Source: an optimization exercise on an open RTL-to-GDS flow (aim: small area). Production flows keep margins and buffers that such runs may drop. At most, simulation tests tie the RTL to the original design; equivalence was not proved. Not every run is shown, and edits may drop behaviour that the tests do not exercise. No functional check of the RTL was part of runs 1 to 11.

==> flow/design.v, too long to show whole: its modules and the start of the top module <==
// module MBF: 1423 lines
// module MBF_fa: 3 lines
// module MBF_ha: 3 lines
// module MBF_hn: 4 lines
module MBF(CLK, RESET, IN_VALID, IN_DATA, X_DATA, Y_DATA, OUT_VALID);
  // ...
==> flow/run.sh <==
#!/bin/bash
# synth_recipe.tcl (not shown) runs the flow's synth.tcl, then flattens the netlist and writes it again
# the make line also repeats each setting of config.mk as NAME=value (left out here)
make -C /OpenROAD-flow-scripts/flow DESIGN_CONFIG=/design/flow/config.mk WORK_HOME=/design/flow/orfs CLKGATE_MAP_FILE= SYNTH_SCRIPT=/design/flow/synth_recipe.tcl finish
==> flow/config.mk <==
export PLATFORM = sky130hd
export DESIGN_NAME = MBF
export DESIGN_NICKNAME = MBF
export VERILOG_FILES = /design/flow/design.v
export SDC_FILE = /design/flow/constraint.sdc
export NUM_CORES = 4
export LEC_CHECK = 0
export CAP_MARGIN = 20
export CORE_MARGIN = 2
export CORE_UTILIZATION = 40
export SLEW_MARGIN = 20
export SYNTH_HIERARCHICAL = 1
==> flow/constraint.sdc <==
create_clock -name core_clock -period 7.0 [get_ports {CLK}]
set_input_delay 1.4000 -clock core_clock [delete_from_list [all_inputs] [get_ports {CLK}]]
set_output_delay 1.4000 -clock core_clock [all_outputs]
set_load 0.01 [all_outputs]
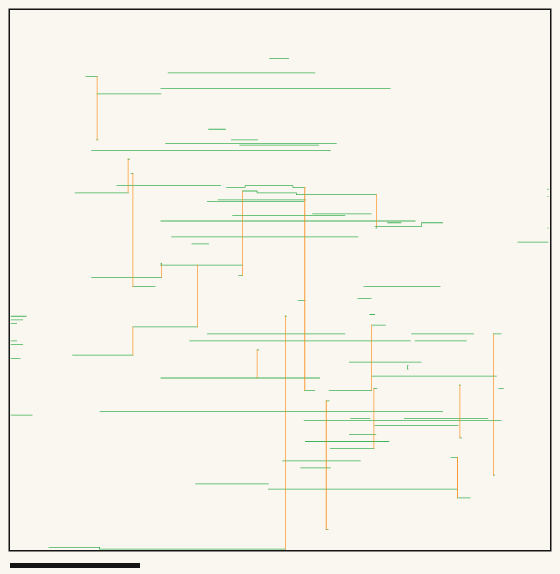
Fig. 1. Wiring by layer (run 1).
Bar = 50 um. Two of the layers only.
- M3: green (wire length 2010 um)
- M4: orange (wire length 532 um)

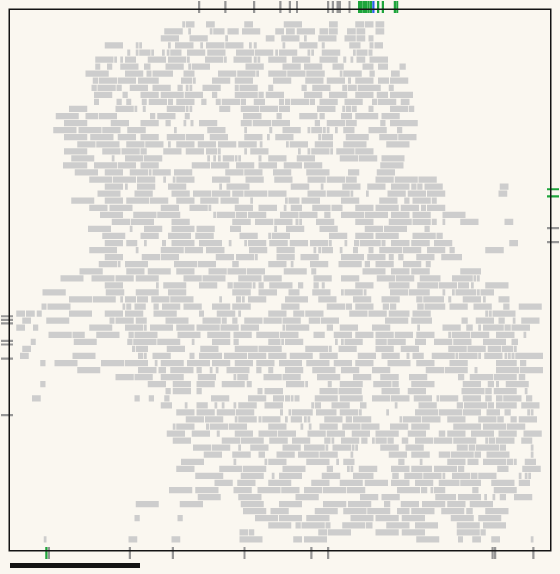
Fig. 2. I/O pins on the die edge (run 1).
Bar = 50 um. Pins as bars across the die edge, other pins in grey.
- OUT_VALID: blue (pins 1; direction output; edge top)
- X_DATA: green (pins 13; direction output; edge 10 top, 2 right, 1 bottom)
- all pins by edge: 22 top, 10 bottom, 7 left, 4 right

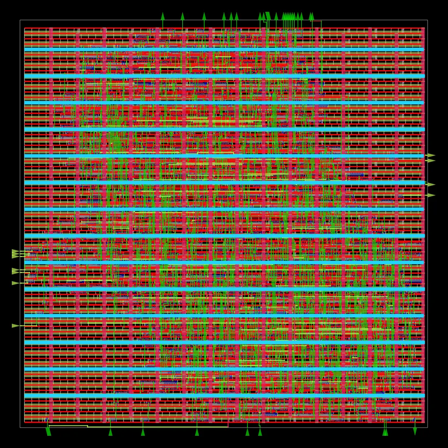
Fig. 3. Full-chip view from the flow's report step (run 1).
post-route non-filler standard cell count: 1709
row count: 74
Die W: 208.2 um
final instance area: 19040 sq um
fin util: 0.4643

==> impl_metrics.env, run 1 <==
export IMPL_multi_input_area_sq_um=9836
export IMPL_synth_ff_type="dfrtp_1"
export IMPL_synth_xor_area_share=0
export IMPL_sh_seq_area=0.3136
export IMPL_top_layer_used="met4"
export IMPL_holdCritPathClass="register to register"
export IMPL_grt_pass1_vias=9533
export IMPL_period_minus_slack_ps=7039
export IMPL_cp_max_fo=2
export IMPL_postCtsSetupBuffers=1
export IMPL_fin_ws_ps=-38.94
export IMPL_tap_cells=532
export IMPL_outcome="complete, but fails checks"
export IMPL_slowest_delay_ps=550
export IMPL_finalSetupViolations=1
export IMPL_cts_hold_buf=0
export IMPL_cap_violations=0
export IMPL_path_depth=21
export IMPL_hold_viol=0
export IMPL_wl_mm=35.55
export IMPL_grt_max_degree=112
export IMPL_syn_to_final_growth_pct=14.24
export IMPL_cts_root_buf="clkbuf_16"
export IMPL_crit_family="adder cells"
export IMPL_so_faults="setup timing"
export IMPL_synth_compound_area_frac=0
export IMPL_required_ps=7470
export IMPL_crit_top_cell="fa_2"
export IMPL_crit_path_end_kind="register"
export IMPL_use_met2=0.2909
export IMPL_design_seq_count=255
export IMPL_pre_cts_slack_ps=-252.7
Fig. 4: run 1, clock distribution
Bar = 50 um.
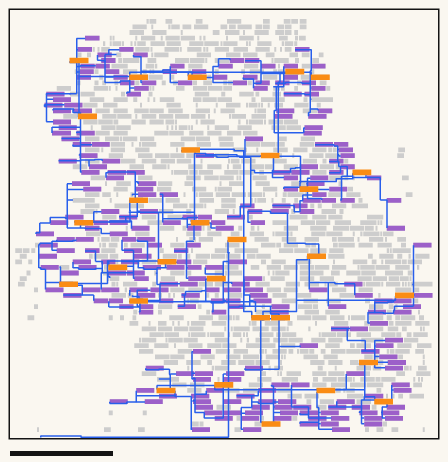

--- run 2: outline of the changes from run 1 ---
flow/design.v: 1433 -> 1403 lines; modules unchanged: 3
  MBF: edited, 1423 -> 1393 lines
--- a/flow/config.mk
+++ b/flow/config.mk
@@ -9,4 +9,6 @@
 export CORE_MARGIN = 2
 export CORE_UTILIZATION = 40
+export CTS_BUF_LIST = sky130_fd_sc_hd__clkbuf_4
+export CTS_CLUSTER_SIZE = 12
 export SLEW_MARGIN = 20
 export SYNTH_HIERARCHICAL = 1
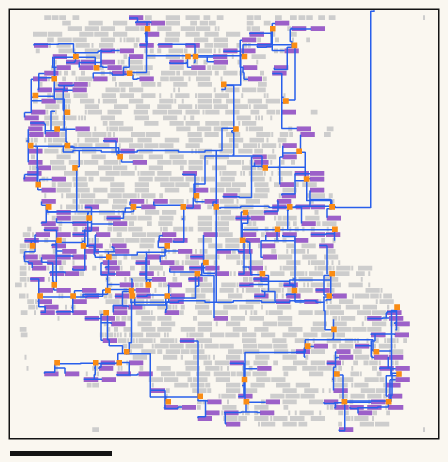
Fig. 5. Clock distribution (run 2).
Bar = 50 um.
- clock-net drivers: orange (count 72)
- flip-flops: purple (count 245)
- clock wires: blue (length 3960 um)
- flops lie: widely spread

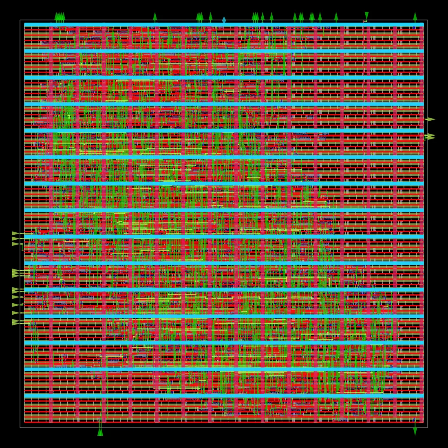
Fig. 6. Full-chip view from the flow's report step (run 2).
row count: 75
fin util: 0.4491
Die W: 209.0 um
Die ar.: 43700 sq um
Die Ht: 209.0 um

==> impl_metrics.env, run 2 <==
export IMPL_cts_hold_buf=0
export IMPL_pre_cts_slack_ps=147.1
export IMPL_crit_family="adder cells"
export IMPL_outcome="no timing/DRC/antenna violations"
export IMPL_syn_to_final_growth_pct=11.52
export IMPL_cp_max_fo=3
export IMPL_finalSetupViolations=0
export IMPL_final_cells=1903
export IMPL_wl_mm=39.38
export IMPL_cap_violations=0
export IMPL_postCtsSetupBuffers=0
export IMPL_grt_pass1_vias=10568
export IMPL_path_depth=25
export IMPL_tap_cells=539
export IMPL_required_ps=7560
export IMPL_multi_input_area_sq_um=10930
export IMPL_period_minus_slack_ps=6788
export IMPL_cts_max_level=3
export IMPL_synth_compound_area_frac=0
export IMPL_synth_xor_area_share=0
export IMPL_final_setup_tns_ps=0
export IMPL_cts_root_buf="clkbuf_4"
export IMPL_signal_buffers=82
export IMPL_synth_ff_type="dfxtp_1"
export IMPL_top_layer_used="met4"
export IMPL_use_met2=0.3123
export IMPL_sh_seq_area=0.2617
export IMPL_crit_path_end_kind="register"
export IMPL_fin_ws_ps=212.2
export IMPL_crit_top_cell="fa_1"
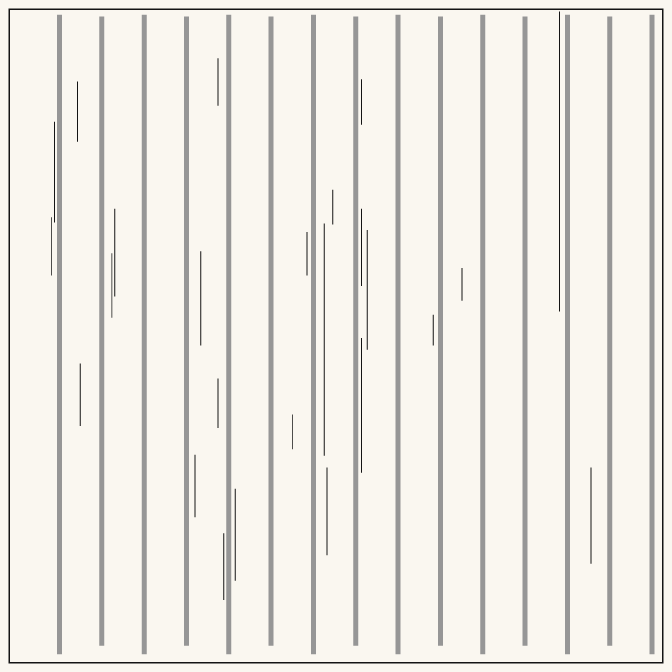
Fig. 7. M4 wires (run 2).
Supply wires on this layer in grey.
- main direction: vertical
- longest straight run: 95.9 um
- wire length on this layer: 671 um
- nets with wire on the layer: 18

Fig. 8: run 2, wiring by layer
Bar = 50 um. Two of the layers only.
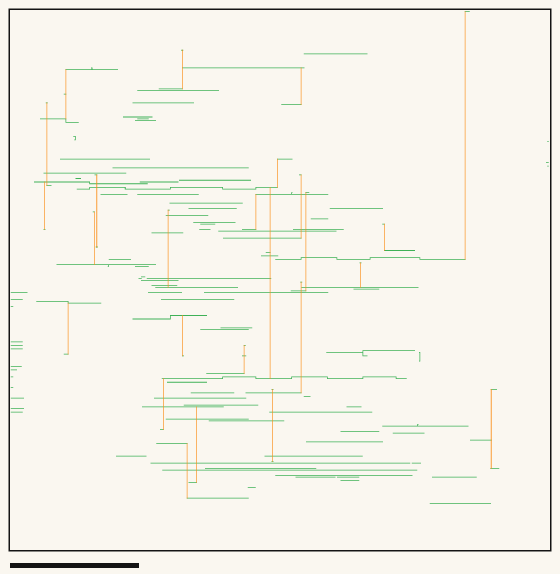

==> run 3: changes to the inputs <==
--- a/flow/config.mk
+++ b/flow/config.mk
@@ -6,4 +6,5 @@
 export NUM_CORES = 4
 export LEC_CHECK = 0
+export ABC_AREA = 1
 export CAP_MARGIN = 20
 export CORE_MARGIN = 2
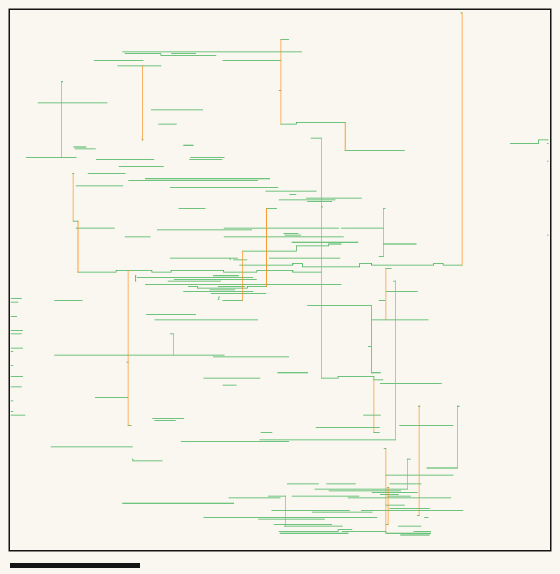
Fig. 9. Wiring by layer (run 3).
Bar = 50 um. Two of the layers only.
- M4: orange (wire length 727 um)
- M3: green (wire length 2720 um)

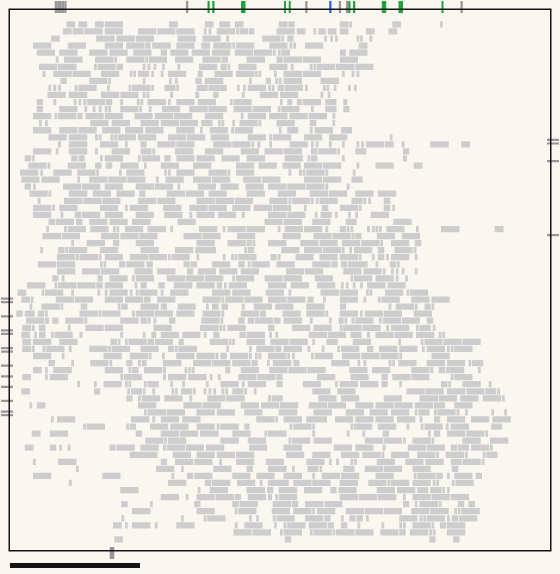
Fig. 10. I/O pins on the die edge (run 3).
Bar = 50 um. Pins as bars across the die edge, other pins in grey.
- OUT_VALID: blue (pins 1; direction output; edge top)
- X_DATA: green (pins 13; direction output; edge top)
- all pins by edge: 24 top, 13 left, 4 right, 2 bottom

==> impl_metrics.env, run 3 <==
export IMPL_outcome="no timing/DRC/antenna violations"
export IMPL_synth_ff_type="dfxtp_1"
export IMPL_io_pins=43
export IMPL_top_layer_used="met4"
export IMPL_synth_xor_area_share=0
export IMPL_crit_path_end_kind="register"
export IMPL_period_minus_slack_ps=6707
export IMPL_core_area_sq_um=41020
export IMPL_clock_latency_ps=740
export IMPL_cp_max_fo=3
export IMPL_cts_root_buf="clkbuf_4"
export IMPL_finalSetupViolations=0
export IMPL_crit_family="adder cells"
export IMPL_signal_buffers=84
export IMPL_synthSimpleGateAreaFrac=0.06084
export IMPL_grt_pass1_vias=10768
export IMPL_die_x_um=208.2
export IMPL_synth_compound_area_frac=0
export IMPL_rows=74
export IMPL_multi_input_area_share=0.5727
export IMPL_die_area_sq_um=43350
export IMPL_required_ps=7610
export IMPL_yosys_warnings=7
export IMPL_port_buffers=40
export IMPL_sh_seq_area=0.2649
export IMPL_tap_cells=532
export IMPL_use_met2=0.3193
export IMPL_cts_max_level=3
export IMPL_multi_input_area_sq_um=10610
export IMPL_gp_congestion=0.9433
export IMPL_die_h_um=208.2
export IMPL_postCtsSetupBuffers=0
export IMPL_cts_reportedPaths_clkPinSlew_ps=70
export IMPL_fin_ws_ps=293.0
export IMPL_crit_top_cell="fa_1"
export IMPL_final_util=0.4516
export IMPL_wl_mm=39.51
export IMPL_multi_input_cells=751
export IMPL_final_cells=1944
export IMPL_path_depth=18
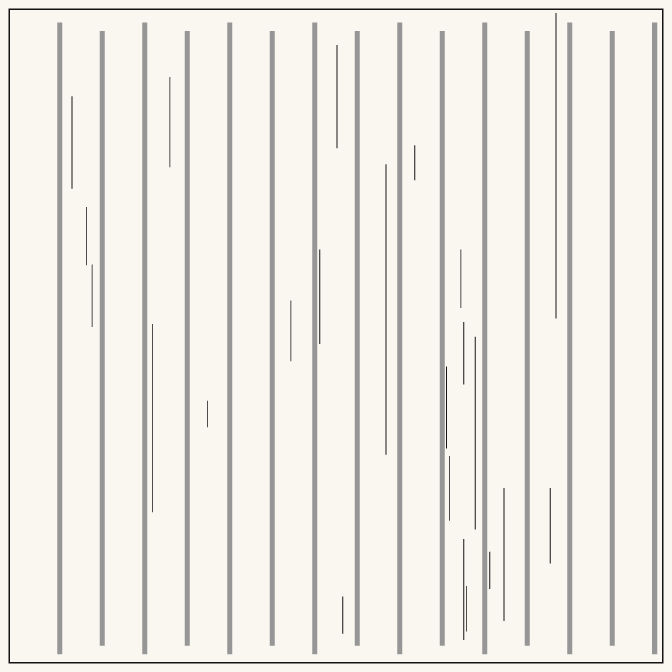
Fig. 11. M4 wires (run 3).
Supply wires on this layer in grey.
- wire length on this layer: 727 um
- share of all routed wire: 1.8%
- main direction: vertical

Fig. 12: run 3, full-chip view from the flow's report step
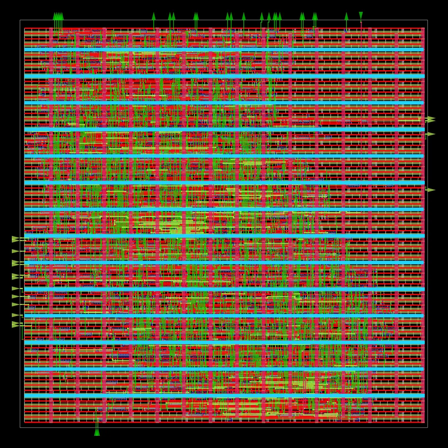

==> run 4: changes to the inputs <==
--- a/flow/config.mk
+++ b/flow/config.mk
@@ -6,10 +6,7 @@
 export NUM_CORES = 4
 export LEC_CHECK = 0
-export ABC_AREA = 1
 export CAP_MARGIN = 20
 export CORE_MARGIN = 2
 export CORE_UTILIZATION = 40
-export CTS_BUF_LIST = sky130_fd_sc_hd__clkbuf_4
-export CTS_CLUSTER_SIZE = 12
 export SLEW_MARGIN = 20
 export SYNTH_HIERARCHICAL = 1
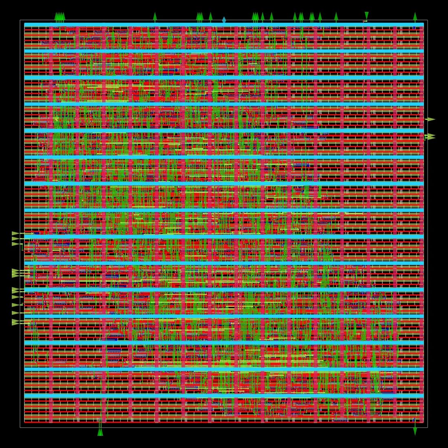
Fig. 13. Full-chip view from the flow's report step (run 4).
fin util: 0.4522
# IOs: 43

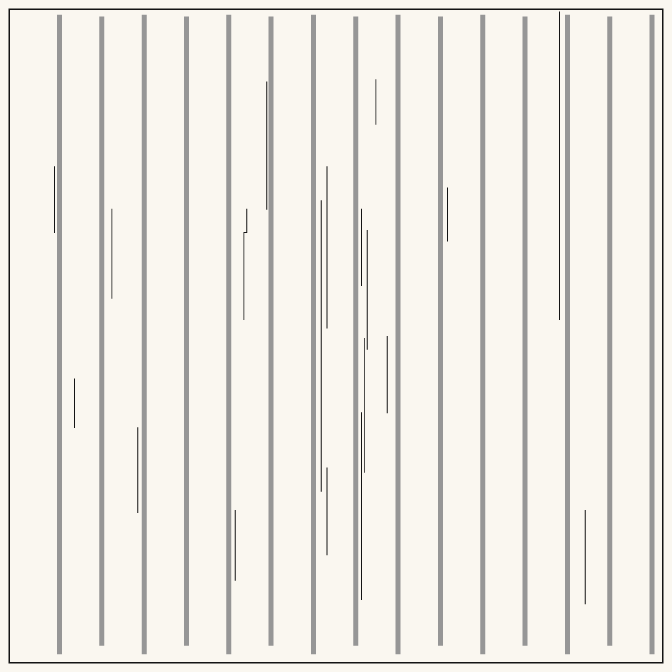
Fig. 14. M4 wires (run 4).
Supply wires on this layer in grey.
- wire length on this layer: 714 um
- main direction: vertical
- share of all routed wire: 1.8%
- nets with wire on the layer: 11
- longest straight run: 98.6 um

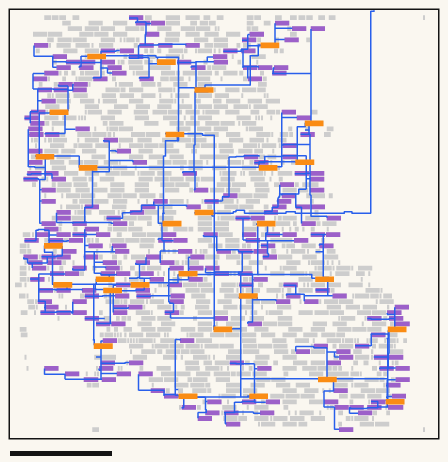
Fig. 15. Clock distribution (run 4).
Bar = 50 um.
- clock wires: blue (length 3500 um)
- clock-net drivers: orange (count 29)
- flip-flops: purple (count 245)
- routed clock nets: 30
- flops lie: widely spread

==> impl_metrics.env, run 4 <==
export IMPL_outcome="no timing/DRC/antenna violations"
export IMPL_required_ps=5600
export IMPL_wl_per_cell_um=21.33
export IMPL_top_layer_used="met4"
export IMPL_clock_latency_ps=580
export IMPL_sh_seq_area=0.2599
export IMPL_fin_ws_ps=251.0
export IMPL_cts_tree="built"
export IMPL_tap_cells=539
export IMPL_cp_max_fo=4
export IMPL_netlist_instances=1204
export IMPL_finalSetupViolations=0
export IMPL_crit_path_end_kind="primary output"
export IMPL_crit_top_cell="fa_1"
export IMPL_die_area_sq_um=43700
export IMPL_die_x_um=209.0
export IMPL_postCtsSetupBuffers=0
export IMPL_crit_family="adder cells"
export IMPL_gp_congestion=0.8785
export IMPL_r2r_setup_slack_ps=250
export IMPL_yosys_warnings=7
export IMPL_synth_area_leaders="fa_1, dfxtp_1, inv_1"
export IMPL_path_depth=15
export IMPL_port_buffers=40
export IMPL_use_met2=0.3132
export IMPL_multi_input_area_share=0.5792
export IMPL_synthMuxAreaShare=0
export IMPL_multi_input_area_sq_um=10940
export IMPL_grt_pass1_vias=10190
export IMPL_die_h_um=209.0
export IMPL_grt_setup_unrepaired="true"
export IMPL_period_minus_slack_ps=6749
export IMPL_rows=75
export IMPL_synthSimpleGateAreaFrac=0.07864
export IMPL_cts_root_buf="clkbuf_16"
export IMPL_multi_input_cells=744
export IMPL_cts_max_level=1
export IMPL_synth_ff_type="dfxtp_1"
export IMPL_cts_reportedPaths_clkPinSlew_ps=60
export IMPL_core_area_sq_um=41760
export IMPL_synth_xor_area_share=0
export IMPL_signal_buffers=82
Fig. 16: run 4, I/O pins on the die edge
Bar = 50 um. Pins as bars across the die edge, other pins in grey.
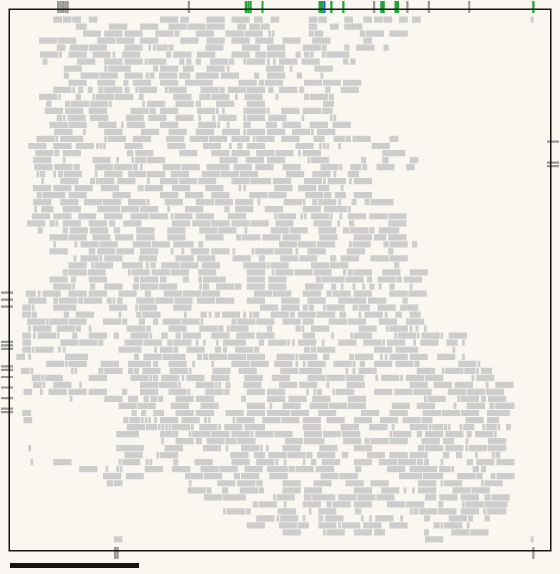

## Run 5: large edit since run 4, in outline
flow/design.v: 1403 -> 1609 lines; modules unchanged: 3
  MBF: edited, 1393 -> 1590 lines
  MBF_xor2: new, 3 lines
  MBF_nand2: new, 3 lines
  MBF_nor2: new, 3 lines
==> module MBF_nor2 as of run 5 <==
module MBF_nor2(input a, input b, output y);
  assign y = ~(a | b);
endmodule
==> module MBF_nand2 as of run 5 <==
module MBF_nand2(input a, input b, output y);
  assign y = ~(a & b);
endmodule
==> module MBF_xor2 as of run 5 <==
module MBF_xor2(input a, input b, output y);
  assign y = a ^ b;
endmodule
--- a/flow/config.mk
+++ b/flow/config.mk
@@ -9,4 +9,7 @@
 export CORE_MARGIN = 2
 export CORE_UTILIZATION = 40
+export CTS_BUF_LIST = sky130_fd_sc_hd__clkbuf_8
+export CTS_CLUSTER_DIAMETER = 60
+export CTS_CLUSTER_SIZE = 24
 export SLEW_MARGIN = 20
 export SYNTH_HIERARCHICAL = 1
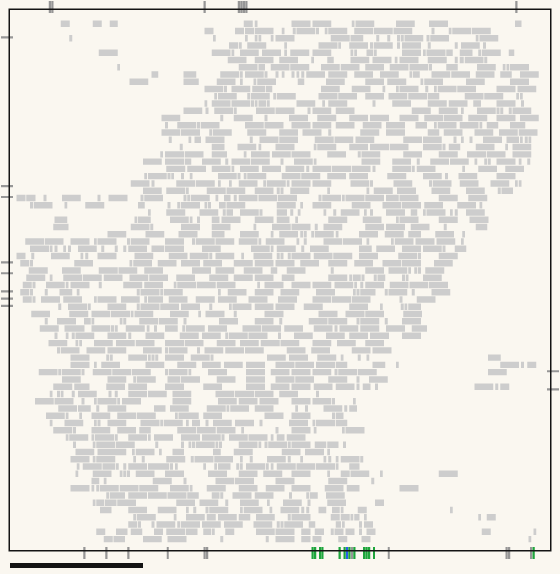
Fig. 17. I/O pins on the die edge (run 5).
Bar = 50 um. Pins as bars across the die edge, other pins in grey.
- OUT_VALID: blue (pins 1; direction output; edge bottom)
- X_DATA: green (pins 13; direction output; edge bottom)
- all pins by edge: 25 bottom, 8 left, 8 top, 2 right

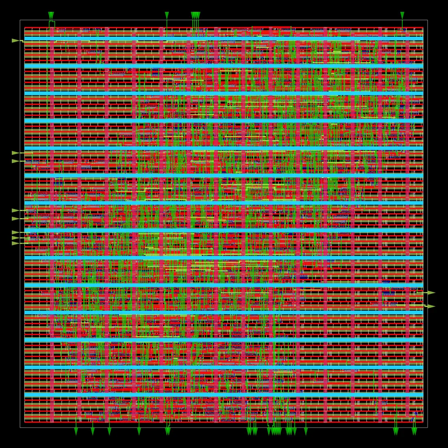
Fig. 18. Full-chip view from the flow's report step (run 5).
Die Ht: 202.3 um
drt total wl: 35.18 mm
fin util: 0.4482
Die ar.: 40940 sq um

==> impl_metrics.env, run 5 <==
export IMPL_signal_buffers=54
export IMPL_sh_seq_area=0.2780
export IMPL_wl_per_cell_um=19.91
export IMPL_layout_commonest_cell="fa_1"
export IMPL_required_ps=5600
export IMPL_multi_input_cells=741
export IMPL_synth_ff_type="dfxtp_1"
export IMPL_io_pins=43
export IMPL_multi_input_area_share=0.5819
export IMPL_cts_hold_buf=0
export IMPL_path_depth=12
export IMPL_cap_violations=0
export IMPL_die_x_um=202.3
export IMPL_synth_xor_area_share=0.008907
export IMPL_clock_latency_ps=600
export IMPL_netlist_instances=1174
export IMPL_synthSimpleGateAreaFrac=0.06497
export IMPL_synthMuxAreaShare=0
export IMPL_port_buffers=40
export IMPL_outcome="no timing/DRC/antenna violations"
export IMPL_multi_input_area_sq_um=10100
export IMPL_cts_reportedPaths_clkPinSlew_ps=120
export IMPL_postCtsSetupBuffers=0
export IMPL_core_area_sq_um=38740
export IMPL_grtUsageTotal=0.1831
export IMPL_cts_max_level=1
export IMPL_finalSetupViolations=0
export IMPL_cts_root_buf="clkbuf_8"
export IMPL_r2r_setup_slack_ps=390
export IMPL_tap_cells=518
export IMPL_crit_top_cell="fa_1"
export IMPL_fin_ws_ps=264.6
export IMPL_cts_tree="built"
export IMPL_top_layer_used="met4"
export IMPL_cp_max_fo=2
export IMPL_period_minus_slack_ps=6735
export IMPL_netlist_area_sq_um=15730
export IMPL_vias_per_cell=4.563
export IMPL_gp_congestion=0.9045
export IMPL_synth_area_leaders="fa_1, dfxtp_1, inv_1"
export IMPL_use_met2=0.2944
export IMPL_synth_top_family_by_area="adder cells"
export IMPL_wl_met2_mm=16.96
export IMPL_crit_family="adder cells"
export IMPL_grt_pass1_vias=9249
export IMPL_crit_path_end_kind="primary output"
export IMPL_rows=72
export IMPL_async_flop_share=0
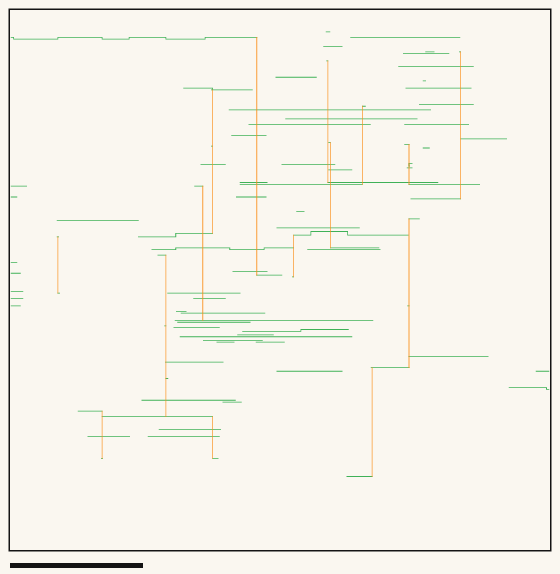
Fig. 19. Wiring by layer (run 5).
Bar = 50 um. Two of the layers only.
- M3: green (wire length 1630 um)
- M4: orange (wire length 605 um)

Fig. 20: run 5, clock distribution
Bar = 50 um.
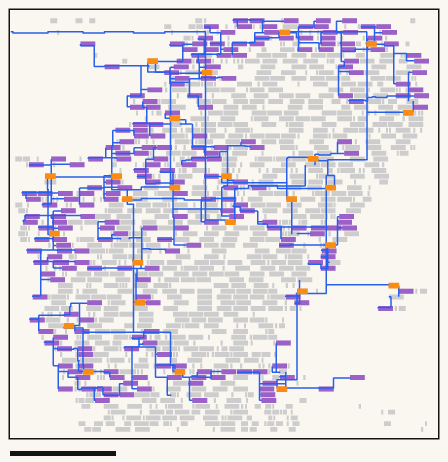

==> run 6: too many edits to list; what changed since run 5 <==
flow/design.v: 1609 -> 1569 lines; modules unchanged: 6
  MBF: edited, 1590 -> 1544 lines
  MBF_maj3: new, 3 lines
  MBF_and2: new, 3 lines
==> module MBF_maj3 as of run 6 <==
module MBF_maj3(input a, input b, input c, output y);
  assign y = (a & b) | (c & (a | b));
endmodule
==> module MBF_and2 as of run 6 <==
module MBF_and2(input a, input b, output y);
  assign y = a & b;
endmodule
--- a/flow/config.mk
+++ b/flow/config.mk
@@ -8,8 +8,8 @@
 export CAP_MARGIN = 20
 export CORE_MARGIN = 2
-export CORE_UTILIZATION = 40
+export CORE_UTILIZATION = 50
 export CTS_BUF_LIST = sky130_fd_sc_hd__clkbuf_8
-export CTS_CLUSTER_DIAMETER = 60
-export CTS_CLUSTER_SIZE = 24
+export CTS_CLUSTER_DIAMETER = 50
+export CTS_CLUSTER_SIZE = 20
 export SLEW_MARGIN = 20
 export SYNTH_HIERARCHICAL = 1
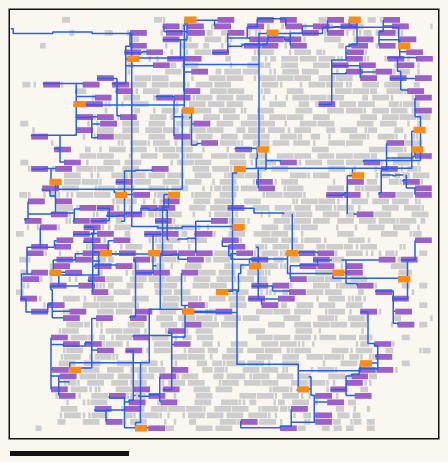
Fig. 21. Clock distribution (run 6).
Bar = 50 um.
- flip-flops: purple (count 229)
- clock wires: blue (length 3140 um)
- clock-net drivers: orange (count 29)
- routed clock nets: 30
- flops lie: widely spread

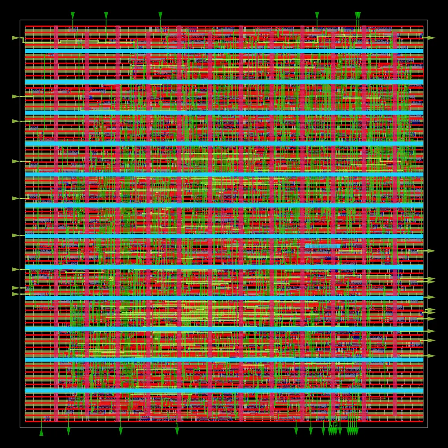
Fig. 22. Full-chip view from the flow's report step (run 6).
Die Ht: 179.6 um
fin util: 0.5600
drt total wl: 36.00 mm
Die ar.: 32250 sq um
final instance area: 17090 sq um

==> impl_metrics.env, run 6 <==
export IMPL_async_flop_share=0
export IMPL_tap_cells=396
export IMPL_use_met2=0.3606
export IMPL_synth_ff_type="dfxtp_1"
export IMPL_multi_input_cells=718
export IMPL_layout_commonest_cell="fa_1"
export IMPL_required_ps=7460
export IMPL_wl_per_cell_um=21.83
export IMPL_cap_violations=0
export IMPL_io_pins=43
export IMPL_cts_hold_buf=0
export IMPL_synth_area_leaders="fa_1, dfxtp_1, inv_1"
export IMPL_cts_max_level=1
export IMPL_die_x_um=179.6
export IMPL_cts_reportedPaths_clkPinSlew_ps=100
export IMPL_top_layer_used="met5"
export IMPL_crit_family="adder cells"
export IMPL_period_minus_slack_ps=6794
export IMPL_outcome="no timing/DRC/antenna violations"
export IMPL_finalSetupViolations=0
export IMPL_port_buffers=40
export IMPL_synthMuxAreaShare=0
export IMPL_grt_pass1_vias=9137
export IMPL_synth_top_family_by_area="adder cells"
export IMPL_gp_congestion=0.8914
export IMPL_synthSimpleGateAreaFrac=0.06275
export IMPL_cp_max_fo=3
export IMPL_core_area_sq_um=30510
export IMPL_crit_path_end_kind="register"
export IMPL_grtUsageTotal=0.2362
export IMPL_bufAreaShareNonClock=0.03998
export IMPL_multi_input_area_sq_um=9990
export IMPL_cts_tree="built"
export IMPL_crit_top_cell="fa_1"
export IMPL_clock_latency_ps=610
export IMPL_vias_per_cell=4.836
export IMPL_cts_root_buf="clkbuf_8"
export IMPL_netlist_area_sq_um=15410
export IMPL_path_depth=19
export IMPL_finClkSkew_ps=20.15
export IMPL_netlist_instances=1147
export IMPL_synth_xor_area_share=0.004546
export IMPL_r2r_setup_slack_ps=210
export IMPL_multi_input_area_share=0.5847
export IMPL_rows=64
export IMPL_fin_ws_ps=205.8
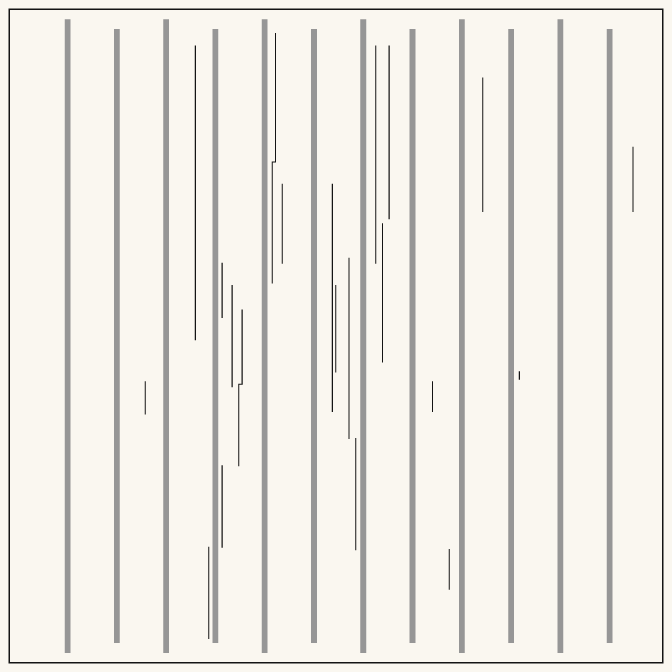
Fig. 23. M4 wires (run 6).
Supply wires on this layer in grey.
- nets with wire on the layer: 13
- main direction: vertical
- share of all routed wire: 2.0%

Fig. 24: run 6, I/O pins on the die edge
Bar = 50 um. Pins as bars across the die edge, other pins in grey.
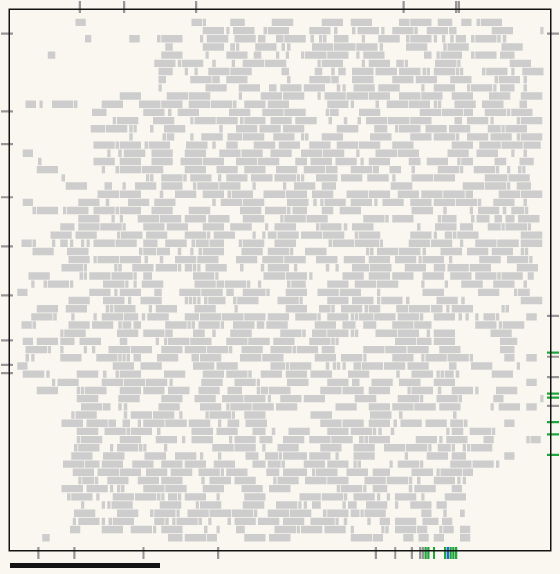

==> run 7: changes to the inputs <==
==> flow/flow/run.sh (new file) <==
#!/bin/bash
# The standard layout, with the port buffers that global placement inserts made from the
# smallest buffer cell. The make output goes to flow_make.log; ORFS keeps each step's own
# log under orfs/logs/.
set -euo pipefail
export BUFFER_PORTS_ARGS="-buffer_cell sky130_fd_sc_hd__buf_1"
bash standard.sh finish > flow_make.log 2>&1
==> flow/standard.sh (new file) <==
#!/bin/bash
# synth_recipe.tcl (not shown) runs the flow's synth.tcl, then flattens the netlist and writes it again
# the make line also repeats each setting of config.mk as NAME=value (left out here)
make -C /OpenROAD-flow-scripts/flow DESIGN_CONFIG=/design/flow/config.mk WORK_HOME=/design/flow/orfs CLKGATE_MAP_FILE= SYNTH_SCRIPT=/design/flow/synth_recipe.tcl "${@:-finish}"
removed: flow/run.sh
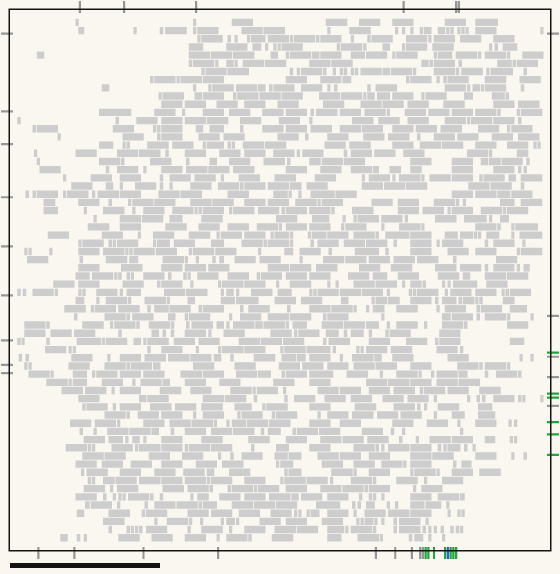
Fig. 25. I/O pins on the die edge (run 7).
Bar = 50 um. Pins as bars across the die edge, other pins in grey.
- X_DATA: green (pins 13; direction output; edge 7 bottom, 6 right)
- OUT_VALID: blue (pins 1; direction output; edge bottom)
- all pins by edge: 17 bottom, 11 right, 9 left, 6 top

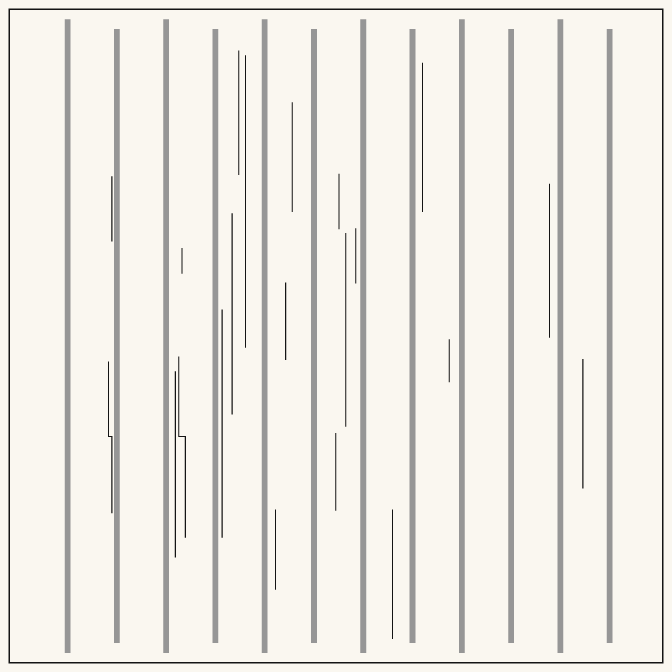
Fig. 26. M4 wires (run 7).
Supply wires on this layer in grey.
- longest straight run: 80.2 um
- wire length on this layer: 743 um
- nets with wire on the layer: 11
- main direction: vertical
- share of all routed wire: 2.1%

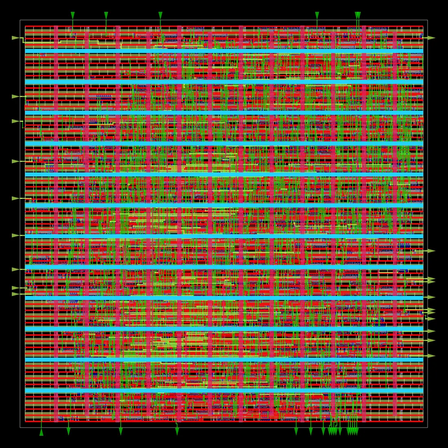
Fig. 27. Full-chip view from the flow's report step (run 7).
post-route non-filler standard cell count: 1646
row count: 64
fin util: 0.5523

==> impl_metrics.env, run 7 <==
export IMPL_grt_pass1_vias=9210
export IMPL_fin_area_sq_um=16850
export IMPL_async_flop_share=0
export IMPL_required_ps=7480
export IMPL_fin_ws_ps=152.6
export IMPL_multi_input_area_share=0.5935
export IMPL_vias_per_cell=4.874
export IMPL_io_pins=43
export IMPL_synth_area_leaders="fa_1, dfxtp_1, inv_1"
export IMPL_synthSimpleGateAreaFrac=0.06275
export IMPL_period_minus_slack_ps=6847
export IMPL_cts_reportedPaths_clkPinSlew_ps=100
export IMPL_crit_top_cell="fa_1"
export IMPL_port_buffers=40
export IMPL_cp_max_fo=2
export IMPL_r2r_setup_slack_ps=150
export IMPL_use_met2=0.3585
export IMPL_synth_xor_area_share=0.004546
export IMPL_top_layer_used="met4"
export IMPL_synth_top_family_by_area="adder cells"
export IMPL_cts_hold_buf=0
export IMPL_die_x_um=179.6
export IMPL_crit_family="adder cells"
export IMPL_finClkSkew_ps=28.92
export IMPL_cts_max_level=1
export IMPL_layout_commonest_cell="fa_1"
export IMPL_grtUsageTotal=0.2364
export IMPL_netlist_instances=1147
export IMPL_clock_latency_ps=610
export IMPL_gp_congestion=0.8821
export IMPL_postCtsSetupBuffers=0
export IMPL_bufAreaShareNonClock=0.02562
export IMPL_cts_root_buf="clkbuf_8"
export IMPL_tap_cells=396
export IMPL_die_area_sq_um=32250
export IMPL_wl_mm=35.93
export IMPL_core_area_sq_um=30510
export IMPL_die_h_um=179.6
export IMPL_crit_path_end_kind="register"
export IMPL_synthMuxAreaShare=0
export IMPL_multi_input_area_sq_um=10000
export IMPL_wl_per_cell_um=21.83
export IMPL_path_depth=18
export IMPL_multi_input_cells=718
export IMPL_whs_ps=373.6
export IMPL_finalSetupViolations=0
export IMPL_place_inst=1594
export IMPL_cap_violations=0
export IMPL_outcome="no timing/DRC/antenna violations"
Fig. 28: run 7, clock distribution
Bar = 50 um.
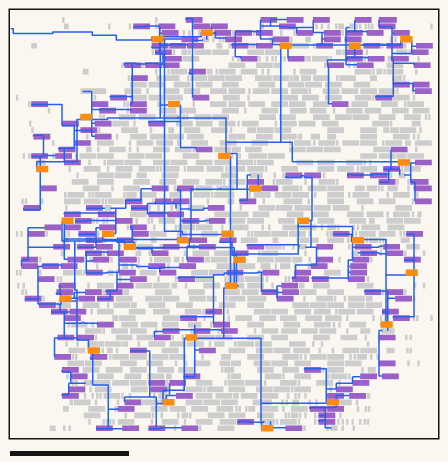

--- run 8: outline of the changes from run 7 ---
flow/design.v: 1569 -> 1549 lines; modules unchanged: 8
  MBF: edited, 1544 -> 1521 lines
  MBF_or2: new, 3 lines
==> module MBF_or2 as of run 8 <==
module MBF_or2(input a, input b, output y);
  assign y = a | b;
endmodule
==> flow/flow/run.sh (replaced) <==
#!/bin/bash
# The standard layout, with the port buffers that global placement inserts made from the
# smallest buffer cell, and clock tree synthesis without dummy loads. The make output goes to
# flow_make.log; ORFS keeps each step's own log under orfs/logs/.
set -euo pipefail
export BUFFER_PORTS_ARGS="-buffer_cell sky130_fd_sc_hd__buf_1"
export CTS_ARGS="-sink_clustering_enable -repair_clock_nets -dont_use_dummy_load -buf_list sky130_fd_sc_hd__clkbuf_8 -sink_clustering_size 20 -sink_clustering_max_diameter 50"
bash standard.sh finish > flow_make.log 2>&1
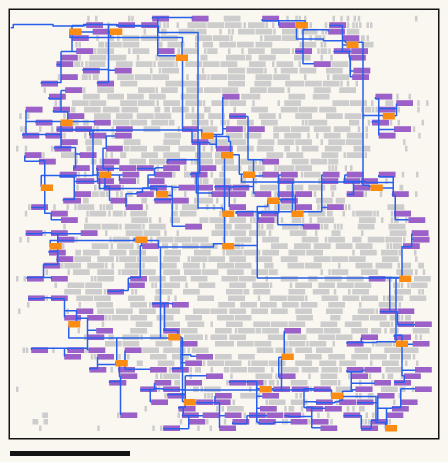
Fig. 29. Clock distribution (run 8).
Bar = 50 um.
- clock wires: blue (length 3000 um)
- flip-flops: purple (count 228)
- clock-net drivers: orange (count 30)
- flops lie: widely spread

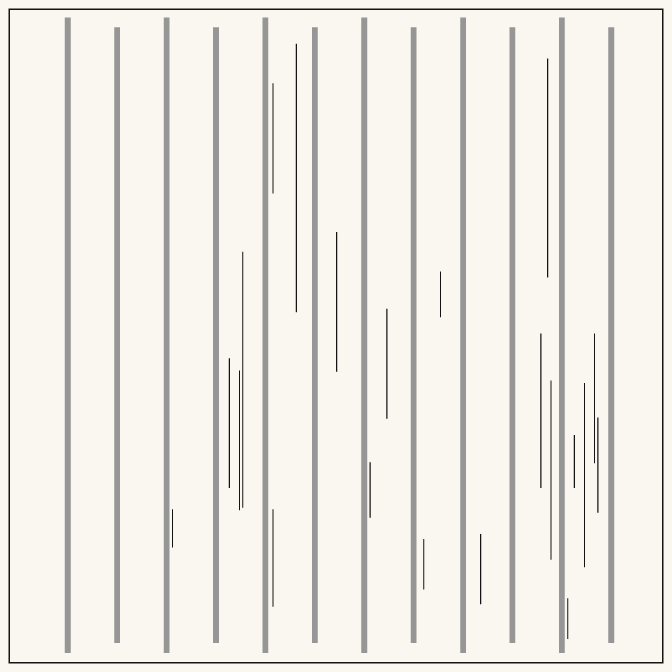
Fig. 30. M4 wires (run 8).
Supply wires on this layer in grey.
- main direction: vertical
- wire length on this layer: 699 um
- longest straight run: 73.4 um
- nets with wire on the layer: 13

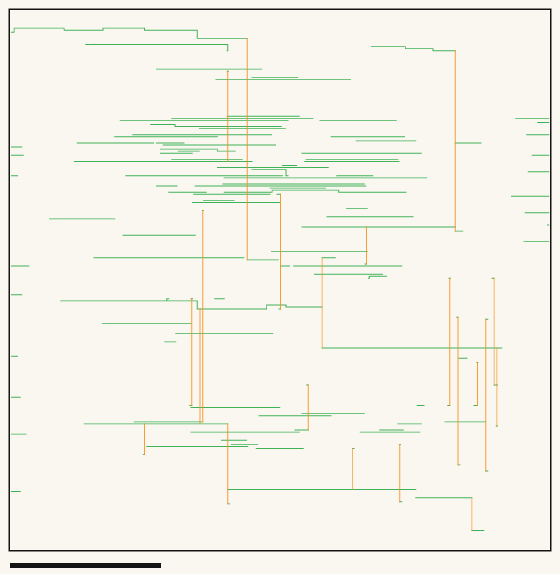
Fig. 31. Wiring by layer (run 8).
Bar = 50 um. Two of the layers only.
- M4: orange (wire length 699 um)
- M3: green (wire length 2380 um)

==> impl_metrics.env, run 8 <==
export IMPL_wl_per_cell_um=21.84
export IMPL_crit_path_end_kind="register"
export IMPL_cts_hold_buf=0
export IMPL_outcome="no timing/DRC/antenna violations"
export IMPL_port_buffers=40
export IMPL_synth_top_family_by_area="adder cells"
export IMPL_finalSetupViolations=0
export IMPL_bufAreaShareNonClock=0.03444
export IMPL_wl_mm=35.57
export IMPL_multi_input_area_share=0.6001
export IMPL_postCtsSetupBuffers=1
export IMPL_grtUsageTotal=0.2482
export IMPL_clock_latency_ps=610
export IMPL_io_pins=43
export IMPL_fin_ws_ps=182.1
export IMPL_cts_root_buf="clkbuf_8"
export IMPL_multi_input_area_sq_um=10010
export IMPL_multi_input_cells=716
export IMPL_crit_top_cell="fa_2"
export IMPL_synthSimpleGateAreaFrac=0.06441
export IMPL_tap_cells=396
export IMPL_synth_xor_area_share=0.005715
export IMPL_finClkSkew_ps=51.97
export IMPL_required_ps=7410
export IMPL_r2r_setup_slack_ps=180
export IMPL_period_minus_slack_ps=6818
export IMPL_use_met2=0.3862
export IMPL_path_depth=18
Fig. 32: run 8, full-chip view from the flow's report step
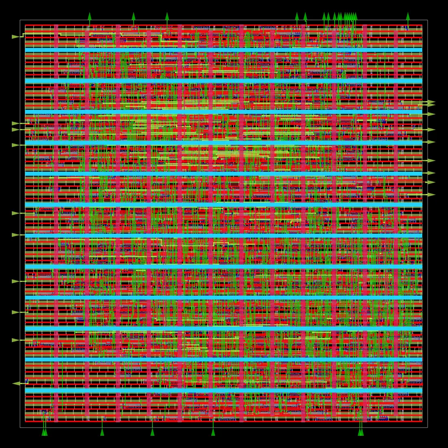

==> run 9: changes to the inputs <==
--- a/flow/config.mk
+++ b/flow/config.mk
@@ -8,5 +8,5 @@
 export CAP_MARGIN = 20
 export CORE_MARGIN = 2
-export CORE_UTILIZATION = 50
+export CORE_UTILIZATION = 65
 export CTS_BUF_LIST = sky130_fd_sc_hd__clkbuf_8
 export CTS_CLUSTER_DIAMETER = 50
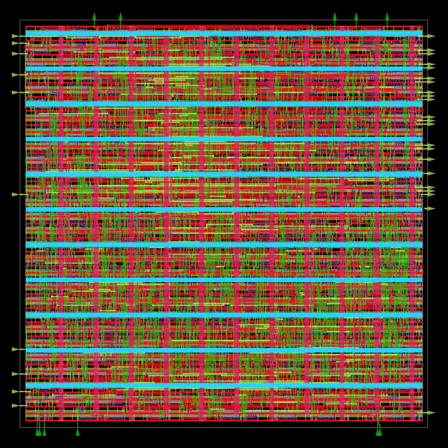
Fig. 33. Full-chip view from the flow's report step (run 9).
Die ar.: 24820 sq um
final instance area: 16480 sq um

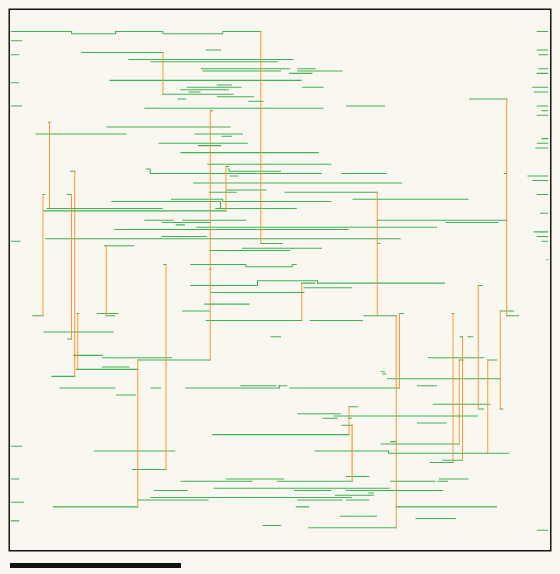
Fig. 34. Wiring by layer (run 9).
Bar = 50 um. Two of the layers only.
- M4: orange (wire length 876 um)
- M3: green (wire length 2760 um)

==> impl_metrics.env, run 9 <==
export IMPL_path_depth=18
export IMPL_finClkSkew_ps=115.6
export IMPL_bufAreaShareNonClock=0.03302
export IMPL_critPathKind="register to register"
export IMPL_clock_latency_ps=620
export IMPL_wl_per_cell_um=22.72
export IMPL_period_minus_slack_ps=6790
export IMPL_postCtsSetupBuffers=0
export IMPL_netlist_instances=1132
export IMPL_finalSetupViolations=0
export IMPL_io_pins=43
export IMPL_crit_top_cell="fa_2"
export IMPL_tap_cells=319
export IMPL_synth_largest_area_cell="fa_1"
export IMPL_cts_hold_buf=0
export IMPL_final_cell_mix="fa_1, dfxtp_1, inv_1"
export IMPL_outcome="no timing/DRC/antenna violations"
export IMPL_multi_input_area_share=0.6080
export IMPL_numCtsBuffers=24
export IMPL_diodes=0
export IMPL_synth_xor_area_share=0.005715
export IMPL_synth_top_family_by_area="adder cells"
export IMPL_cts_root_buf="clkbuf_8"
export IMPL_synthSimpleGateAreaFrac=0.06441
export IMPL_crit_path_end_kind="register"
export IMPL_port_buffers=40
export IMPL_wl_mm=35.03
export IMPL_use_met2=0.4668
export IMPL_multi_input_area_sq_um=10020
export IMPL_required_ps=7400
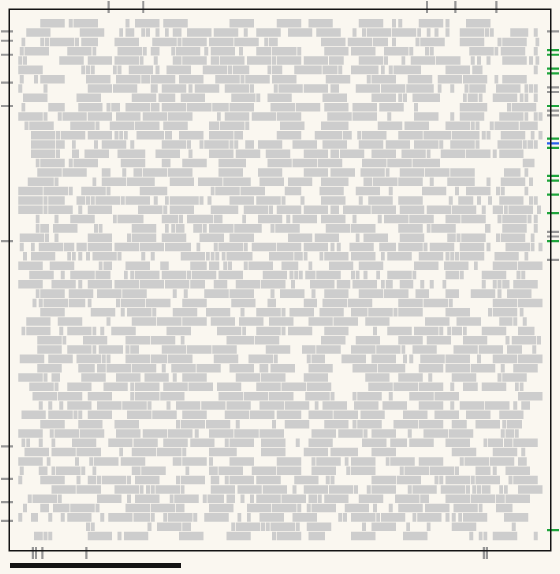
Fig. 35. I/O pins on the die edge (run 9).
Bar = 50 um. Pins as bars across the die edge, other pins in grey.
- OUT_VALID: blue (pins 1; direction output; edge right)
- X_DATA: green (pins 13; direction output; edge right)
- all pins by edge: 22 right, 10 left, 6 bottom, 5 top

Fig. 36: run 9, M4 wires
Supply wires on this layer in grey.
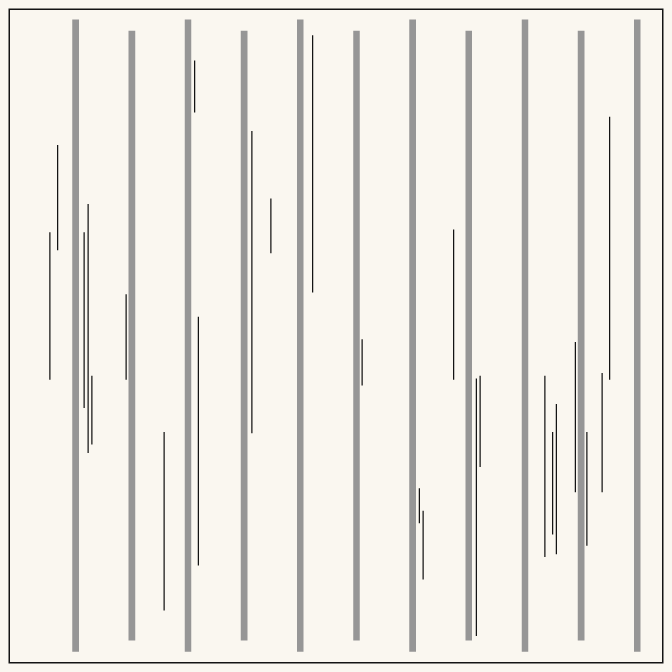

--- run 10: outline of the changes from run 9 ---
flow/design.v: 1549 -> 1547 lines; modules unchanged: 9
  MBF: edited, 1521 -> 1519 lines
==> flow/flow/run.sh (replaced) <==
#!/bin/bash
# The standard layout, with the port buffers that global placement inserts made from the
# smallest buffer cell, resizer changes from timing-driven placement not kept, and clock
# tree synthesis without dummy loads. The make output goes to
# flow_make.log; ORFS keeps each step's own log under orfs/logs/.
set -euo pipefail
export BUFFER_PORTS_ARGS="-buffer_cell sky130_fd_sc_hd__buf_1"
export GPL_KEEP_OVERFLOW=0
export CTS_ARGS="-sink_clustering_enable -repair_clock_nets -dont_use_dummy_load -buf_list sky130_fd_sc_hd__clkbuf_8 -sink_clustering_size 16 -sink_clustering_max_diameter 40"
bash standard.sh finish > flow_make.log 2>&1
--- a/flow/config.mk
+++ b/flow/config.mk
@@ -8,5 +8,5 @@
 export CAP_MARGIN = 20
 export CORE_MARGIN = 2
-export CORE_UTILIZATION = 65
+export CORE_UTILIZATION = 50
 export CTS_BUF_LIST = sky130_fd_sc_hd__clkbuf_8
 export CTS_CLUSTER_DIAMETER = 50
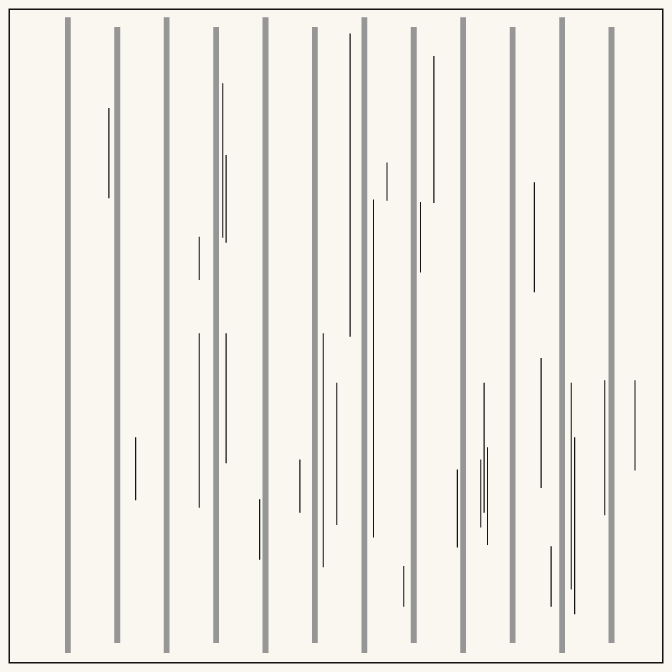
Fig. 37. M4 wires (run 10).
Supply wires on this layer in grey.
- main direction: vertical
- longest straight run: 92.5 um
- nets with wire on the layer: 19

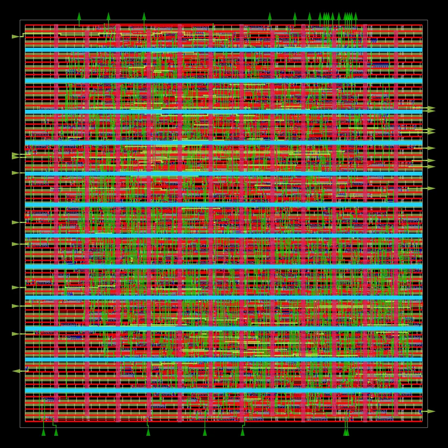
Fig. 38. Full-chip view from the flow's report step (run 10).
final instance area: 16530 sq um
fin util: 0.5446
Die ar.: 32040 sq um

==> impl_metrics.env, run 10 <==
export IMPL_outcome="no timing/DRC/antenna violations"
export IMPL_synth_xor_area_share=0.006291
export IMPL_reg2reg_depth=18
export IMPL_period_minus_slack_ps=6795
export IMPL_pre_cts_slack_ps=-183.3
export IMPL_crit_family="adder cells"
export IMPL_clock_latency_ps=590
export IMPL_use_met2=0.3702
export IMPL_tap_cells=396
export IMPL_final_cell_mix="fa_1, dfxtp_1, inv_1"
export IMPL_final_antenna_net_count=0
export IMPL_slew_violations=0
export IMPL_multi_input_area_sq_um=10020
export IMPL_io_pins=43
export IMPL_synth_largest_area_cell="fa_1"
export IMPL_critPathKind="register to register"
export IMPL_clock_path_buffers=3
export IMPL_cts_hold_buf=0
export IMPL_grt_busiest_layer="met2"
export IMPL_synthSimpleGateAreaFrac=0.06446
export IMPL_slowest_stage="fa_1"
export IMPL_gp_congestion=0.9168
export IMPL_cts_resized_gates=8
export IMPL_multi_input_area_share=0.6063
export IMPL_crit_top_cell="fa_2"
export IMPL_die_h_um=179.0
export IMPL_diodes=0
export IMPL_synth_top_family_by_area="adder cells"
export IMPL_required_ps=7430
export IMPL_syn_to_final_growth_pct=7.917
export IMPL_cts_root_buf="clkbuf_8"
export IMPL_cts_tree="built"
export IMPL_wl_per_cell_um=21.71
export IMPL_bufAreaShareNonClock=0.01628
export IMPL_crit_path_end_kind="register"
export IMPL_synthMuxAreaShare=0
export IMPL_numCtsBuffers=40
export IMPL_finalSetupViolations=0
export IMPL_wl_mm=34.50
export IMPL_path_depth=18
export IMPL_use_met1=0.3542
export IMPL_port_buffers=40
export IMPL_finClkSkew_ps=86.10
export IMPL_postCtsSetupBuffers=0
export IMPL_grt_setup_unrepaired="false"
export IMPL_initial_core_util=0.5046
export IMPL_min_period_over_period=0.9708
export IMPL_r2r_setup_slack_ps=200
export IMPL_drc=0
export IMPL_netlist_instances=1130
export IMPL_fmax_ghz=0.1472
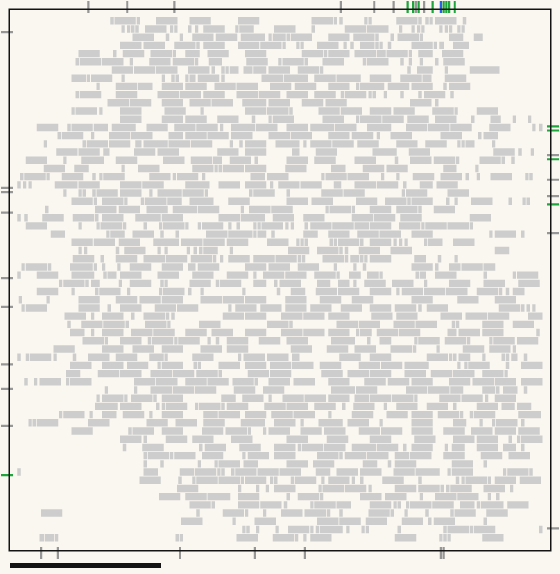
Fig. 39. I/O pins on the die edge (run 10).
Bar = 50 um. Pins as bars across the die edge, other pins in grey.
- X_DATA: green (pins 13; direction output; edge 8 top, 4 right, 1 left)
- OUT_VALID: blue (pins 1; direction output; edge top)

Fig. 40: run 10, wiring by layer
Bar = 50 um. Two of the layers only.
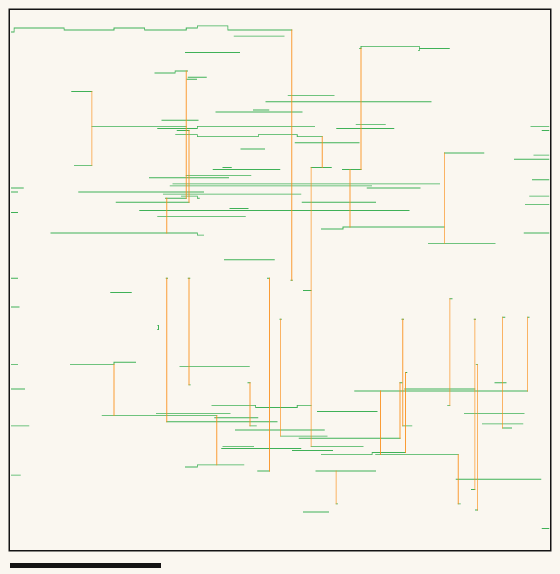

==> run 11: changes to the inputs <==
--- a/flow/flow/run.sh
+++ b/flow/flow/run.sh
@@ -7,4 +7,4 @@
 export BUFFER_PORTS_ARGS="-buffer_cell sky130_fd_sc_hd__buf_1"
 export GPL_KEEP_OVERFLOW=0
-export CTS_ARGS="-sink_clustering_enable -repair_clock_nets -dont_use_dummy_load -buf_list sky130_fd_sc_hd__clkbuf_8 -sink_clustering_size 16 -sink_clustering_max_diameter 40"
+export CTS_ARGS="-sink_clustering_enable -repair_clock_nets -dont_use_dummy_load -buf_list sky130_fd_sc_hd__clkbuf_8 -sink_clustering_size 24 -sink_clustering_max_diameter 50"
 bash standard.sh finish > flow_make.log 2>&1
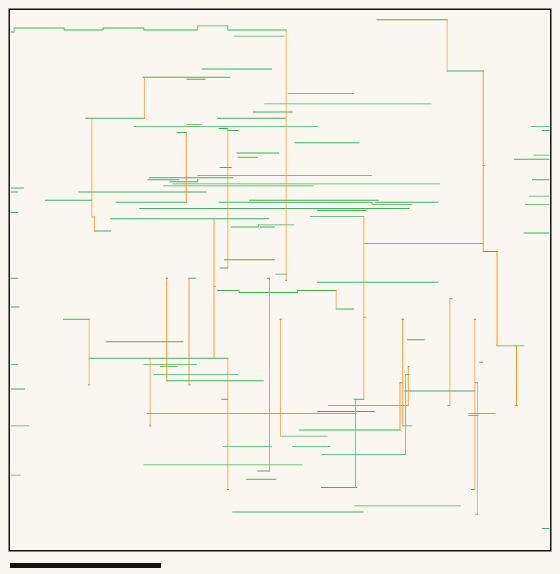
Fig. 41. Wiring by layer (run 11).
Bar = 50 um. Two of the layers only.
- M3: green (wire length 1960 um)
- M4: orange (wire length 959 um)

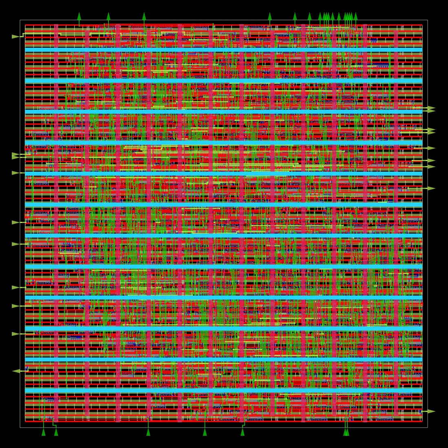
Fig. 42. Full-chip view from the flow's report step (run 11).
Die W: 179.0 um
Die Ht: 179.0 um
fin util: 0.5397
post-route non-filler standard cell count: 1578
drt total wl: 34.25 mm

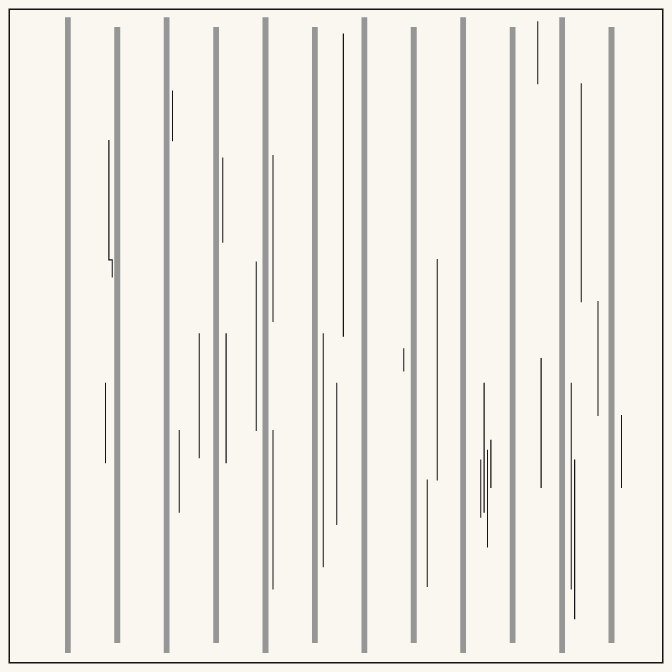
Fig. 43. M4 wires (run 11).
Supply wires on this layer in grey.
- wire length on this layer: 959 um
- nets with wire on the layer: 17
- share of all routed wire: 2.8%
- main direction: vertical
- longest straight run: 83.0 um

==> impl_metrics.env, run 11 <==
export IMPL_fin_area_sq_um=16380
export IMPL_synthSimpleGateAreaFrac=0.06446
export IMPL_path_depth=20
export IMPL_io_pins=43
export IMPL_crit_family="adder cells"
export IMPL_initial_core_util=0.5046
export IMPL_diodes=0
export IMPL_cts_root_buf="clkbuf_8"
export IMPL_wl_per_cell_um=21.70
export IMPL_critPathKind="register to register"
export IMPL_outcome="no timing/DRC/antenna violations"
export IMPL_clock_latency_ps=600
export IMPL_fmax_ghz=0.1472
export IMPL_clock_path_buffers=3
export IMPL_synth_xor_area_share=0.006291
export IMPL_final_cell_mix="fa_1, dfxtp_1, inv_1"
export IMPL_numCtsBuffers=28
export IMPL_bufAreaShareNonClock=0.01688
export IMPL_gp_congestion=0.9168
export IMPL_drc=0
export IMPL_synth_top_family_by_area="adder cells"
export IMPL_cts_tree="built"
export IMPL_final_antenna_net_count=0
export IMPL_port_buffers=40
export IMPL_use_met1=0.3538
Fig. 44: run 11, clock distribution
Bar = 50 um.
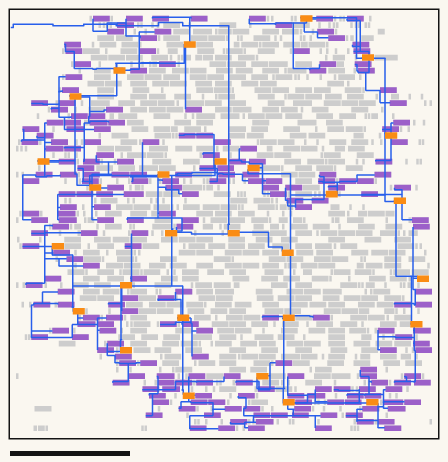

==> run 12: too many edits to list; what changed since run 11 <==
flow/design.v: 1547 -> 1493 lines; modules unchanged: 3
  MBF: edited, 1519 -> 1483 lines
  removed: MBF_maj3, MBF_and2, MBF_or2, MBF_xor2, MBF_nand2, MBF_nor2
==> flow/run.sh (new file) <==
#!/bin/bash
# synth_recipe.tcl (not shown) runs the flow's synth.tcl, then flattens the netlist and writes it again
# the make line also repeats each setting of config.mk as NAME=value (left out here)
make -C /OpenROAD-flow-scripts/flow DESIGN_CONFIG=/design/flow/config.mk WORK_HOME=/design/flow/orfs CLKGATE_MAP_FILE= SYNTH_SCRIPT=/design/flow/synth_recipe.tcl finish
--- a/flow/config.mk
+++ b/flow/config.mk
@@ -8,7 +8,6 @@
 export CAP_MARGIN = 20
 export CORE_MARGIN = 2
-export CORE_UTILIZATION = 50
-export CTS_BUF_LIST = sky130_fd_sc_hd__clkbuf_8
-export CTS_CLUSTER_DIAMETER = 50
+export CORE_UTILIZATION = 60
+export CTS_BUF_LIST = sky130_fd_sc_hd__clkbuf_2 sky130_fd_sc_hd__clkbuf_4
 export CTS_CLUSTER_SIZE = 20
 export SLEW_MARGIN = 20
removed: flow/flow/run.sh
removed: flow/standard.sh
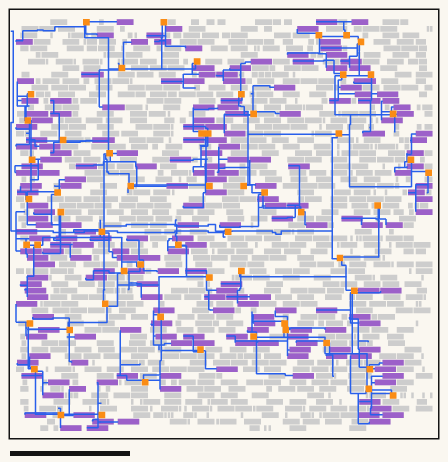
Fig. 45. Clock distribution (run 12).
Bar = 50 um.
- clock wires: blue (length 3550 um)
- clock-net drivers: orange (count 58)
- flip-flops: purple (count 212)
- routed clock nets: 59

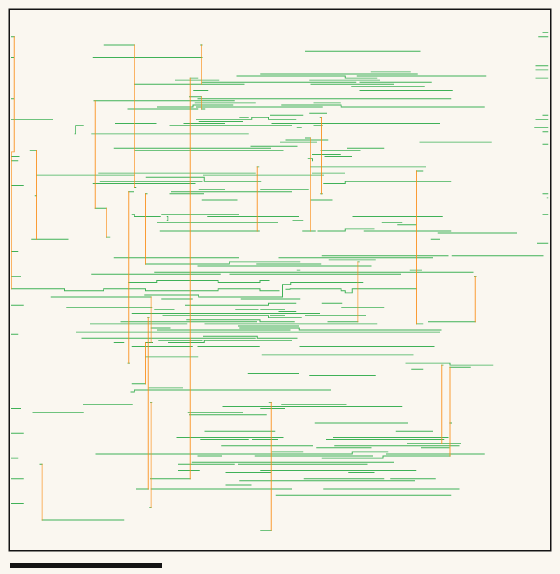
Fig. 46. Wiring by layer (run 12).
Bar = 50 um. Two of the layers only.
- M4: orange (wire length 831 um)
- M3: green (wire length 5260 um)

==> impl_metrics.env, run 12 <==
export IMPL_outcome="no timing/DRC/antenna violations"
export IMPL_final_cell_mix="fa_1, dfrtp_1, inv_1"
export IMPL_wl_per_cell_um=27.36
export IMPL_clock_path_buffers=3
export IMPL_whs_ps=340.6
export IMPL_synth_top_family_by_area="adder cells"
export IMPL_first_pass_iters=4
export IMPL_clock_latency_ps=760
export IMPL_bufAreaShareNonClock=0.03912
export IMPL_cts_root_buf="clkbuf_4"
export IMPL_fin_area_sq_um=19990
export IMPL_cts_tree="built"
export IMPL_cts_max_level=2
export IMPL_crit_family="adder cells"
export IMPL_synth_xor_area_share=0
export IMPL_tap_cells=390
export IMPL_port_buffers=40
export IMPL_synthSimpleGateAreaFrac=0.01650
export IMPL_gp_congestion=0.8912
export IMPL_critPathKind="register to primary output"
export IMPL_initial_core_util=0.6099
export IMPL_use_met1=0.4872
export IMPL_drc=0
export IMPL_numCtsBuffers=58
export IMPL_fmax_ghz=0.1463
export IMPL_final_antenna_net_count=0
export IMPL_synth_commonest_cells="fa_1, dfrtp_1, inv_1"
export IMPL_synth_top_area_frac=0.6462
export IMPL_final_util=0.6727
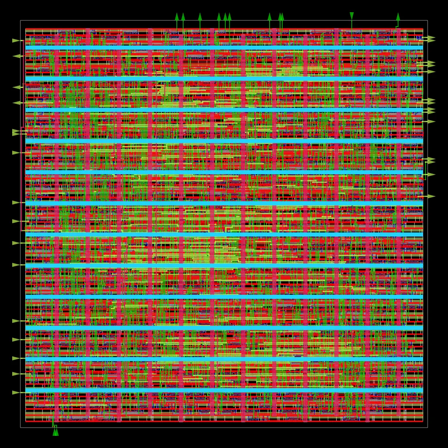
Fig. 47. Full-chip view from the flow's report step (run 12).
drt total wl: 43.20 mm
post-route non-filler standard cell count: 1579
Die W: 177.8 um

Fig. 48: run 12, I/O pins on the die edge
Bar = 50 um. Pins as bars across the die edge, other pins in grey.
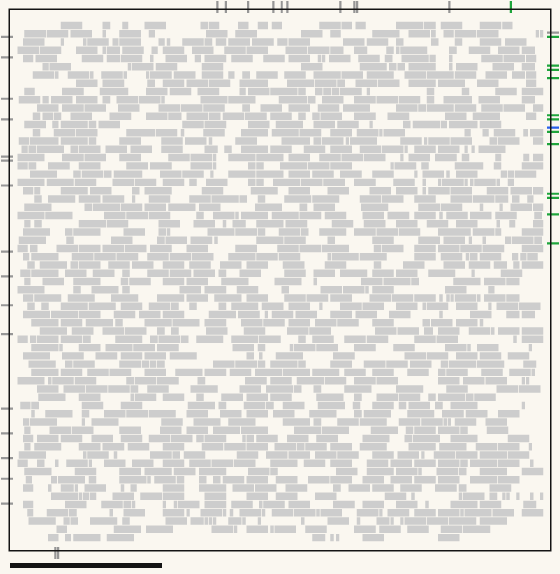

==> run 13: changes to the inputs <==
--- a/flow/config.mk
+++ b/flow/config.mk
@@ -8,7 +8,5 @@
 export CAP_MARGIN = 20
 export CORE_MARGIN = 2
-export CORE_UTILIZATION = 60
-export CTS_BUF_LIST = sky130_fd_sc_hd__clkbuf_2 sky130_fd_sc_hd__clkbuf_4
-export CTS_CLUSTER_SIZE = 20
+export CORE_UTILIZATION = 40
 export SLEW_MARGIN = 20
 export SYNTH_HIERARCHICAL = 1
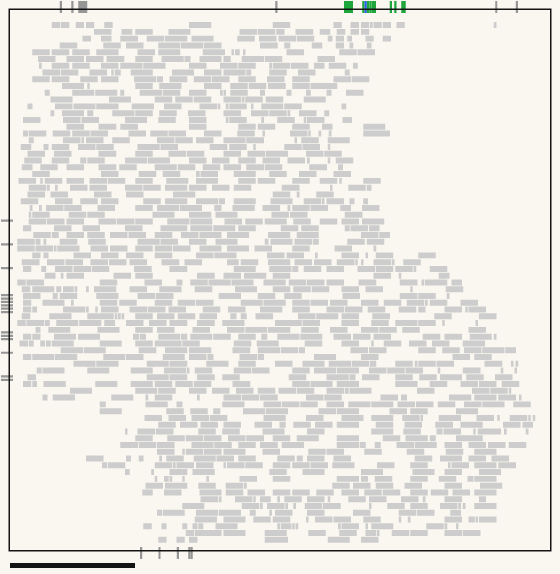
Fig. 49. I/O pins on the die edge (run 13).
Bar = 50 um. Pins as bars across the die edge, other pins in grey.
- OUT_VALID: blue (pins 1; direction output; edge top)
- X_DATA: green (pins 13; direction output; edge top)
- all pins by edge: 23 top, 15 left, 5 bottom

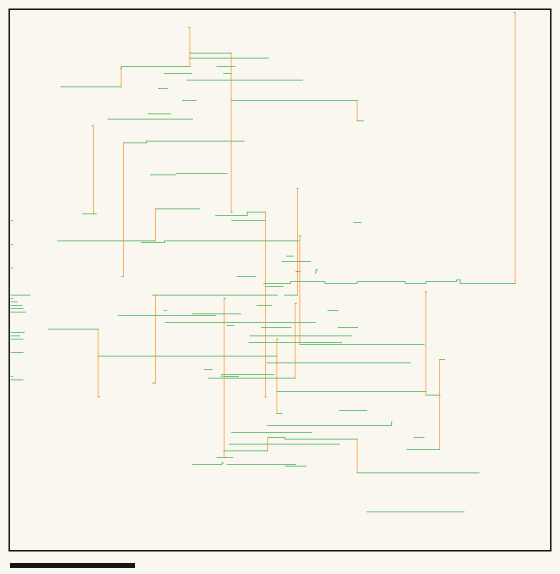
Fig. 50. Wiring by layer (run 13).
Bar = 50 um. Two of the layers only.
- M4: orange (wire length 749 um)
- M3: green (wire length 1690 um)

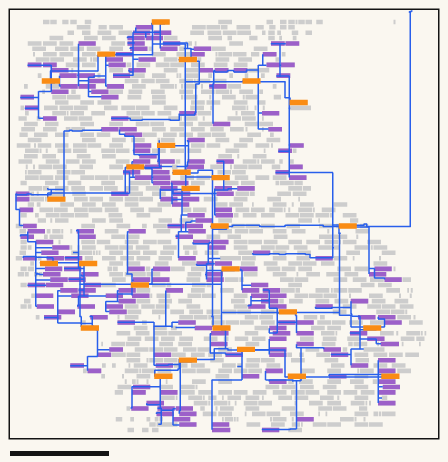
Fig. 51. Clock distribution (run 13).
Bar = 50 um.
- clock wires: blue (length 3330 um)
- clock-net drivers: orange (count 27)
- flip-flops: purple (count 212)
- flops lie: widely spread
- routed clock nets: 28

==> impl_metrics.env, run 13 <==
export IMPL_yosysMostFrequentCell="fa_1"
export IMPL_outcome="no timing/DRC/antenna violations"
export IMPL_numCtsBuffers=27
export IMPL_wl_mm=41.42
export IMPL_tap_cells=592
export IMPL_clock_buffers=28
export IMPL_bufAreaShareNonClock=0.03116
export IMPL_use_met3=0.03466
export IMPL_final_cell_mix="fa_1, dfrtp_1, inv_1"
export IMPL_clock_path_buffers=3
export IMPL_grt_overflow_total=0
export IMPL_synth_xor_area_share=0
export IMPL_diodes=0
export IMPL_final_cells=1703
export IMPL_die_h_um=216.9
export IMPL_gp_congestion=0.8612
export IMPL_critPathKind="register to primary output"
export IMPL_cts_tree="built"
export IMPL_cts_max_level=1
export IMPL_synth_top_area_frac=0.6462
export IMPL_crit_family="adder cells"
export IMPL_first_pass_iters=4
export IMPL_die_x_um=216.9
export IMPL_fin_area_sq_um=20320
export IMPL_drc=0
export IMPL_fin_ws_ps=210.1
export IMPL_required_ps=5600
export IMPL_dominant_cells="multi-input combinational cells"
export IMPL_use_met1=0.2854
export IMPL_clock_latency_ps=560
export IMPL_synth_commonest_cells="fa_1, dfrtp_1, inv_1"
export IMPL_grtUsageTotal=0.1997
export IMPL_min_period_over_period=0.9700
export IMPL_final_antenna_net_count=0
export IMPL_synthSimpleGateAreaFrac=0.01650
export IMPL_final_util=0.4565
export IMPL_whs_ps=346.8
export IMPL_synth_top_family_by_area="adder cells"
export IMPL_fmax_ghz=0.1473
export IMPL_drive_above_1_share=0.07561
export IMPL_initial_core_util=0.4072
export IMPL_port_buffers=40
export IMPL_hold_viol=0
export IMPL_synth_compound_area_frac=0
export IMPL_cts_hold_buf=0
export IMPL_wl_per_cell_um=24.32
export IMPL_synth_area_leaders="fa_1, dfrtp_1, dfxtp_1"
export IMPL_cts_root_buf="clkbuf_16"
Fig. 52: run 13, M4 wires
Supply wires on this layer in grey.
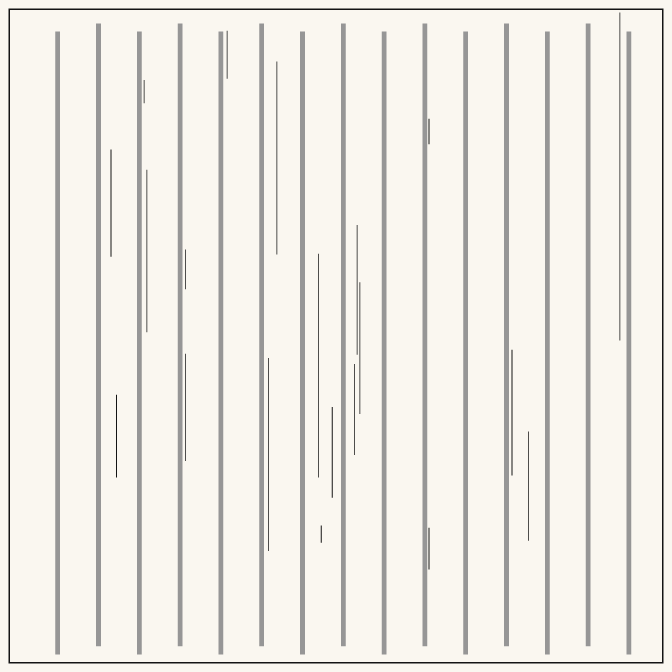

==> run 14: too many edits to list; what changed since run 13 <==
flow/design.v: 1493 -> 1641 lines; modules unchanged: 3
  MBF: edited, 1483 -> 1622 lines
  MBF_xor2: new, 3 lines
  MBF_nand2: new, 3 lines
  MBF_nor2: new, 3 lines
==> module MBF_nand2 as of run 14 <==
module MBF_nand2(input a, input b, output y);
  assign y = ~(a & b);
endmodule
==> module MBF_xor2 as of run 14 <==
module MBF_xor2(input a, input b, output y);
  assign y = a ^ b;
endmodule
==> module MBF_nor2 as of run 14 <==
module MBF_nor2(input a, input b, output y);
  assign y = ~(a | b);
endmodule
--- a/flow/config.mk
+++ b/flow/config.mk
@@ -6,7 +6,9 @@
 export NUM_CORES = 4
 export LEC_CHECK = 0
-export CAP_MARGIN = 20
+export CAP_MARGIN = 0
 export CORE_MARGIN = 2
 export CORE_UTILIZATION = 40
-export SLEW_MARGIN = 20
+export CTS_BUF_LIST = sky130_fd_sc_hd__clkbuf_4
+export CTS_CLUSTER_SIZE = 12
+export SLEW_MARGIN = 0
 export SYNTH_HIERARCHICAL = 1
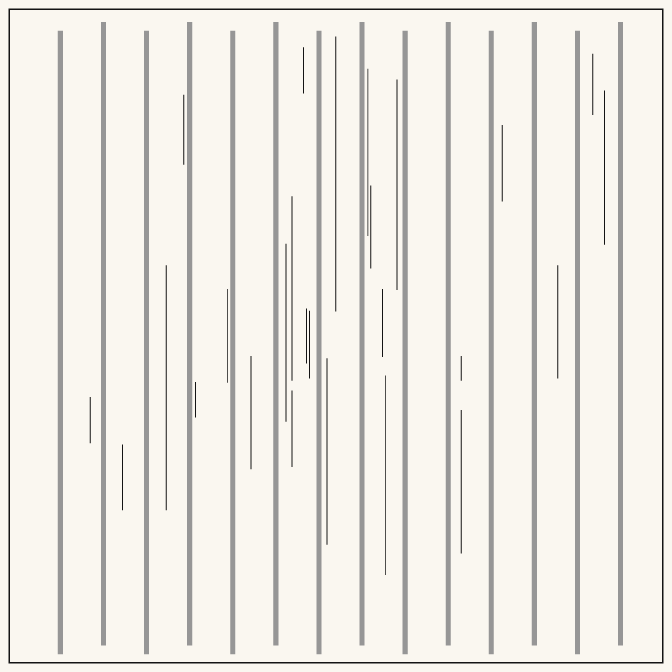
Fig. 53. M4 wires (run 14).
Supply wires on this layer in grey.
- wire length on this layer: 950 um
- share of all routed wire: 2.5%
- main direction: vertical

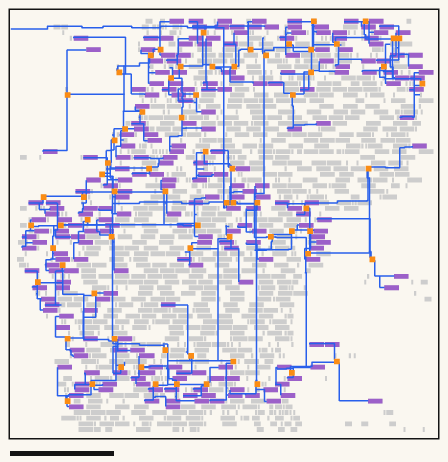
Fig. 54. Clock distribution (run 14).
Bar = 50 um.
- flip-flops: purple (count 245)
- clock wires: blue (length 3970 um)
- clock-net drivers: orange (count 72)
- routed clock nets: 73

==> impl_metrics.env, run 14 <==
export IMPL_synth_top_area_frac=0.5630
export IMPL_numCtsBuffers=72
export IMPL_die_h_um=205.3
export IMPL_initial_core_util=0.4062
export IMPL_gp_congestion=0.9012
export IMPL_bufAreaShareNonClock=0.02869
export IMPL_critPathKind="register to primary output"
export IMPL_cts_hold_buf=0
export IMPL_outcome="no timing/DRC/antenna violations"
export IMPL_final_cells=1879
export IMPL_use_met1=0.2738
export IMPL_min_period_over_period=0.9464
export IMPL_dominant_cells="multi-input combinational cells"
export IMPL_first_pass_iters=5
export IMPL_final_cell_mix="fa_1, dfxtp_1, inv_1"
export IMPL_grtUsageTotal=0.1986
export IMPL_use_met3=0.04973
export IMPL_crit_family="adder cells"
export IMPL_clock_path_buffers=3
export IMPL_hold_viol=0
export IMPL_synthSimpleGateAreaFrac=0.06289
export IMPL_fmax_ghz=0.1510
export IMPL_tap_cells=525
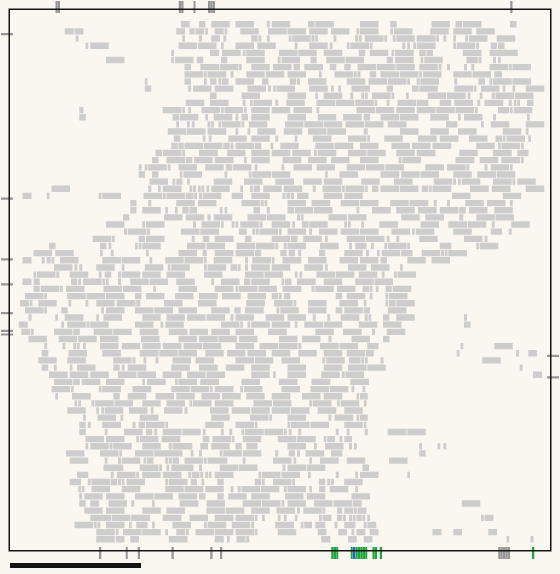
Fig. 55. I/O pins on the die edge (run 14).
Bar = 50 um. Pins as bars across the die edge, other pins in grey.
- X_DATA: green (pins 13; direction output; edge bottom)
- OUT_VALID: blue (pins 1; direction output; edge bottom)

Fig. 56: run 14, wiring by layer
Bar = 50 um. Two of the layers only.
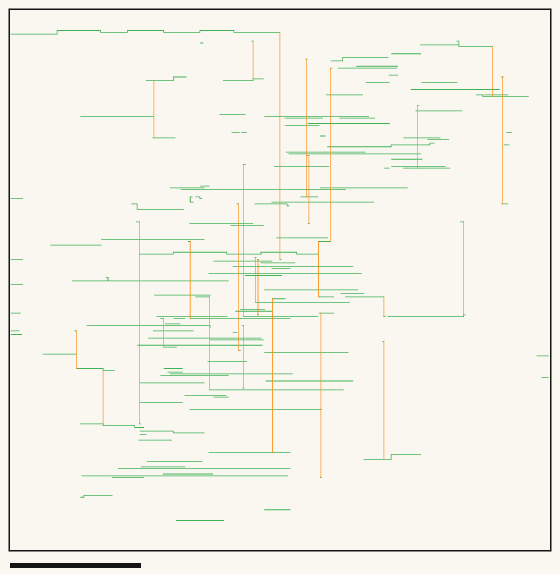

==> run 15: changes to the inputs <==
--- a/flow/config.mk
+++ b/flow/config.mk
@@ -6,9 +6,9 @@
 export NUM_CORES = 4
 export LEC_CHECK = 0
-export CAP_MARGIN = 0
+export CAP_MARGIN = 20
 export CORE_MARGIN = 2
 export CORE_UTILIZATION = 40
 export CTS_BUF_LIST = sky130_fd_sc_hd__clkbuf_4
 export CTS_CLUSTER_SIZE = 12
-export SLEW_MARGIN = 0
+export SLEW_MARGIN = 20
 export SYNTH_HIERARCHICAL = 1
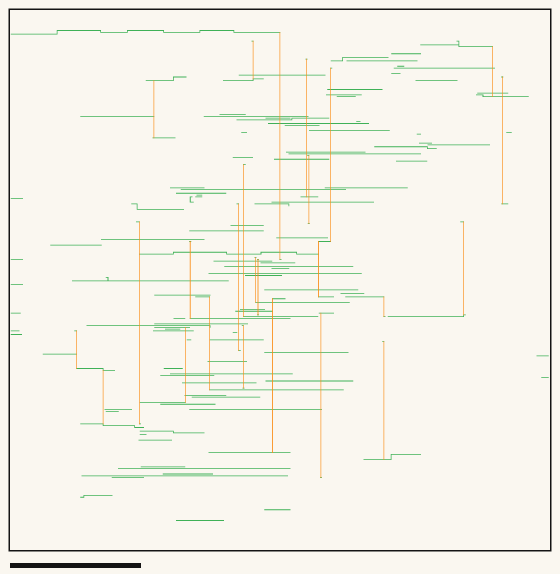
Fig. 57. Wiring by layer (run 15).
Bar = 50 um. Two of the layers only.
- M4: orange (wire length 944 um)
- M3: green (wire length 2610 um)

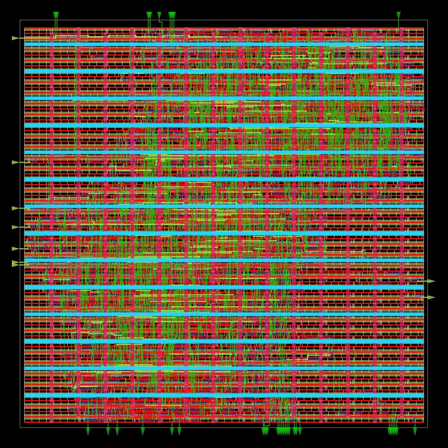
Fig. 58. Full-chip view from the flow's report step (run 15).
final instance area: 18140 sq um
drt total wl: 38.36 mm
Die Ht: 205.3 um
fin util: 0.4545

==> impl_metrics.env, run 15 <==
export IMPL_critPathKind="register to primary output"
export IMPL_place_area_sq_um=17200
export IMPL_final_cell_mix="fa_1, dfxtp_1, inv_1"
export IMPL_top_layer_used="met4"
export IMPL_crit_family="adder cells"
export IMPL_use_met1=0.2738
export IMPL_vias_per_cell=4.632
export IMPL_r2r_setup_slack_ps=420
export IMPL_dominant_cells="multi-input combinational cells"
export IMPL_grtUsageTotal=0.1986
export IMPL_first_pass_iters=5
export IMPL_regArea_sq_um=4912
export IMPL_final_cells=1879
export IMPL_synth_top_area_frac=0.5630
export IMPL_synthSimpleGateAreaFrac=0.06289
export IMPL_min_period_over_period=0.9470
export IMPL_crit_buf_inv=4
export IMPL_gp_congestion=0.9012
export IMPL_cts_hold_buf=0
export IMPL_outcome="no timing/DRC/antenna violations"
export IMPL_use_met3=0.04973
export IMPL_met1_length_mm=16.33
export IMPL_bufAreaShareNonClock=0.02869
export IMPL_fmax_ghz=0.1509
export IMPL_worstMarginPinSlew_ps=862.4
export IMPL_initial_core_util=0.4062
export IMPL_clock_path_buffers=3
export IMPL_hold_viol=0
export IMPL_tap_cells=525
export IMPL_numCtsBuffers=72
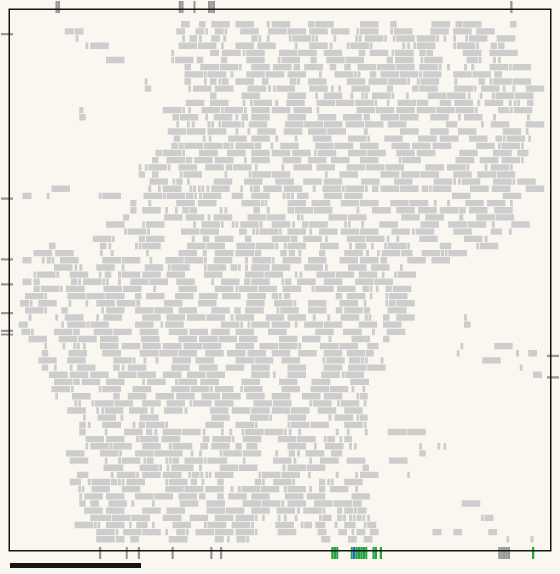
Fig. 59. I/O pins on the die edge (run 15).
Bar = 50 um. Pins as bars across the die edge, other pins in grey.
- X_DATA: green (pins 13; direction output; edge bottom)
- OUT_VALID: blue (pins 1; direction output; edge bottom)

Fig. 60: run 15, M4 wires
Supply wires on this layer in grey.
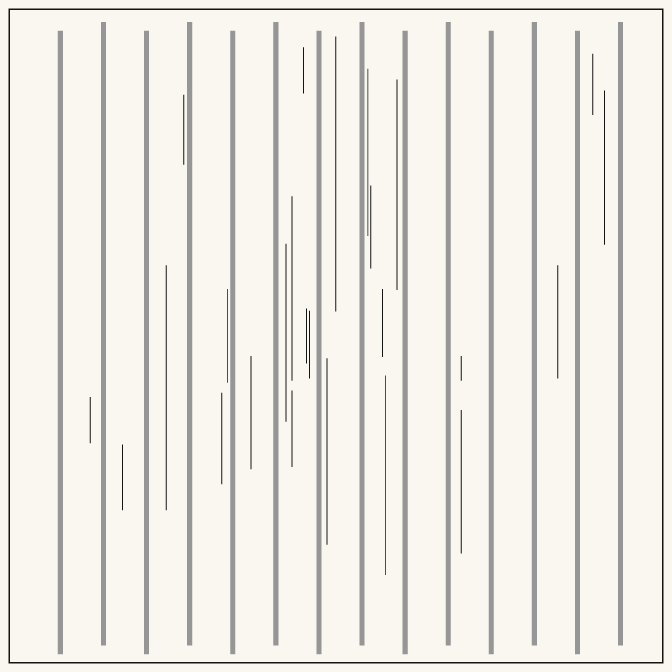

==> run 16: changes to the inputs <==
--- a/flow/config.mk
+++ b/flow/config.mk
@@ -9,6 +9,7 @@
 export CORE_MARGIN = 2
 export CORE_UTILIZATION = 40
-export CTS_BUF_LIST = sky130_fd_sc_hd__clkbuf_4
-export CTS_CLUSTER_SIZE = 12
+export CTS_BUF_LIST = sky130_fd_sc_hd__clkbuf_8
+export CTS_CLUSTER_DIAMETER = 60
+export CTS_CLUSTER_SIZE = 24
 export SLEW_MARGIN = 20
 export SYNTH_HIERARCHICAL = 1
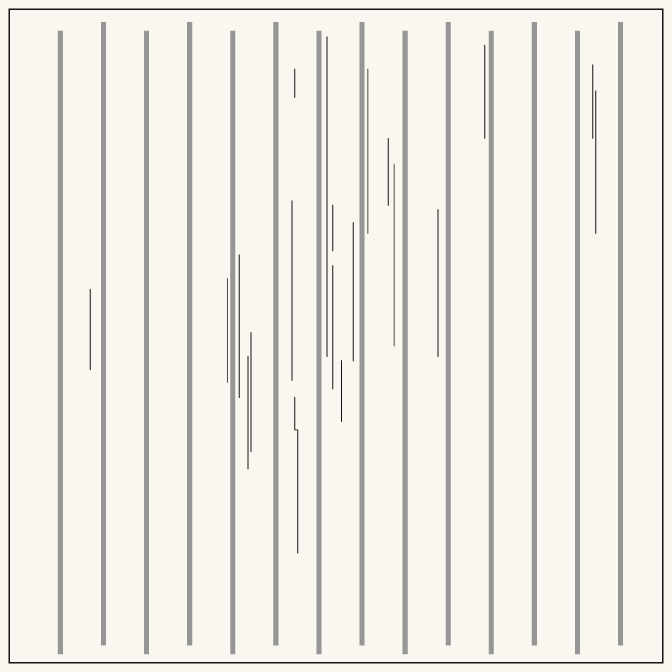
Fig. 61. M4 wires (run 16).
Supply wires on this layer in grey.
- share of all routed wire: 2.1%
- longest straight run: 101 um
- wire length on this layer: 780 um
- main direction: vertical

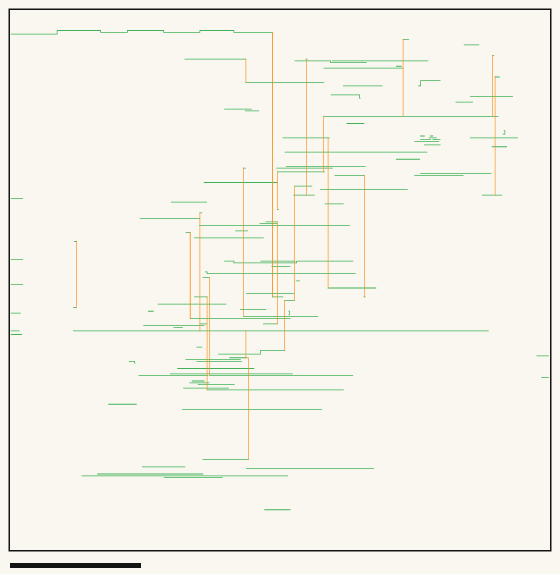
Fig. 62. Wiring by layer (run 16).
Bar = 50 um. Two of the layers only.
- M3: green (wire length 2030 um)
- M4: orange (wire length 780 um)

==> impl_metrics.env, run 16 <==
export IMPL_path_depth=14
export IMPL_r2r_setup_slack_ps=380
export IMPL_use_met3=0.03880
export IMPL_slowest_stage="fa_2"
export IMPL_final_cell_mix="fa_1, dfxtp_1, inv_1"
export IMPL_outcome="no timing/DRC/antenna violations"
export IMPL_crit_family="adder cells"
export IMPL_initial_core_util=0.4062
export IMPL_synth_xor_area_share=0.006482
export IMPL_layout_commonest_cell="fa_1"
export IMPL_fin_area_sq_um=17790
export IMPL_required_ps=5600
export IMPL_critPathKind="register to primary output"
export IMPL_worstMarginPinSlew_ps=873.1
export IMPL_crit_buf_inv=4
export IMPL_hpwl_mm=32.75
export IMPL_tap_cells=525
export IMPL_use_met1=0.2793
export IMPL_cts_hold_buf=0
export IMPL_rows=73
export IMPL_regArea_sq_um=4908
export IMPL_clock_path_buffers=3
export IMPL_gp_congestion=0.9012
export IMPL_hold_viol=0
export IMPL_grtUsageTotal=0.1929
export IMPL_place_inst=1747
export IMPL_bufAreaShareNonClock=0.02912
export IMPL_dominant_cells="multi-input combinational cells"
export IMPL_top_layer_used="met4"
export IMPL_synthMuxAreaShare=0
export IMPL_numCtsBuffers=26
export IMPL_met1_length_mm=17.06
export IMPL_vias_per_cell=4.676
export IMPL_num_nets_final=1741
export IMPL_synthSimpleGateAreaFrac=0.06289
export IMPL_place_area_sq_um=17200
export IMPL_synth_top_area_frac=0.5630
export IMPL_min_period_over_period=0.9683
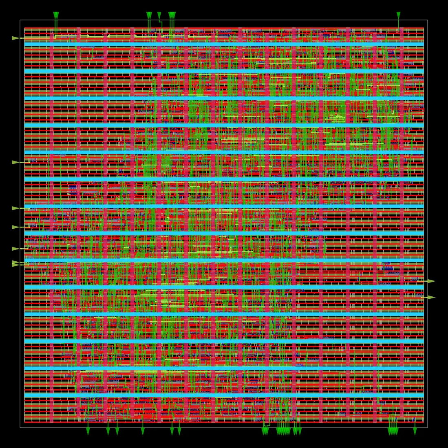
Fig. 63. Full-chip view from the flow's report step (run 16).
Die W: 205.3 um
fin util: 0.4457
Die ar.: 42160 sq um
post-route non-filler standard cell count: 1795

Fig. 64: run 16, I/O pins on the die edge
Bar = 50 um. Pins as bars across the die edge, other pins in grey.
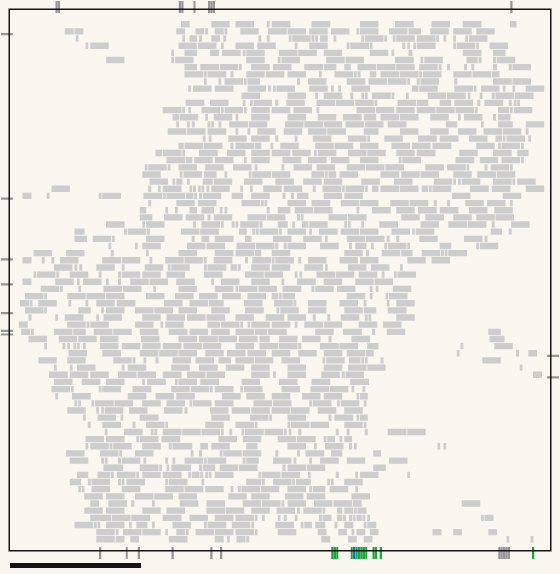

==> run 17: changes to the inputs <==
--- a/flow/config.mk
+++ b/flow/config.mk
@@ -10,6 +10,6 @@
 export CORE_UTILIZATION = 40
 export CTS_BUF_LIST = sky130_fd_sc_hd__clkbuf_8
-export CTS_CLUSTER_DIAMETER = 60
-export CTS_CLUSTER_SIZE = 24
+export CTS_CLUSTER_DIAMETER = 45
+export CTS_CLUSTER_SIZE = 30
 export SLEW_MARGIN = 20
 export SYNTH_HIERARCHICAL = 1
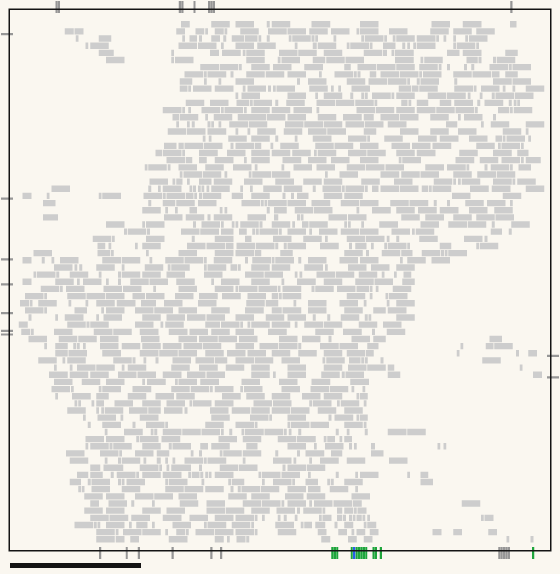
Fig. 65. I/O pins on the die edge (run 17).
Bar = 50 um. Pins as bars across the die edge, other pins in grey.
- X_DATA: green (pins 13; direction output; edge bottom)
- OUT_VALID: blue (pins 1; direction output; edge bottom)
- all pins by edge: 25 bottom, 9 top, 7 left, 2 right

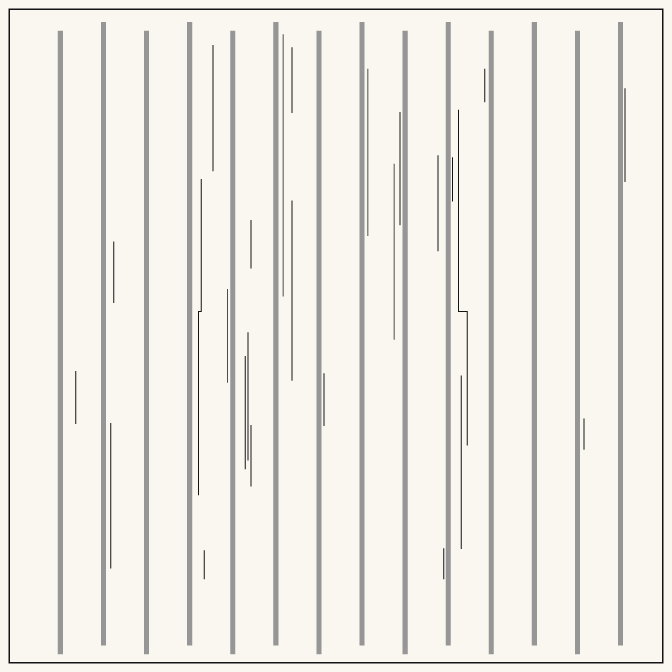
Fig. 66. M4 wires (run 17).
Supply wires on this layer in grey.
- main direction: vertical
- nets with wire on the layer: 14
- share of all routed wire: 2.5%
- wire length on this layer: 951 um
- longest straight run: 82.3 um

==> impl_metrics.env, run 17 <==
export IMPL_first_pass_iters=5
export IMPL_crit_buf_inv=4
export IMPL_path_depth=14
export IMPL_drt_iter0_drc=500
export IMPL_cts_hold_buf=0
export IMPL_hold_viol=0
export IMPL_final_setup_tns_ps=0
export IMPL_clock_latency_ps=620
export IMPL_postCtsSetupBuffers=0
export IMPL_tap_cells=525
export IMPL_layout_commonest_cell="fa_1"
export IMPL_grtUsageTotal=0.1955
export IMPL_met1_length_mm=16.39
export IMPL_synth_xor_area_share=0.006482
export IMPL_clock_path_buffers=3
export IMPL_place_inst=1747
export IMPL_critPathKind="register to primary output"
export IMPL_die_h_um=205.3
export IMPL_bufAreaShareNonClock=0.02871
export IMPL_place_area_sq_um=17200
export IMPL_crit_family="adder cells"
export IMPL_yosysMostFrequentCell="fa_1"
export IMPL_initial_core_util=0.4062
export IMPL_hpwl_mm=32.75
export IMPL_dominant_cells="multi-input combinational cells"
export IMPL_num_nets_final=1752
export IMPL_regArea_sq_um=4907
export IMPL_vias_per_cell=4.632
export IMPL_gp_congestion=0.9012
export IMPL_die_area_sq_um=42160
export IMPL_use_met3=0.04688
export IMPL_synthDistinctLibCells=13
export IMPL_fin_area_sq_um=18040
export IMPL_die_x_um=205.3
export IMPL_wl_per_cell_um=20.91
export IMPL_cp_max_fo=5
export IMPL_synthMuxAreaShare=0
export IMPL_holdCritPathClass="register to register"
export IMPL_min_period_over_period=0.9699
export IMPL_top_layer_used="met4"
export IMPL_synthSimpleGateAreaFrac=0.06289
export IMPL_worstMarginPinSlew_ps=861.5
export IMPL_numCtsBuffers=37
export IMPL_wl_met2_mm=18.08
export IMPL_r2r_setup_slack_ps=410
export IMPL_synth_top_area_frac=0.5630
export IMPL_cts_resized_gates=0
export IMPL_slowest_stage="fa_1"
export IMPL_outcome="no timing/DRC/antenna violations"
export IMPL_synth_edff_count=0
export IMPL_final_cell_mix="fa_1, dfxtp_1, inv_1"
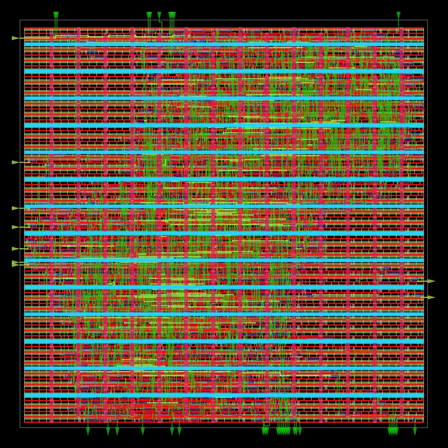
Fig. 67. Full-chip view from the flow's report step (run 17).
fin util: 0.4520
row count: 73
drt total wl: 37.93 mm
post-route non-filler standard cell count: 1814

Fig. 68: run 17, wiring by layer
Bar = 50 um. Two of the layers only.
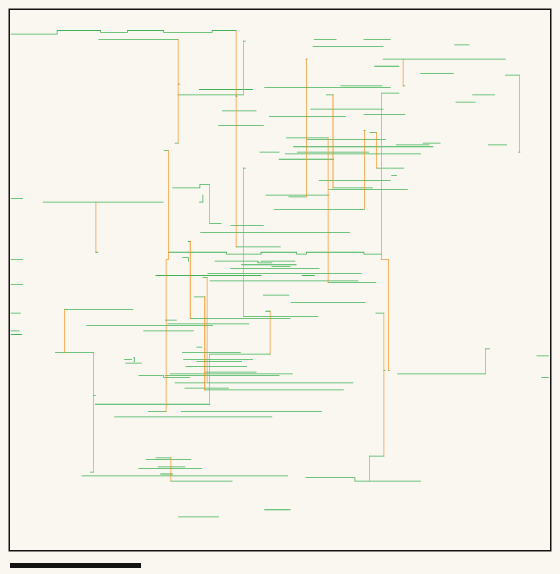

==> run 18: changes to the inputs <==
--- a/flow/config.mk
+++ b/flow/config.mk
@@ -9,7 +9,7 @@
 export CORE_MARGIN = 2
 export CORE_UTILIZATION = 40
-export CTS_BUF_LIST = sky130_fd_sc_hd__clkbuf_8
-export CTS_CLUSTER_DIAMETER = 45
-export CTS_CLUSTER_SIZE = 30
+export CTS_BUF_LIST = sky130_fd_sc_hd__clkbuf_16
+export CTS_CLUSTER_DIAMETER = 80
+export CTS_CLUSTER_SIZE = 40
 export SLEW_MARGIN = 20
 export SYNTH_HIERARCHICAL = 1
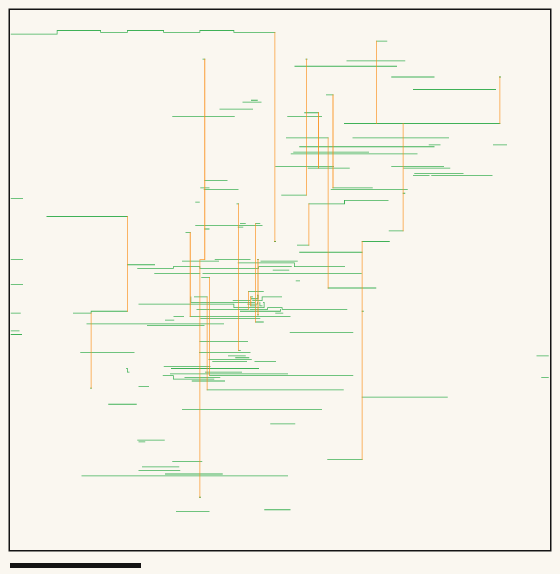
Fig. 69. Wiring by layer (run 18).
Bar = 50 um. Two of the layers only.
- M4: orange (wire length 895 um)
- M3: green (wire length 2220 um)

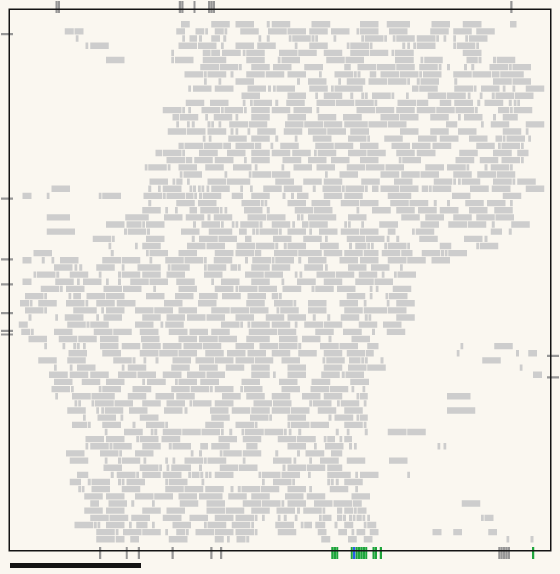
Fig. 70. I/O pins on the die edge (run 18).
Bar = 50 um. Pins as bars across the die edge, other pins in grey.
- OUT_VALID: blue (pins 1; direction output; edge bottom)
- X_DATA: green (pins 13; direction output; edge bottom)

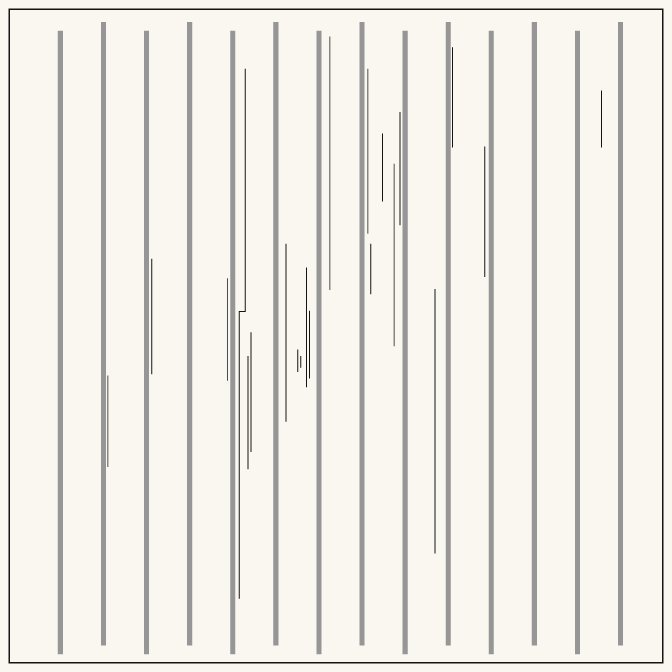
Fig. 71. M4 wires (run 18).
Supply wires on this layer in grey.
- wire length on this layer: 895 um
- longest straight run: 90.3 um
- main direction: vertical

==> impl_metrics.env, run 18 <==
export IMPL_synth_top_area_frac=0.5630
export IMPL_hold_viol=0
export IMPL_postCtsSetupBuffers=0
export IMPL_synthMuxAreaShare=0
export IMPL_first_pass_iters=5
export IMPL_wl_per_cell_um=21.20
export IMPL_slowest_stage="fa_1"
export IMPL_top_layer_used="met4"
export IMPL_synth_edff_count=0
export IMPL_synthDistinctLibCells=13
export IMPL_layout_commonest_cell="fa_1"
export IMPL_initial_core_util=0.4062
export IMPL_path_depth=14
export IMPL_worstMarginPinSlew_ps=860.7
export IMPL_grtUsageTotal=0.1923
export IMPL_drt_iter0_drc=557
export IMPL_hpwl_mm=32.75
export IMPL_final_cells=1781
export IMPL_die_area_sq_um=42160
export IMPL_crit_buf_inv=4
export IMPL_holdCritPathClass="register to register"
export IMPL_die_x_um=205.3
export IMPL_cp_max_fo=5
export IMPL_clock_path_buffers=3
export IMPL_wl_mm=37.77
export IMPL_final_setup_tns_ps=0
export IMPL_fin_area_sq_um=17970
export IMPL_clock_latency_ps=550
export IMPL_final_cell_mix="fa_1, dfxtp_1, inv_1"
export IMPL_bufAreaShareNonClock=0.02883
export IMPL_synth_xor_area_share=0.006482
export IMPL_num_nets_final=1734
export IMPL_place_area_sq_um=17200
export IMPL_cts_hold_buf=0
export IMPL_use_met3=0.03754
export IMPL_tap_cells=525
export IMPL_critPathKind="register to primary output"
export IMPL_vias_per_cell=4.659
export IMPL_min_period_over_period=0.9726
export IMPL_numCtsBuffers=19
export IMPL_outcome="no timing/DRC/antenna violations"
export IMPL_final_util=0.4501
export IMPL_crit_family="adder cells"
export IMPL_rows=73
Fig. 72: run 18, full-chip view from the flow's report step
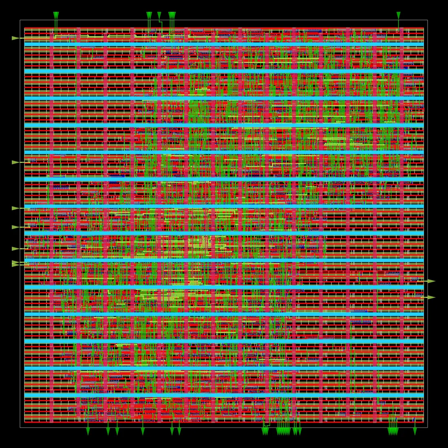

==> run 19: too many edits to list; what changed since run 18 <==
flow/design.v: 1641 -> 1568 lines; modules unchanged: 6
  MBF: edited, 1622 -> 1549 lines
--- a/flow/config.mk
+++ b/flow/config.mk
@@ -8,8 +8,8 @@
 export CAP_MARGIN = 20
 export CORE_MARGIN = 2
-export CORE_UTILIZATION = 40
-export CTS_BUF_LIST = sky130_fd_sc_hd__clkbuf_16
-export CTS_CLUSTER_DIAMETER = 80
-export CTS_CLUSTER_SIZE = 40
+export CORE_UTILIZATION = 55
+export CTS_BUF_LIST = sky130_fd_sc_hd__clkbuf_8
+export CTS_CLUSTER_DIAMETER = 50
+export CTS_CLUSTER_SIZE = 20
 export SLEW_MARGIN = 20
 export SYNTH_HIERARCHICAL = 1
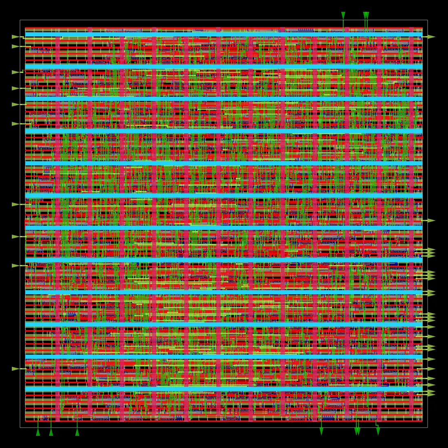
Fig. 73. Full-chip view from the flow's report step (run 19).
final instance area: 17140 sq um
Die Ht: 172.0 um
drt total wl: 35.63 mm
row count: 61

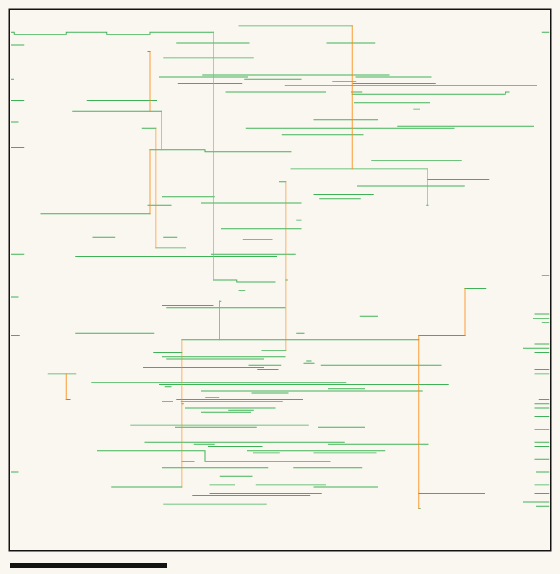
Fig. 74. Wiring by layer (run 19).
Bar = 50 um. Two of the layers only.
- M4: orange (wire length 417 um)
- M3: green (wire length 2750 um)

==> impl_metrics.env, run 19 <==
export IMPL_postCtsSetupBuffers=0
export IMPL_cp_max_fo=4
export IMPL_clock_latency_ps=590
export IMPL_cts_reportedPaths_clkPinSlew_ps=100
export IMPL_slowest_stage="fa_1"
export IMPL_bufAreaShareNonClock=0.03724
export IMPL_numCtsBuffers=28
export IMPL_tap_cells=378
export IMPL_final_cell_mix="fa_1, dfxtp_1, inv_1"
export IMPL_yosysSeqAreaShare=0.2954
export IMPL_layout_commonest_cell="fa_1"
export IMPL_place_area_sq_um=16440
export IMPL_clock_path_buffers=3
export IMPL_initial_core_util=0.5587
export IMPL_use_met3=0.05791
export IMPL_synthMuxAreaShare=0
export IMPL_whs_ps=364.8
export IMPL_fmax_ghz=0.1465
export IMPL_top_layer_used="met4"
export IMPL_cts_hold_buf=0
export IMPL_area_share_clock_buf_inv=0.03833
export IMPL_synthDistinctLibCells=13
export IMPL_first_pass_iters=5
export IMPL_die_x_um=172.0
export IMPL_synth_top_area_frac=0.5649
export IMPL_synth_commonest_cells="fa_1, dfxtp_1, inv_1"
export IMPL_final_cells=1624
export IMPL_drt_iter0_drc=572
export IMPL_hold_viol=0
export IMPL_netlist_area_sq_um=15520
export IMPL_max_slew_margin_rel=0.3370
export IMPL_final_util=0.6168
export IMPL_grtUsageTotal=0.2625
export IMPL_period_minus_slack_ps=6826
export IMPL_worstMarginPinSlew_ps=994.5
export IMPL_num_nets_final=1701
export IMPL_die_area_sq_um=29580
export IMPL_synth_xor_area_share=0.004514
export IMPL_path_depth=18
export IMPL_wl_per_cell_um=21.94
export IMPL_critPathKind="register to register"
export IMPL_num_nonclk_inverters=175
export IMPL_synth_edff_count=0
export IMPL_vias_per_cell=4.925
export IMPL_outcome="no timing/DRC/antenna violations"
export IMPL_grt_pass1_wl_mm=54.68
export IMPL_crit_family="adder cells"
export IMPL_crit_buf_inv=1
export IMPL_holdCritPathClass="register to register"
export IMPL_hpwl_mm=30.54
export IMPL_final_setup_tns_ps=0
export IMPL_holdPathStages=1
export IMPL_min_period_over_period=0.9751
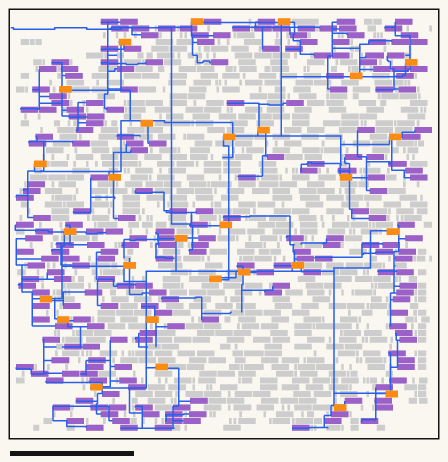
Fig. 75. Clock distribution (run 19).
Bar = 50 um.
- clock wires: blue (length 3000 um)
- clock-net drivers: orange (count 28)
- flip-flops: purple (count 229)
- routed clock nets: 29

Fig. 76: run 19, I/O pins on the die edge
Bar = 50 um. Pins as bars across the die edge, other pins in grey.
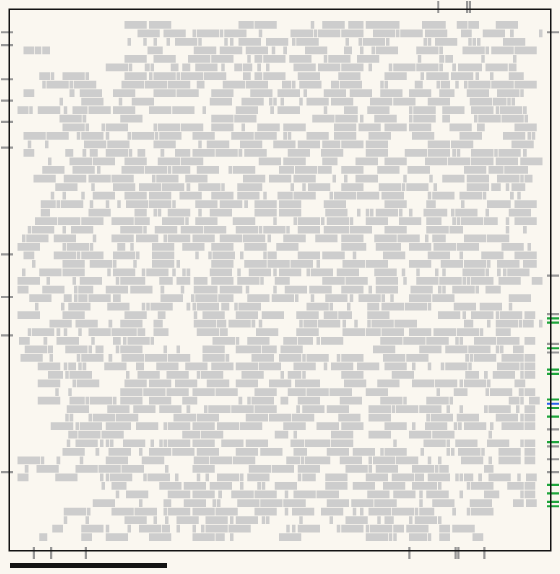

==> run 20: changes to the inputs <==
--- a/flow/config.mk
+++ b/flow/config.mk
@@ -8,8 +8,8 @@
 export CAP_MARGIN = 20
 export CORE_MARGIN = 2
-export CORE_UTILIZATION = 55
+export CORE_UTILIZATION = 40
 export CTS_BUF_LIST = sky130_fd_sc_hd__clkbuf_8
-export CTS_CLUSTER_DIAMETER = 50
-export CTS_CLUSTER_SIZE = 20
+export CTS_CLUSTER_DIAMETER = 60
+export CTS_CLUSTER_SIZE = 24
 export SLEW_MARGIN = 20
 export SYNTH_HIERARCHICAL = 1
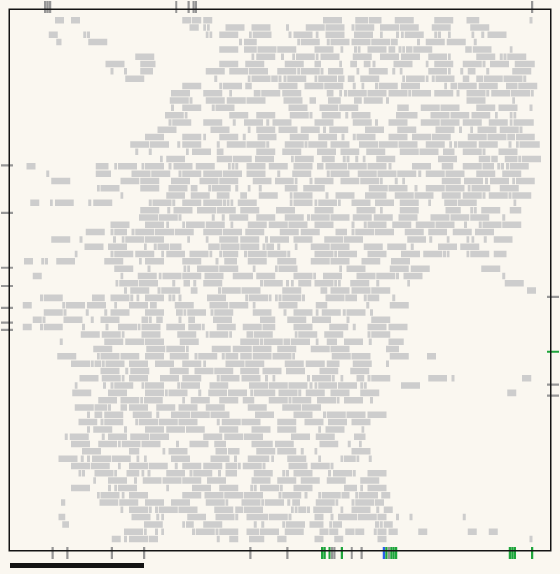
Fig. 77. I/O pins on the die edge (run 20).
Bar = 50 um. Pins as bars across the die edge, other pins in grey.
- OUT_VALID: blue (pins 1; direction output; edge bottom)
- X_DATA: green (pins 13; direction output; edge 12 bottom, 1 right)
- all pins by edge: 24 bottom, 8 top, 7 left, 4 right

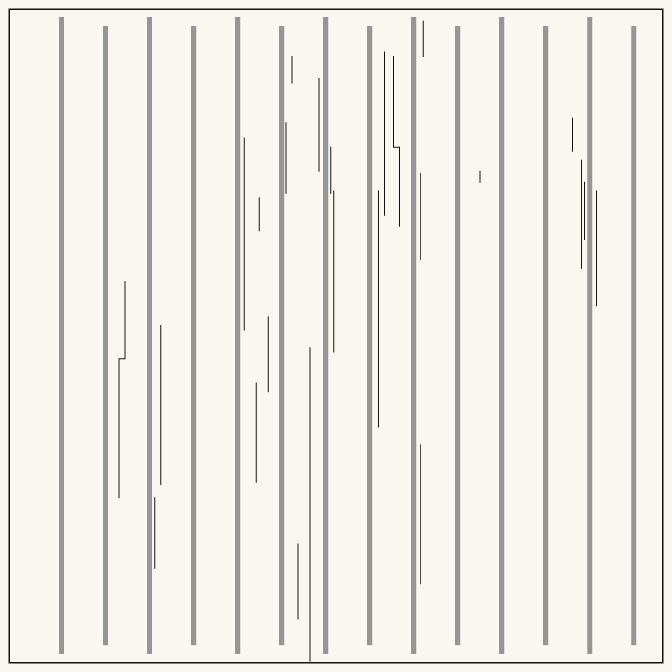
Fig. 78. M4 wires (run 20).
Supply wires on this layer in grey.
- nets with wire on the layer: 15
- longest straight run: 96.6 um
- wire length on this layer: 862 um

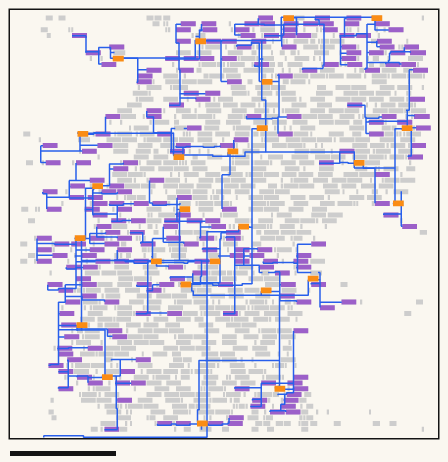
Fig. 79. Clock distribution (run 20).
Bar = 50 um.
- flip-flops: purple (count 229)
- clock wires: blue (length 3210 um)
- clock-net drivers: orange (count 25)
- flops lie: widely spread
- routed clock nets: 26

==> impl_metrics.env, run 20 <==
export IMPL_outcome="no timing/DRC/antenna violations"
export IMPL_rows=72
export IMPL_synth_top_area_frac=0.5649
export IMPL_hpwl_mm=30.84
export IMPL_place_area_sq_um=16620
export IMPL_initial_core_util=0.4035
export IMPL_netlist_area_sq_um=15520
export IMPL_holdCritPathClass="register to register"
export IMPL_synthDistinctLibCells=13
export IMPL_synth_commonest_cells="fa_1, dfxtp_1, inv_1"
export IMPL_postCtsSetupBuffers=0
export IMPL_tap_cells=518
export IMPL_final_setup_tns_ps=0
export IMPL_numCtsBuffers=25
export IMPL_critPathKind="register to register"
export IMPL_final_cells=1759
export IMPL_die_x_um=201.0
export IMPL_use_met3=0.03555
export IMPL_first_pass_iters=4
export IMPL_grt_pass1_wl_mm=56.37
export IMPL_layout_commonest_cell="fa_1"
export IMPL_cp_max_fo=3
export IMPL_hold_viol=0
export IMPL_wl_mm=35.94
export IMPL_die_area_sq_um=40400
export IMPL_clock_latency_ps=610
export IMPL_synthMuxAreaShare=0
export IMPL_bufAreaShareNonClock=0.03780
export IMPL_crit_buf_inv=3
export IMPL_whs_ps=354.5
export IMPL_fin_area_sq_um=17280
export IMPL_path_depth=19
export IMPL_synth_edff_count=0
export IMPL_area_share_clock_buf_inv=0.03577
export IMPL_final_cell_mix="fa_1, dfxtp_1, inv_1"
export IMPL_slowest_stage="fa_2"
export IMPL_grtUsageTotal=0.1892
export IMPL_clock_path_buffers=3
export IMPL_top_layer_used="met5"
export IMPL_wl_per_cell_um=20.43
export IMPL_drt_iter0_drc=442
export IMPL_period_minus_slack_ps=6822

-- static timing again, ports no longer ideal --
The flow's constraints put no driver on any port. The routed layouts listed below were extracted and timed again, unchanged, in two steps.
Step 1 assumes that a clkbuf_16 drives the clock port and a buf_2 every other input.
Step 2, shift: input delay + t, output delay - t, t = (earliest + latest rising clock arrival at the registers) / 2. This alone moves slack from input paths to output paths.
Three values: ideal ports, drivers, drivers and shift; two values: the first two.
run	t, ns	setup slack, ns	latest minus earliest clock arrival (ns)	worst register clock-pin slew, ns	pins driven straight from the clock port
run 1	0.617	-0.039 / -0.039 / -0.039	0.033 / 0.033	0.07 / 0.07	1
run 2	0.768	0.212 / 0.212 / 0.212	0.066 / 0.066	0.07 / 0.07	1
run 3	0.754	0.293 / 0.258 / 0.293	0.066 / 0.067	0.07 / 0.07	1
run 4	0.623	0.251 / 0.200 / 0.254	0.012 / 0.011	0.07 / 0.07	1
run 5	0.643	0.265 / 0.214 / 0.390	0.032 / 0.032	0.12 / 0.12	1
run 6	0.647	0.206 / 0.206 / 0.206	0.024 / 0.025	0.10 / 0.10	1
run 7	0.647	0.153 / 0.153 / 0.153	0.029 / 0.029	0.11 / 0.11	1
run 8	0.631	0.182 / 0.182 / 0.182	0.057 / 0.057	0.10 / 0.10	1
run 9	0.604	0.210 / 0.210 / 0.210	0.115 / 0.116	0.11 / 0.11	1
run 10	0.601	0.205 / 0.205 / 0.205	0.086 / 0.087	0.09 / 0.09	1
run 11	0.607	0.206 / 0.206 / 0.206	0.078 / 0.078	0.11 / 0.11	1
run 12	0.772	0.165 / 0.120 / 0.327	0.070 / 0.071	0.08 / 0.08	1
run 13	0.602	0.210 / 0.157 / 0.348	0.028 / 0.028	0.07 / 0.07	1
run 14	0.758	0.375 / 0.325 / 0.417	0.044 / 0.044	0.08 / 0.08	1
run 15	0.761	0.371 / 0.320 / 0.421	0.047 / 0.046	0.08 / 0.08	1
run 16	0.663	0.222 / 0.168 / 0.375	0.027 / 0.027	0.11 / 0.11	1
run 17	0.639	0.211 / 0.160 / 0.411	0.061 / 0.061	0.09 / 0.09	1
run 18	0.590	0.192 / 0.138 / 0.399	0.030 / 0.030	0.10 / 0.10	1
run 19	0.627	0.174 / 0.174 / 0.174	0.024 / 0.025	0.10 / 0.10	1
run 20	0.641	0.178 / 0.178 / 0.178	0.027 / 0.027	0.12 / 0.12	1
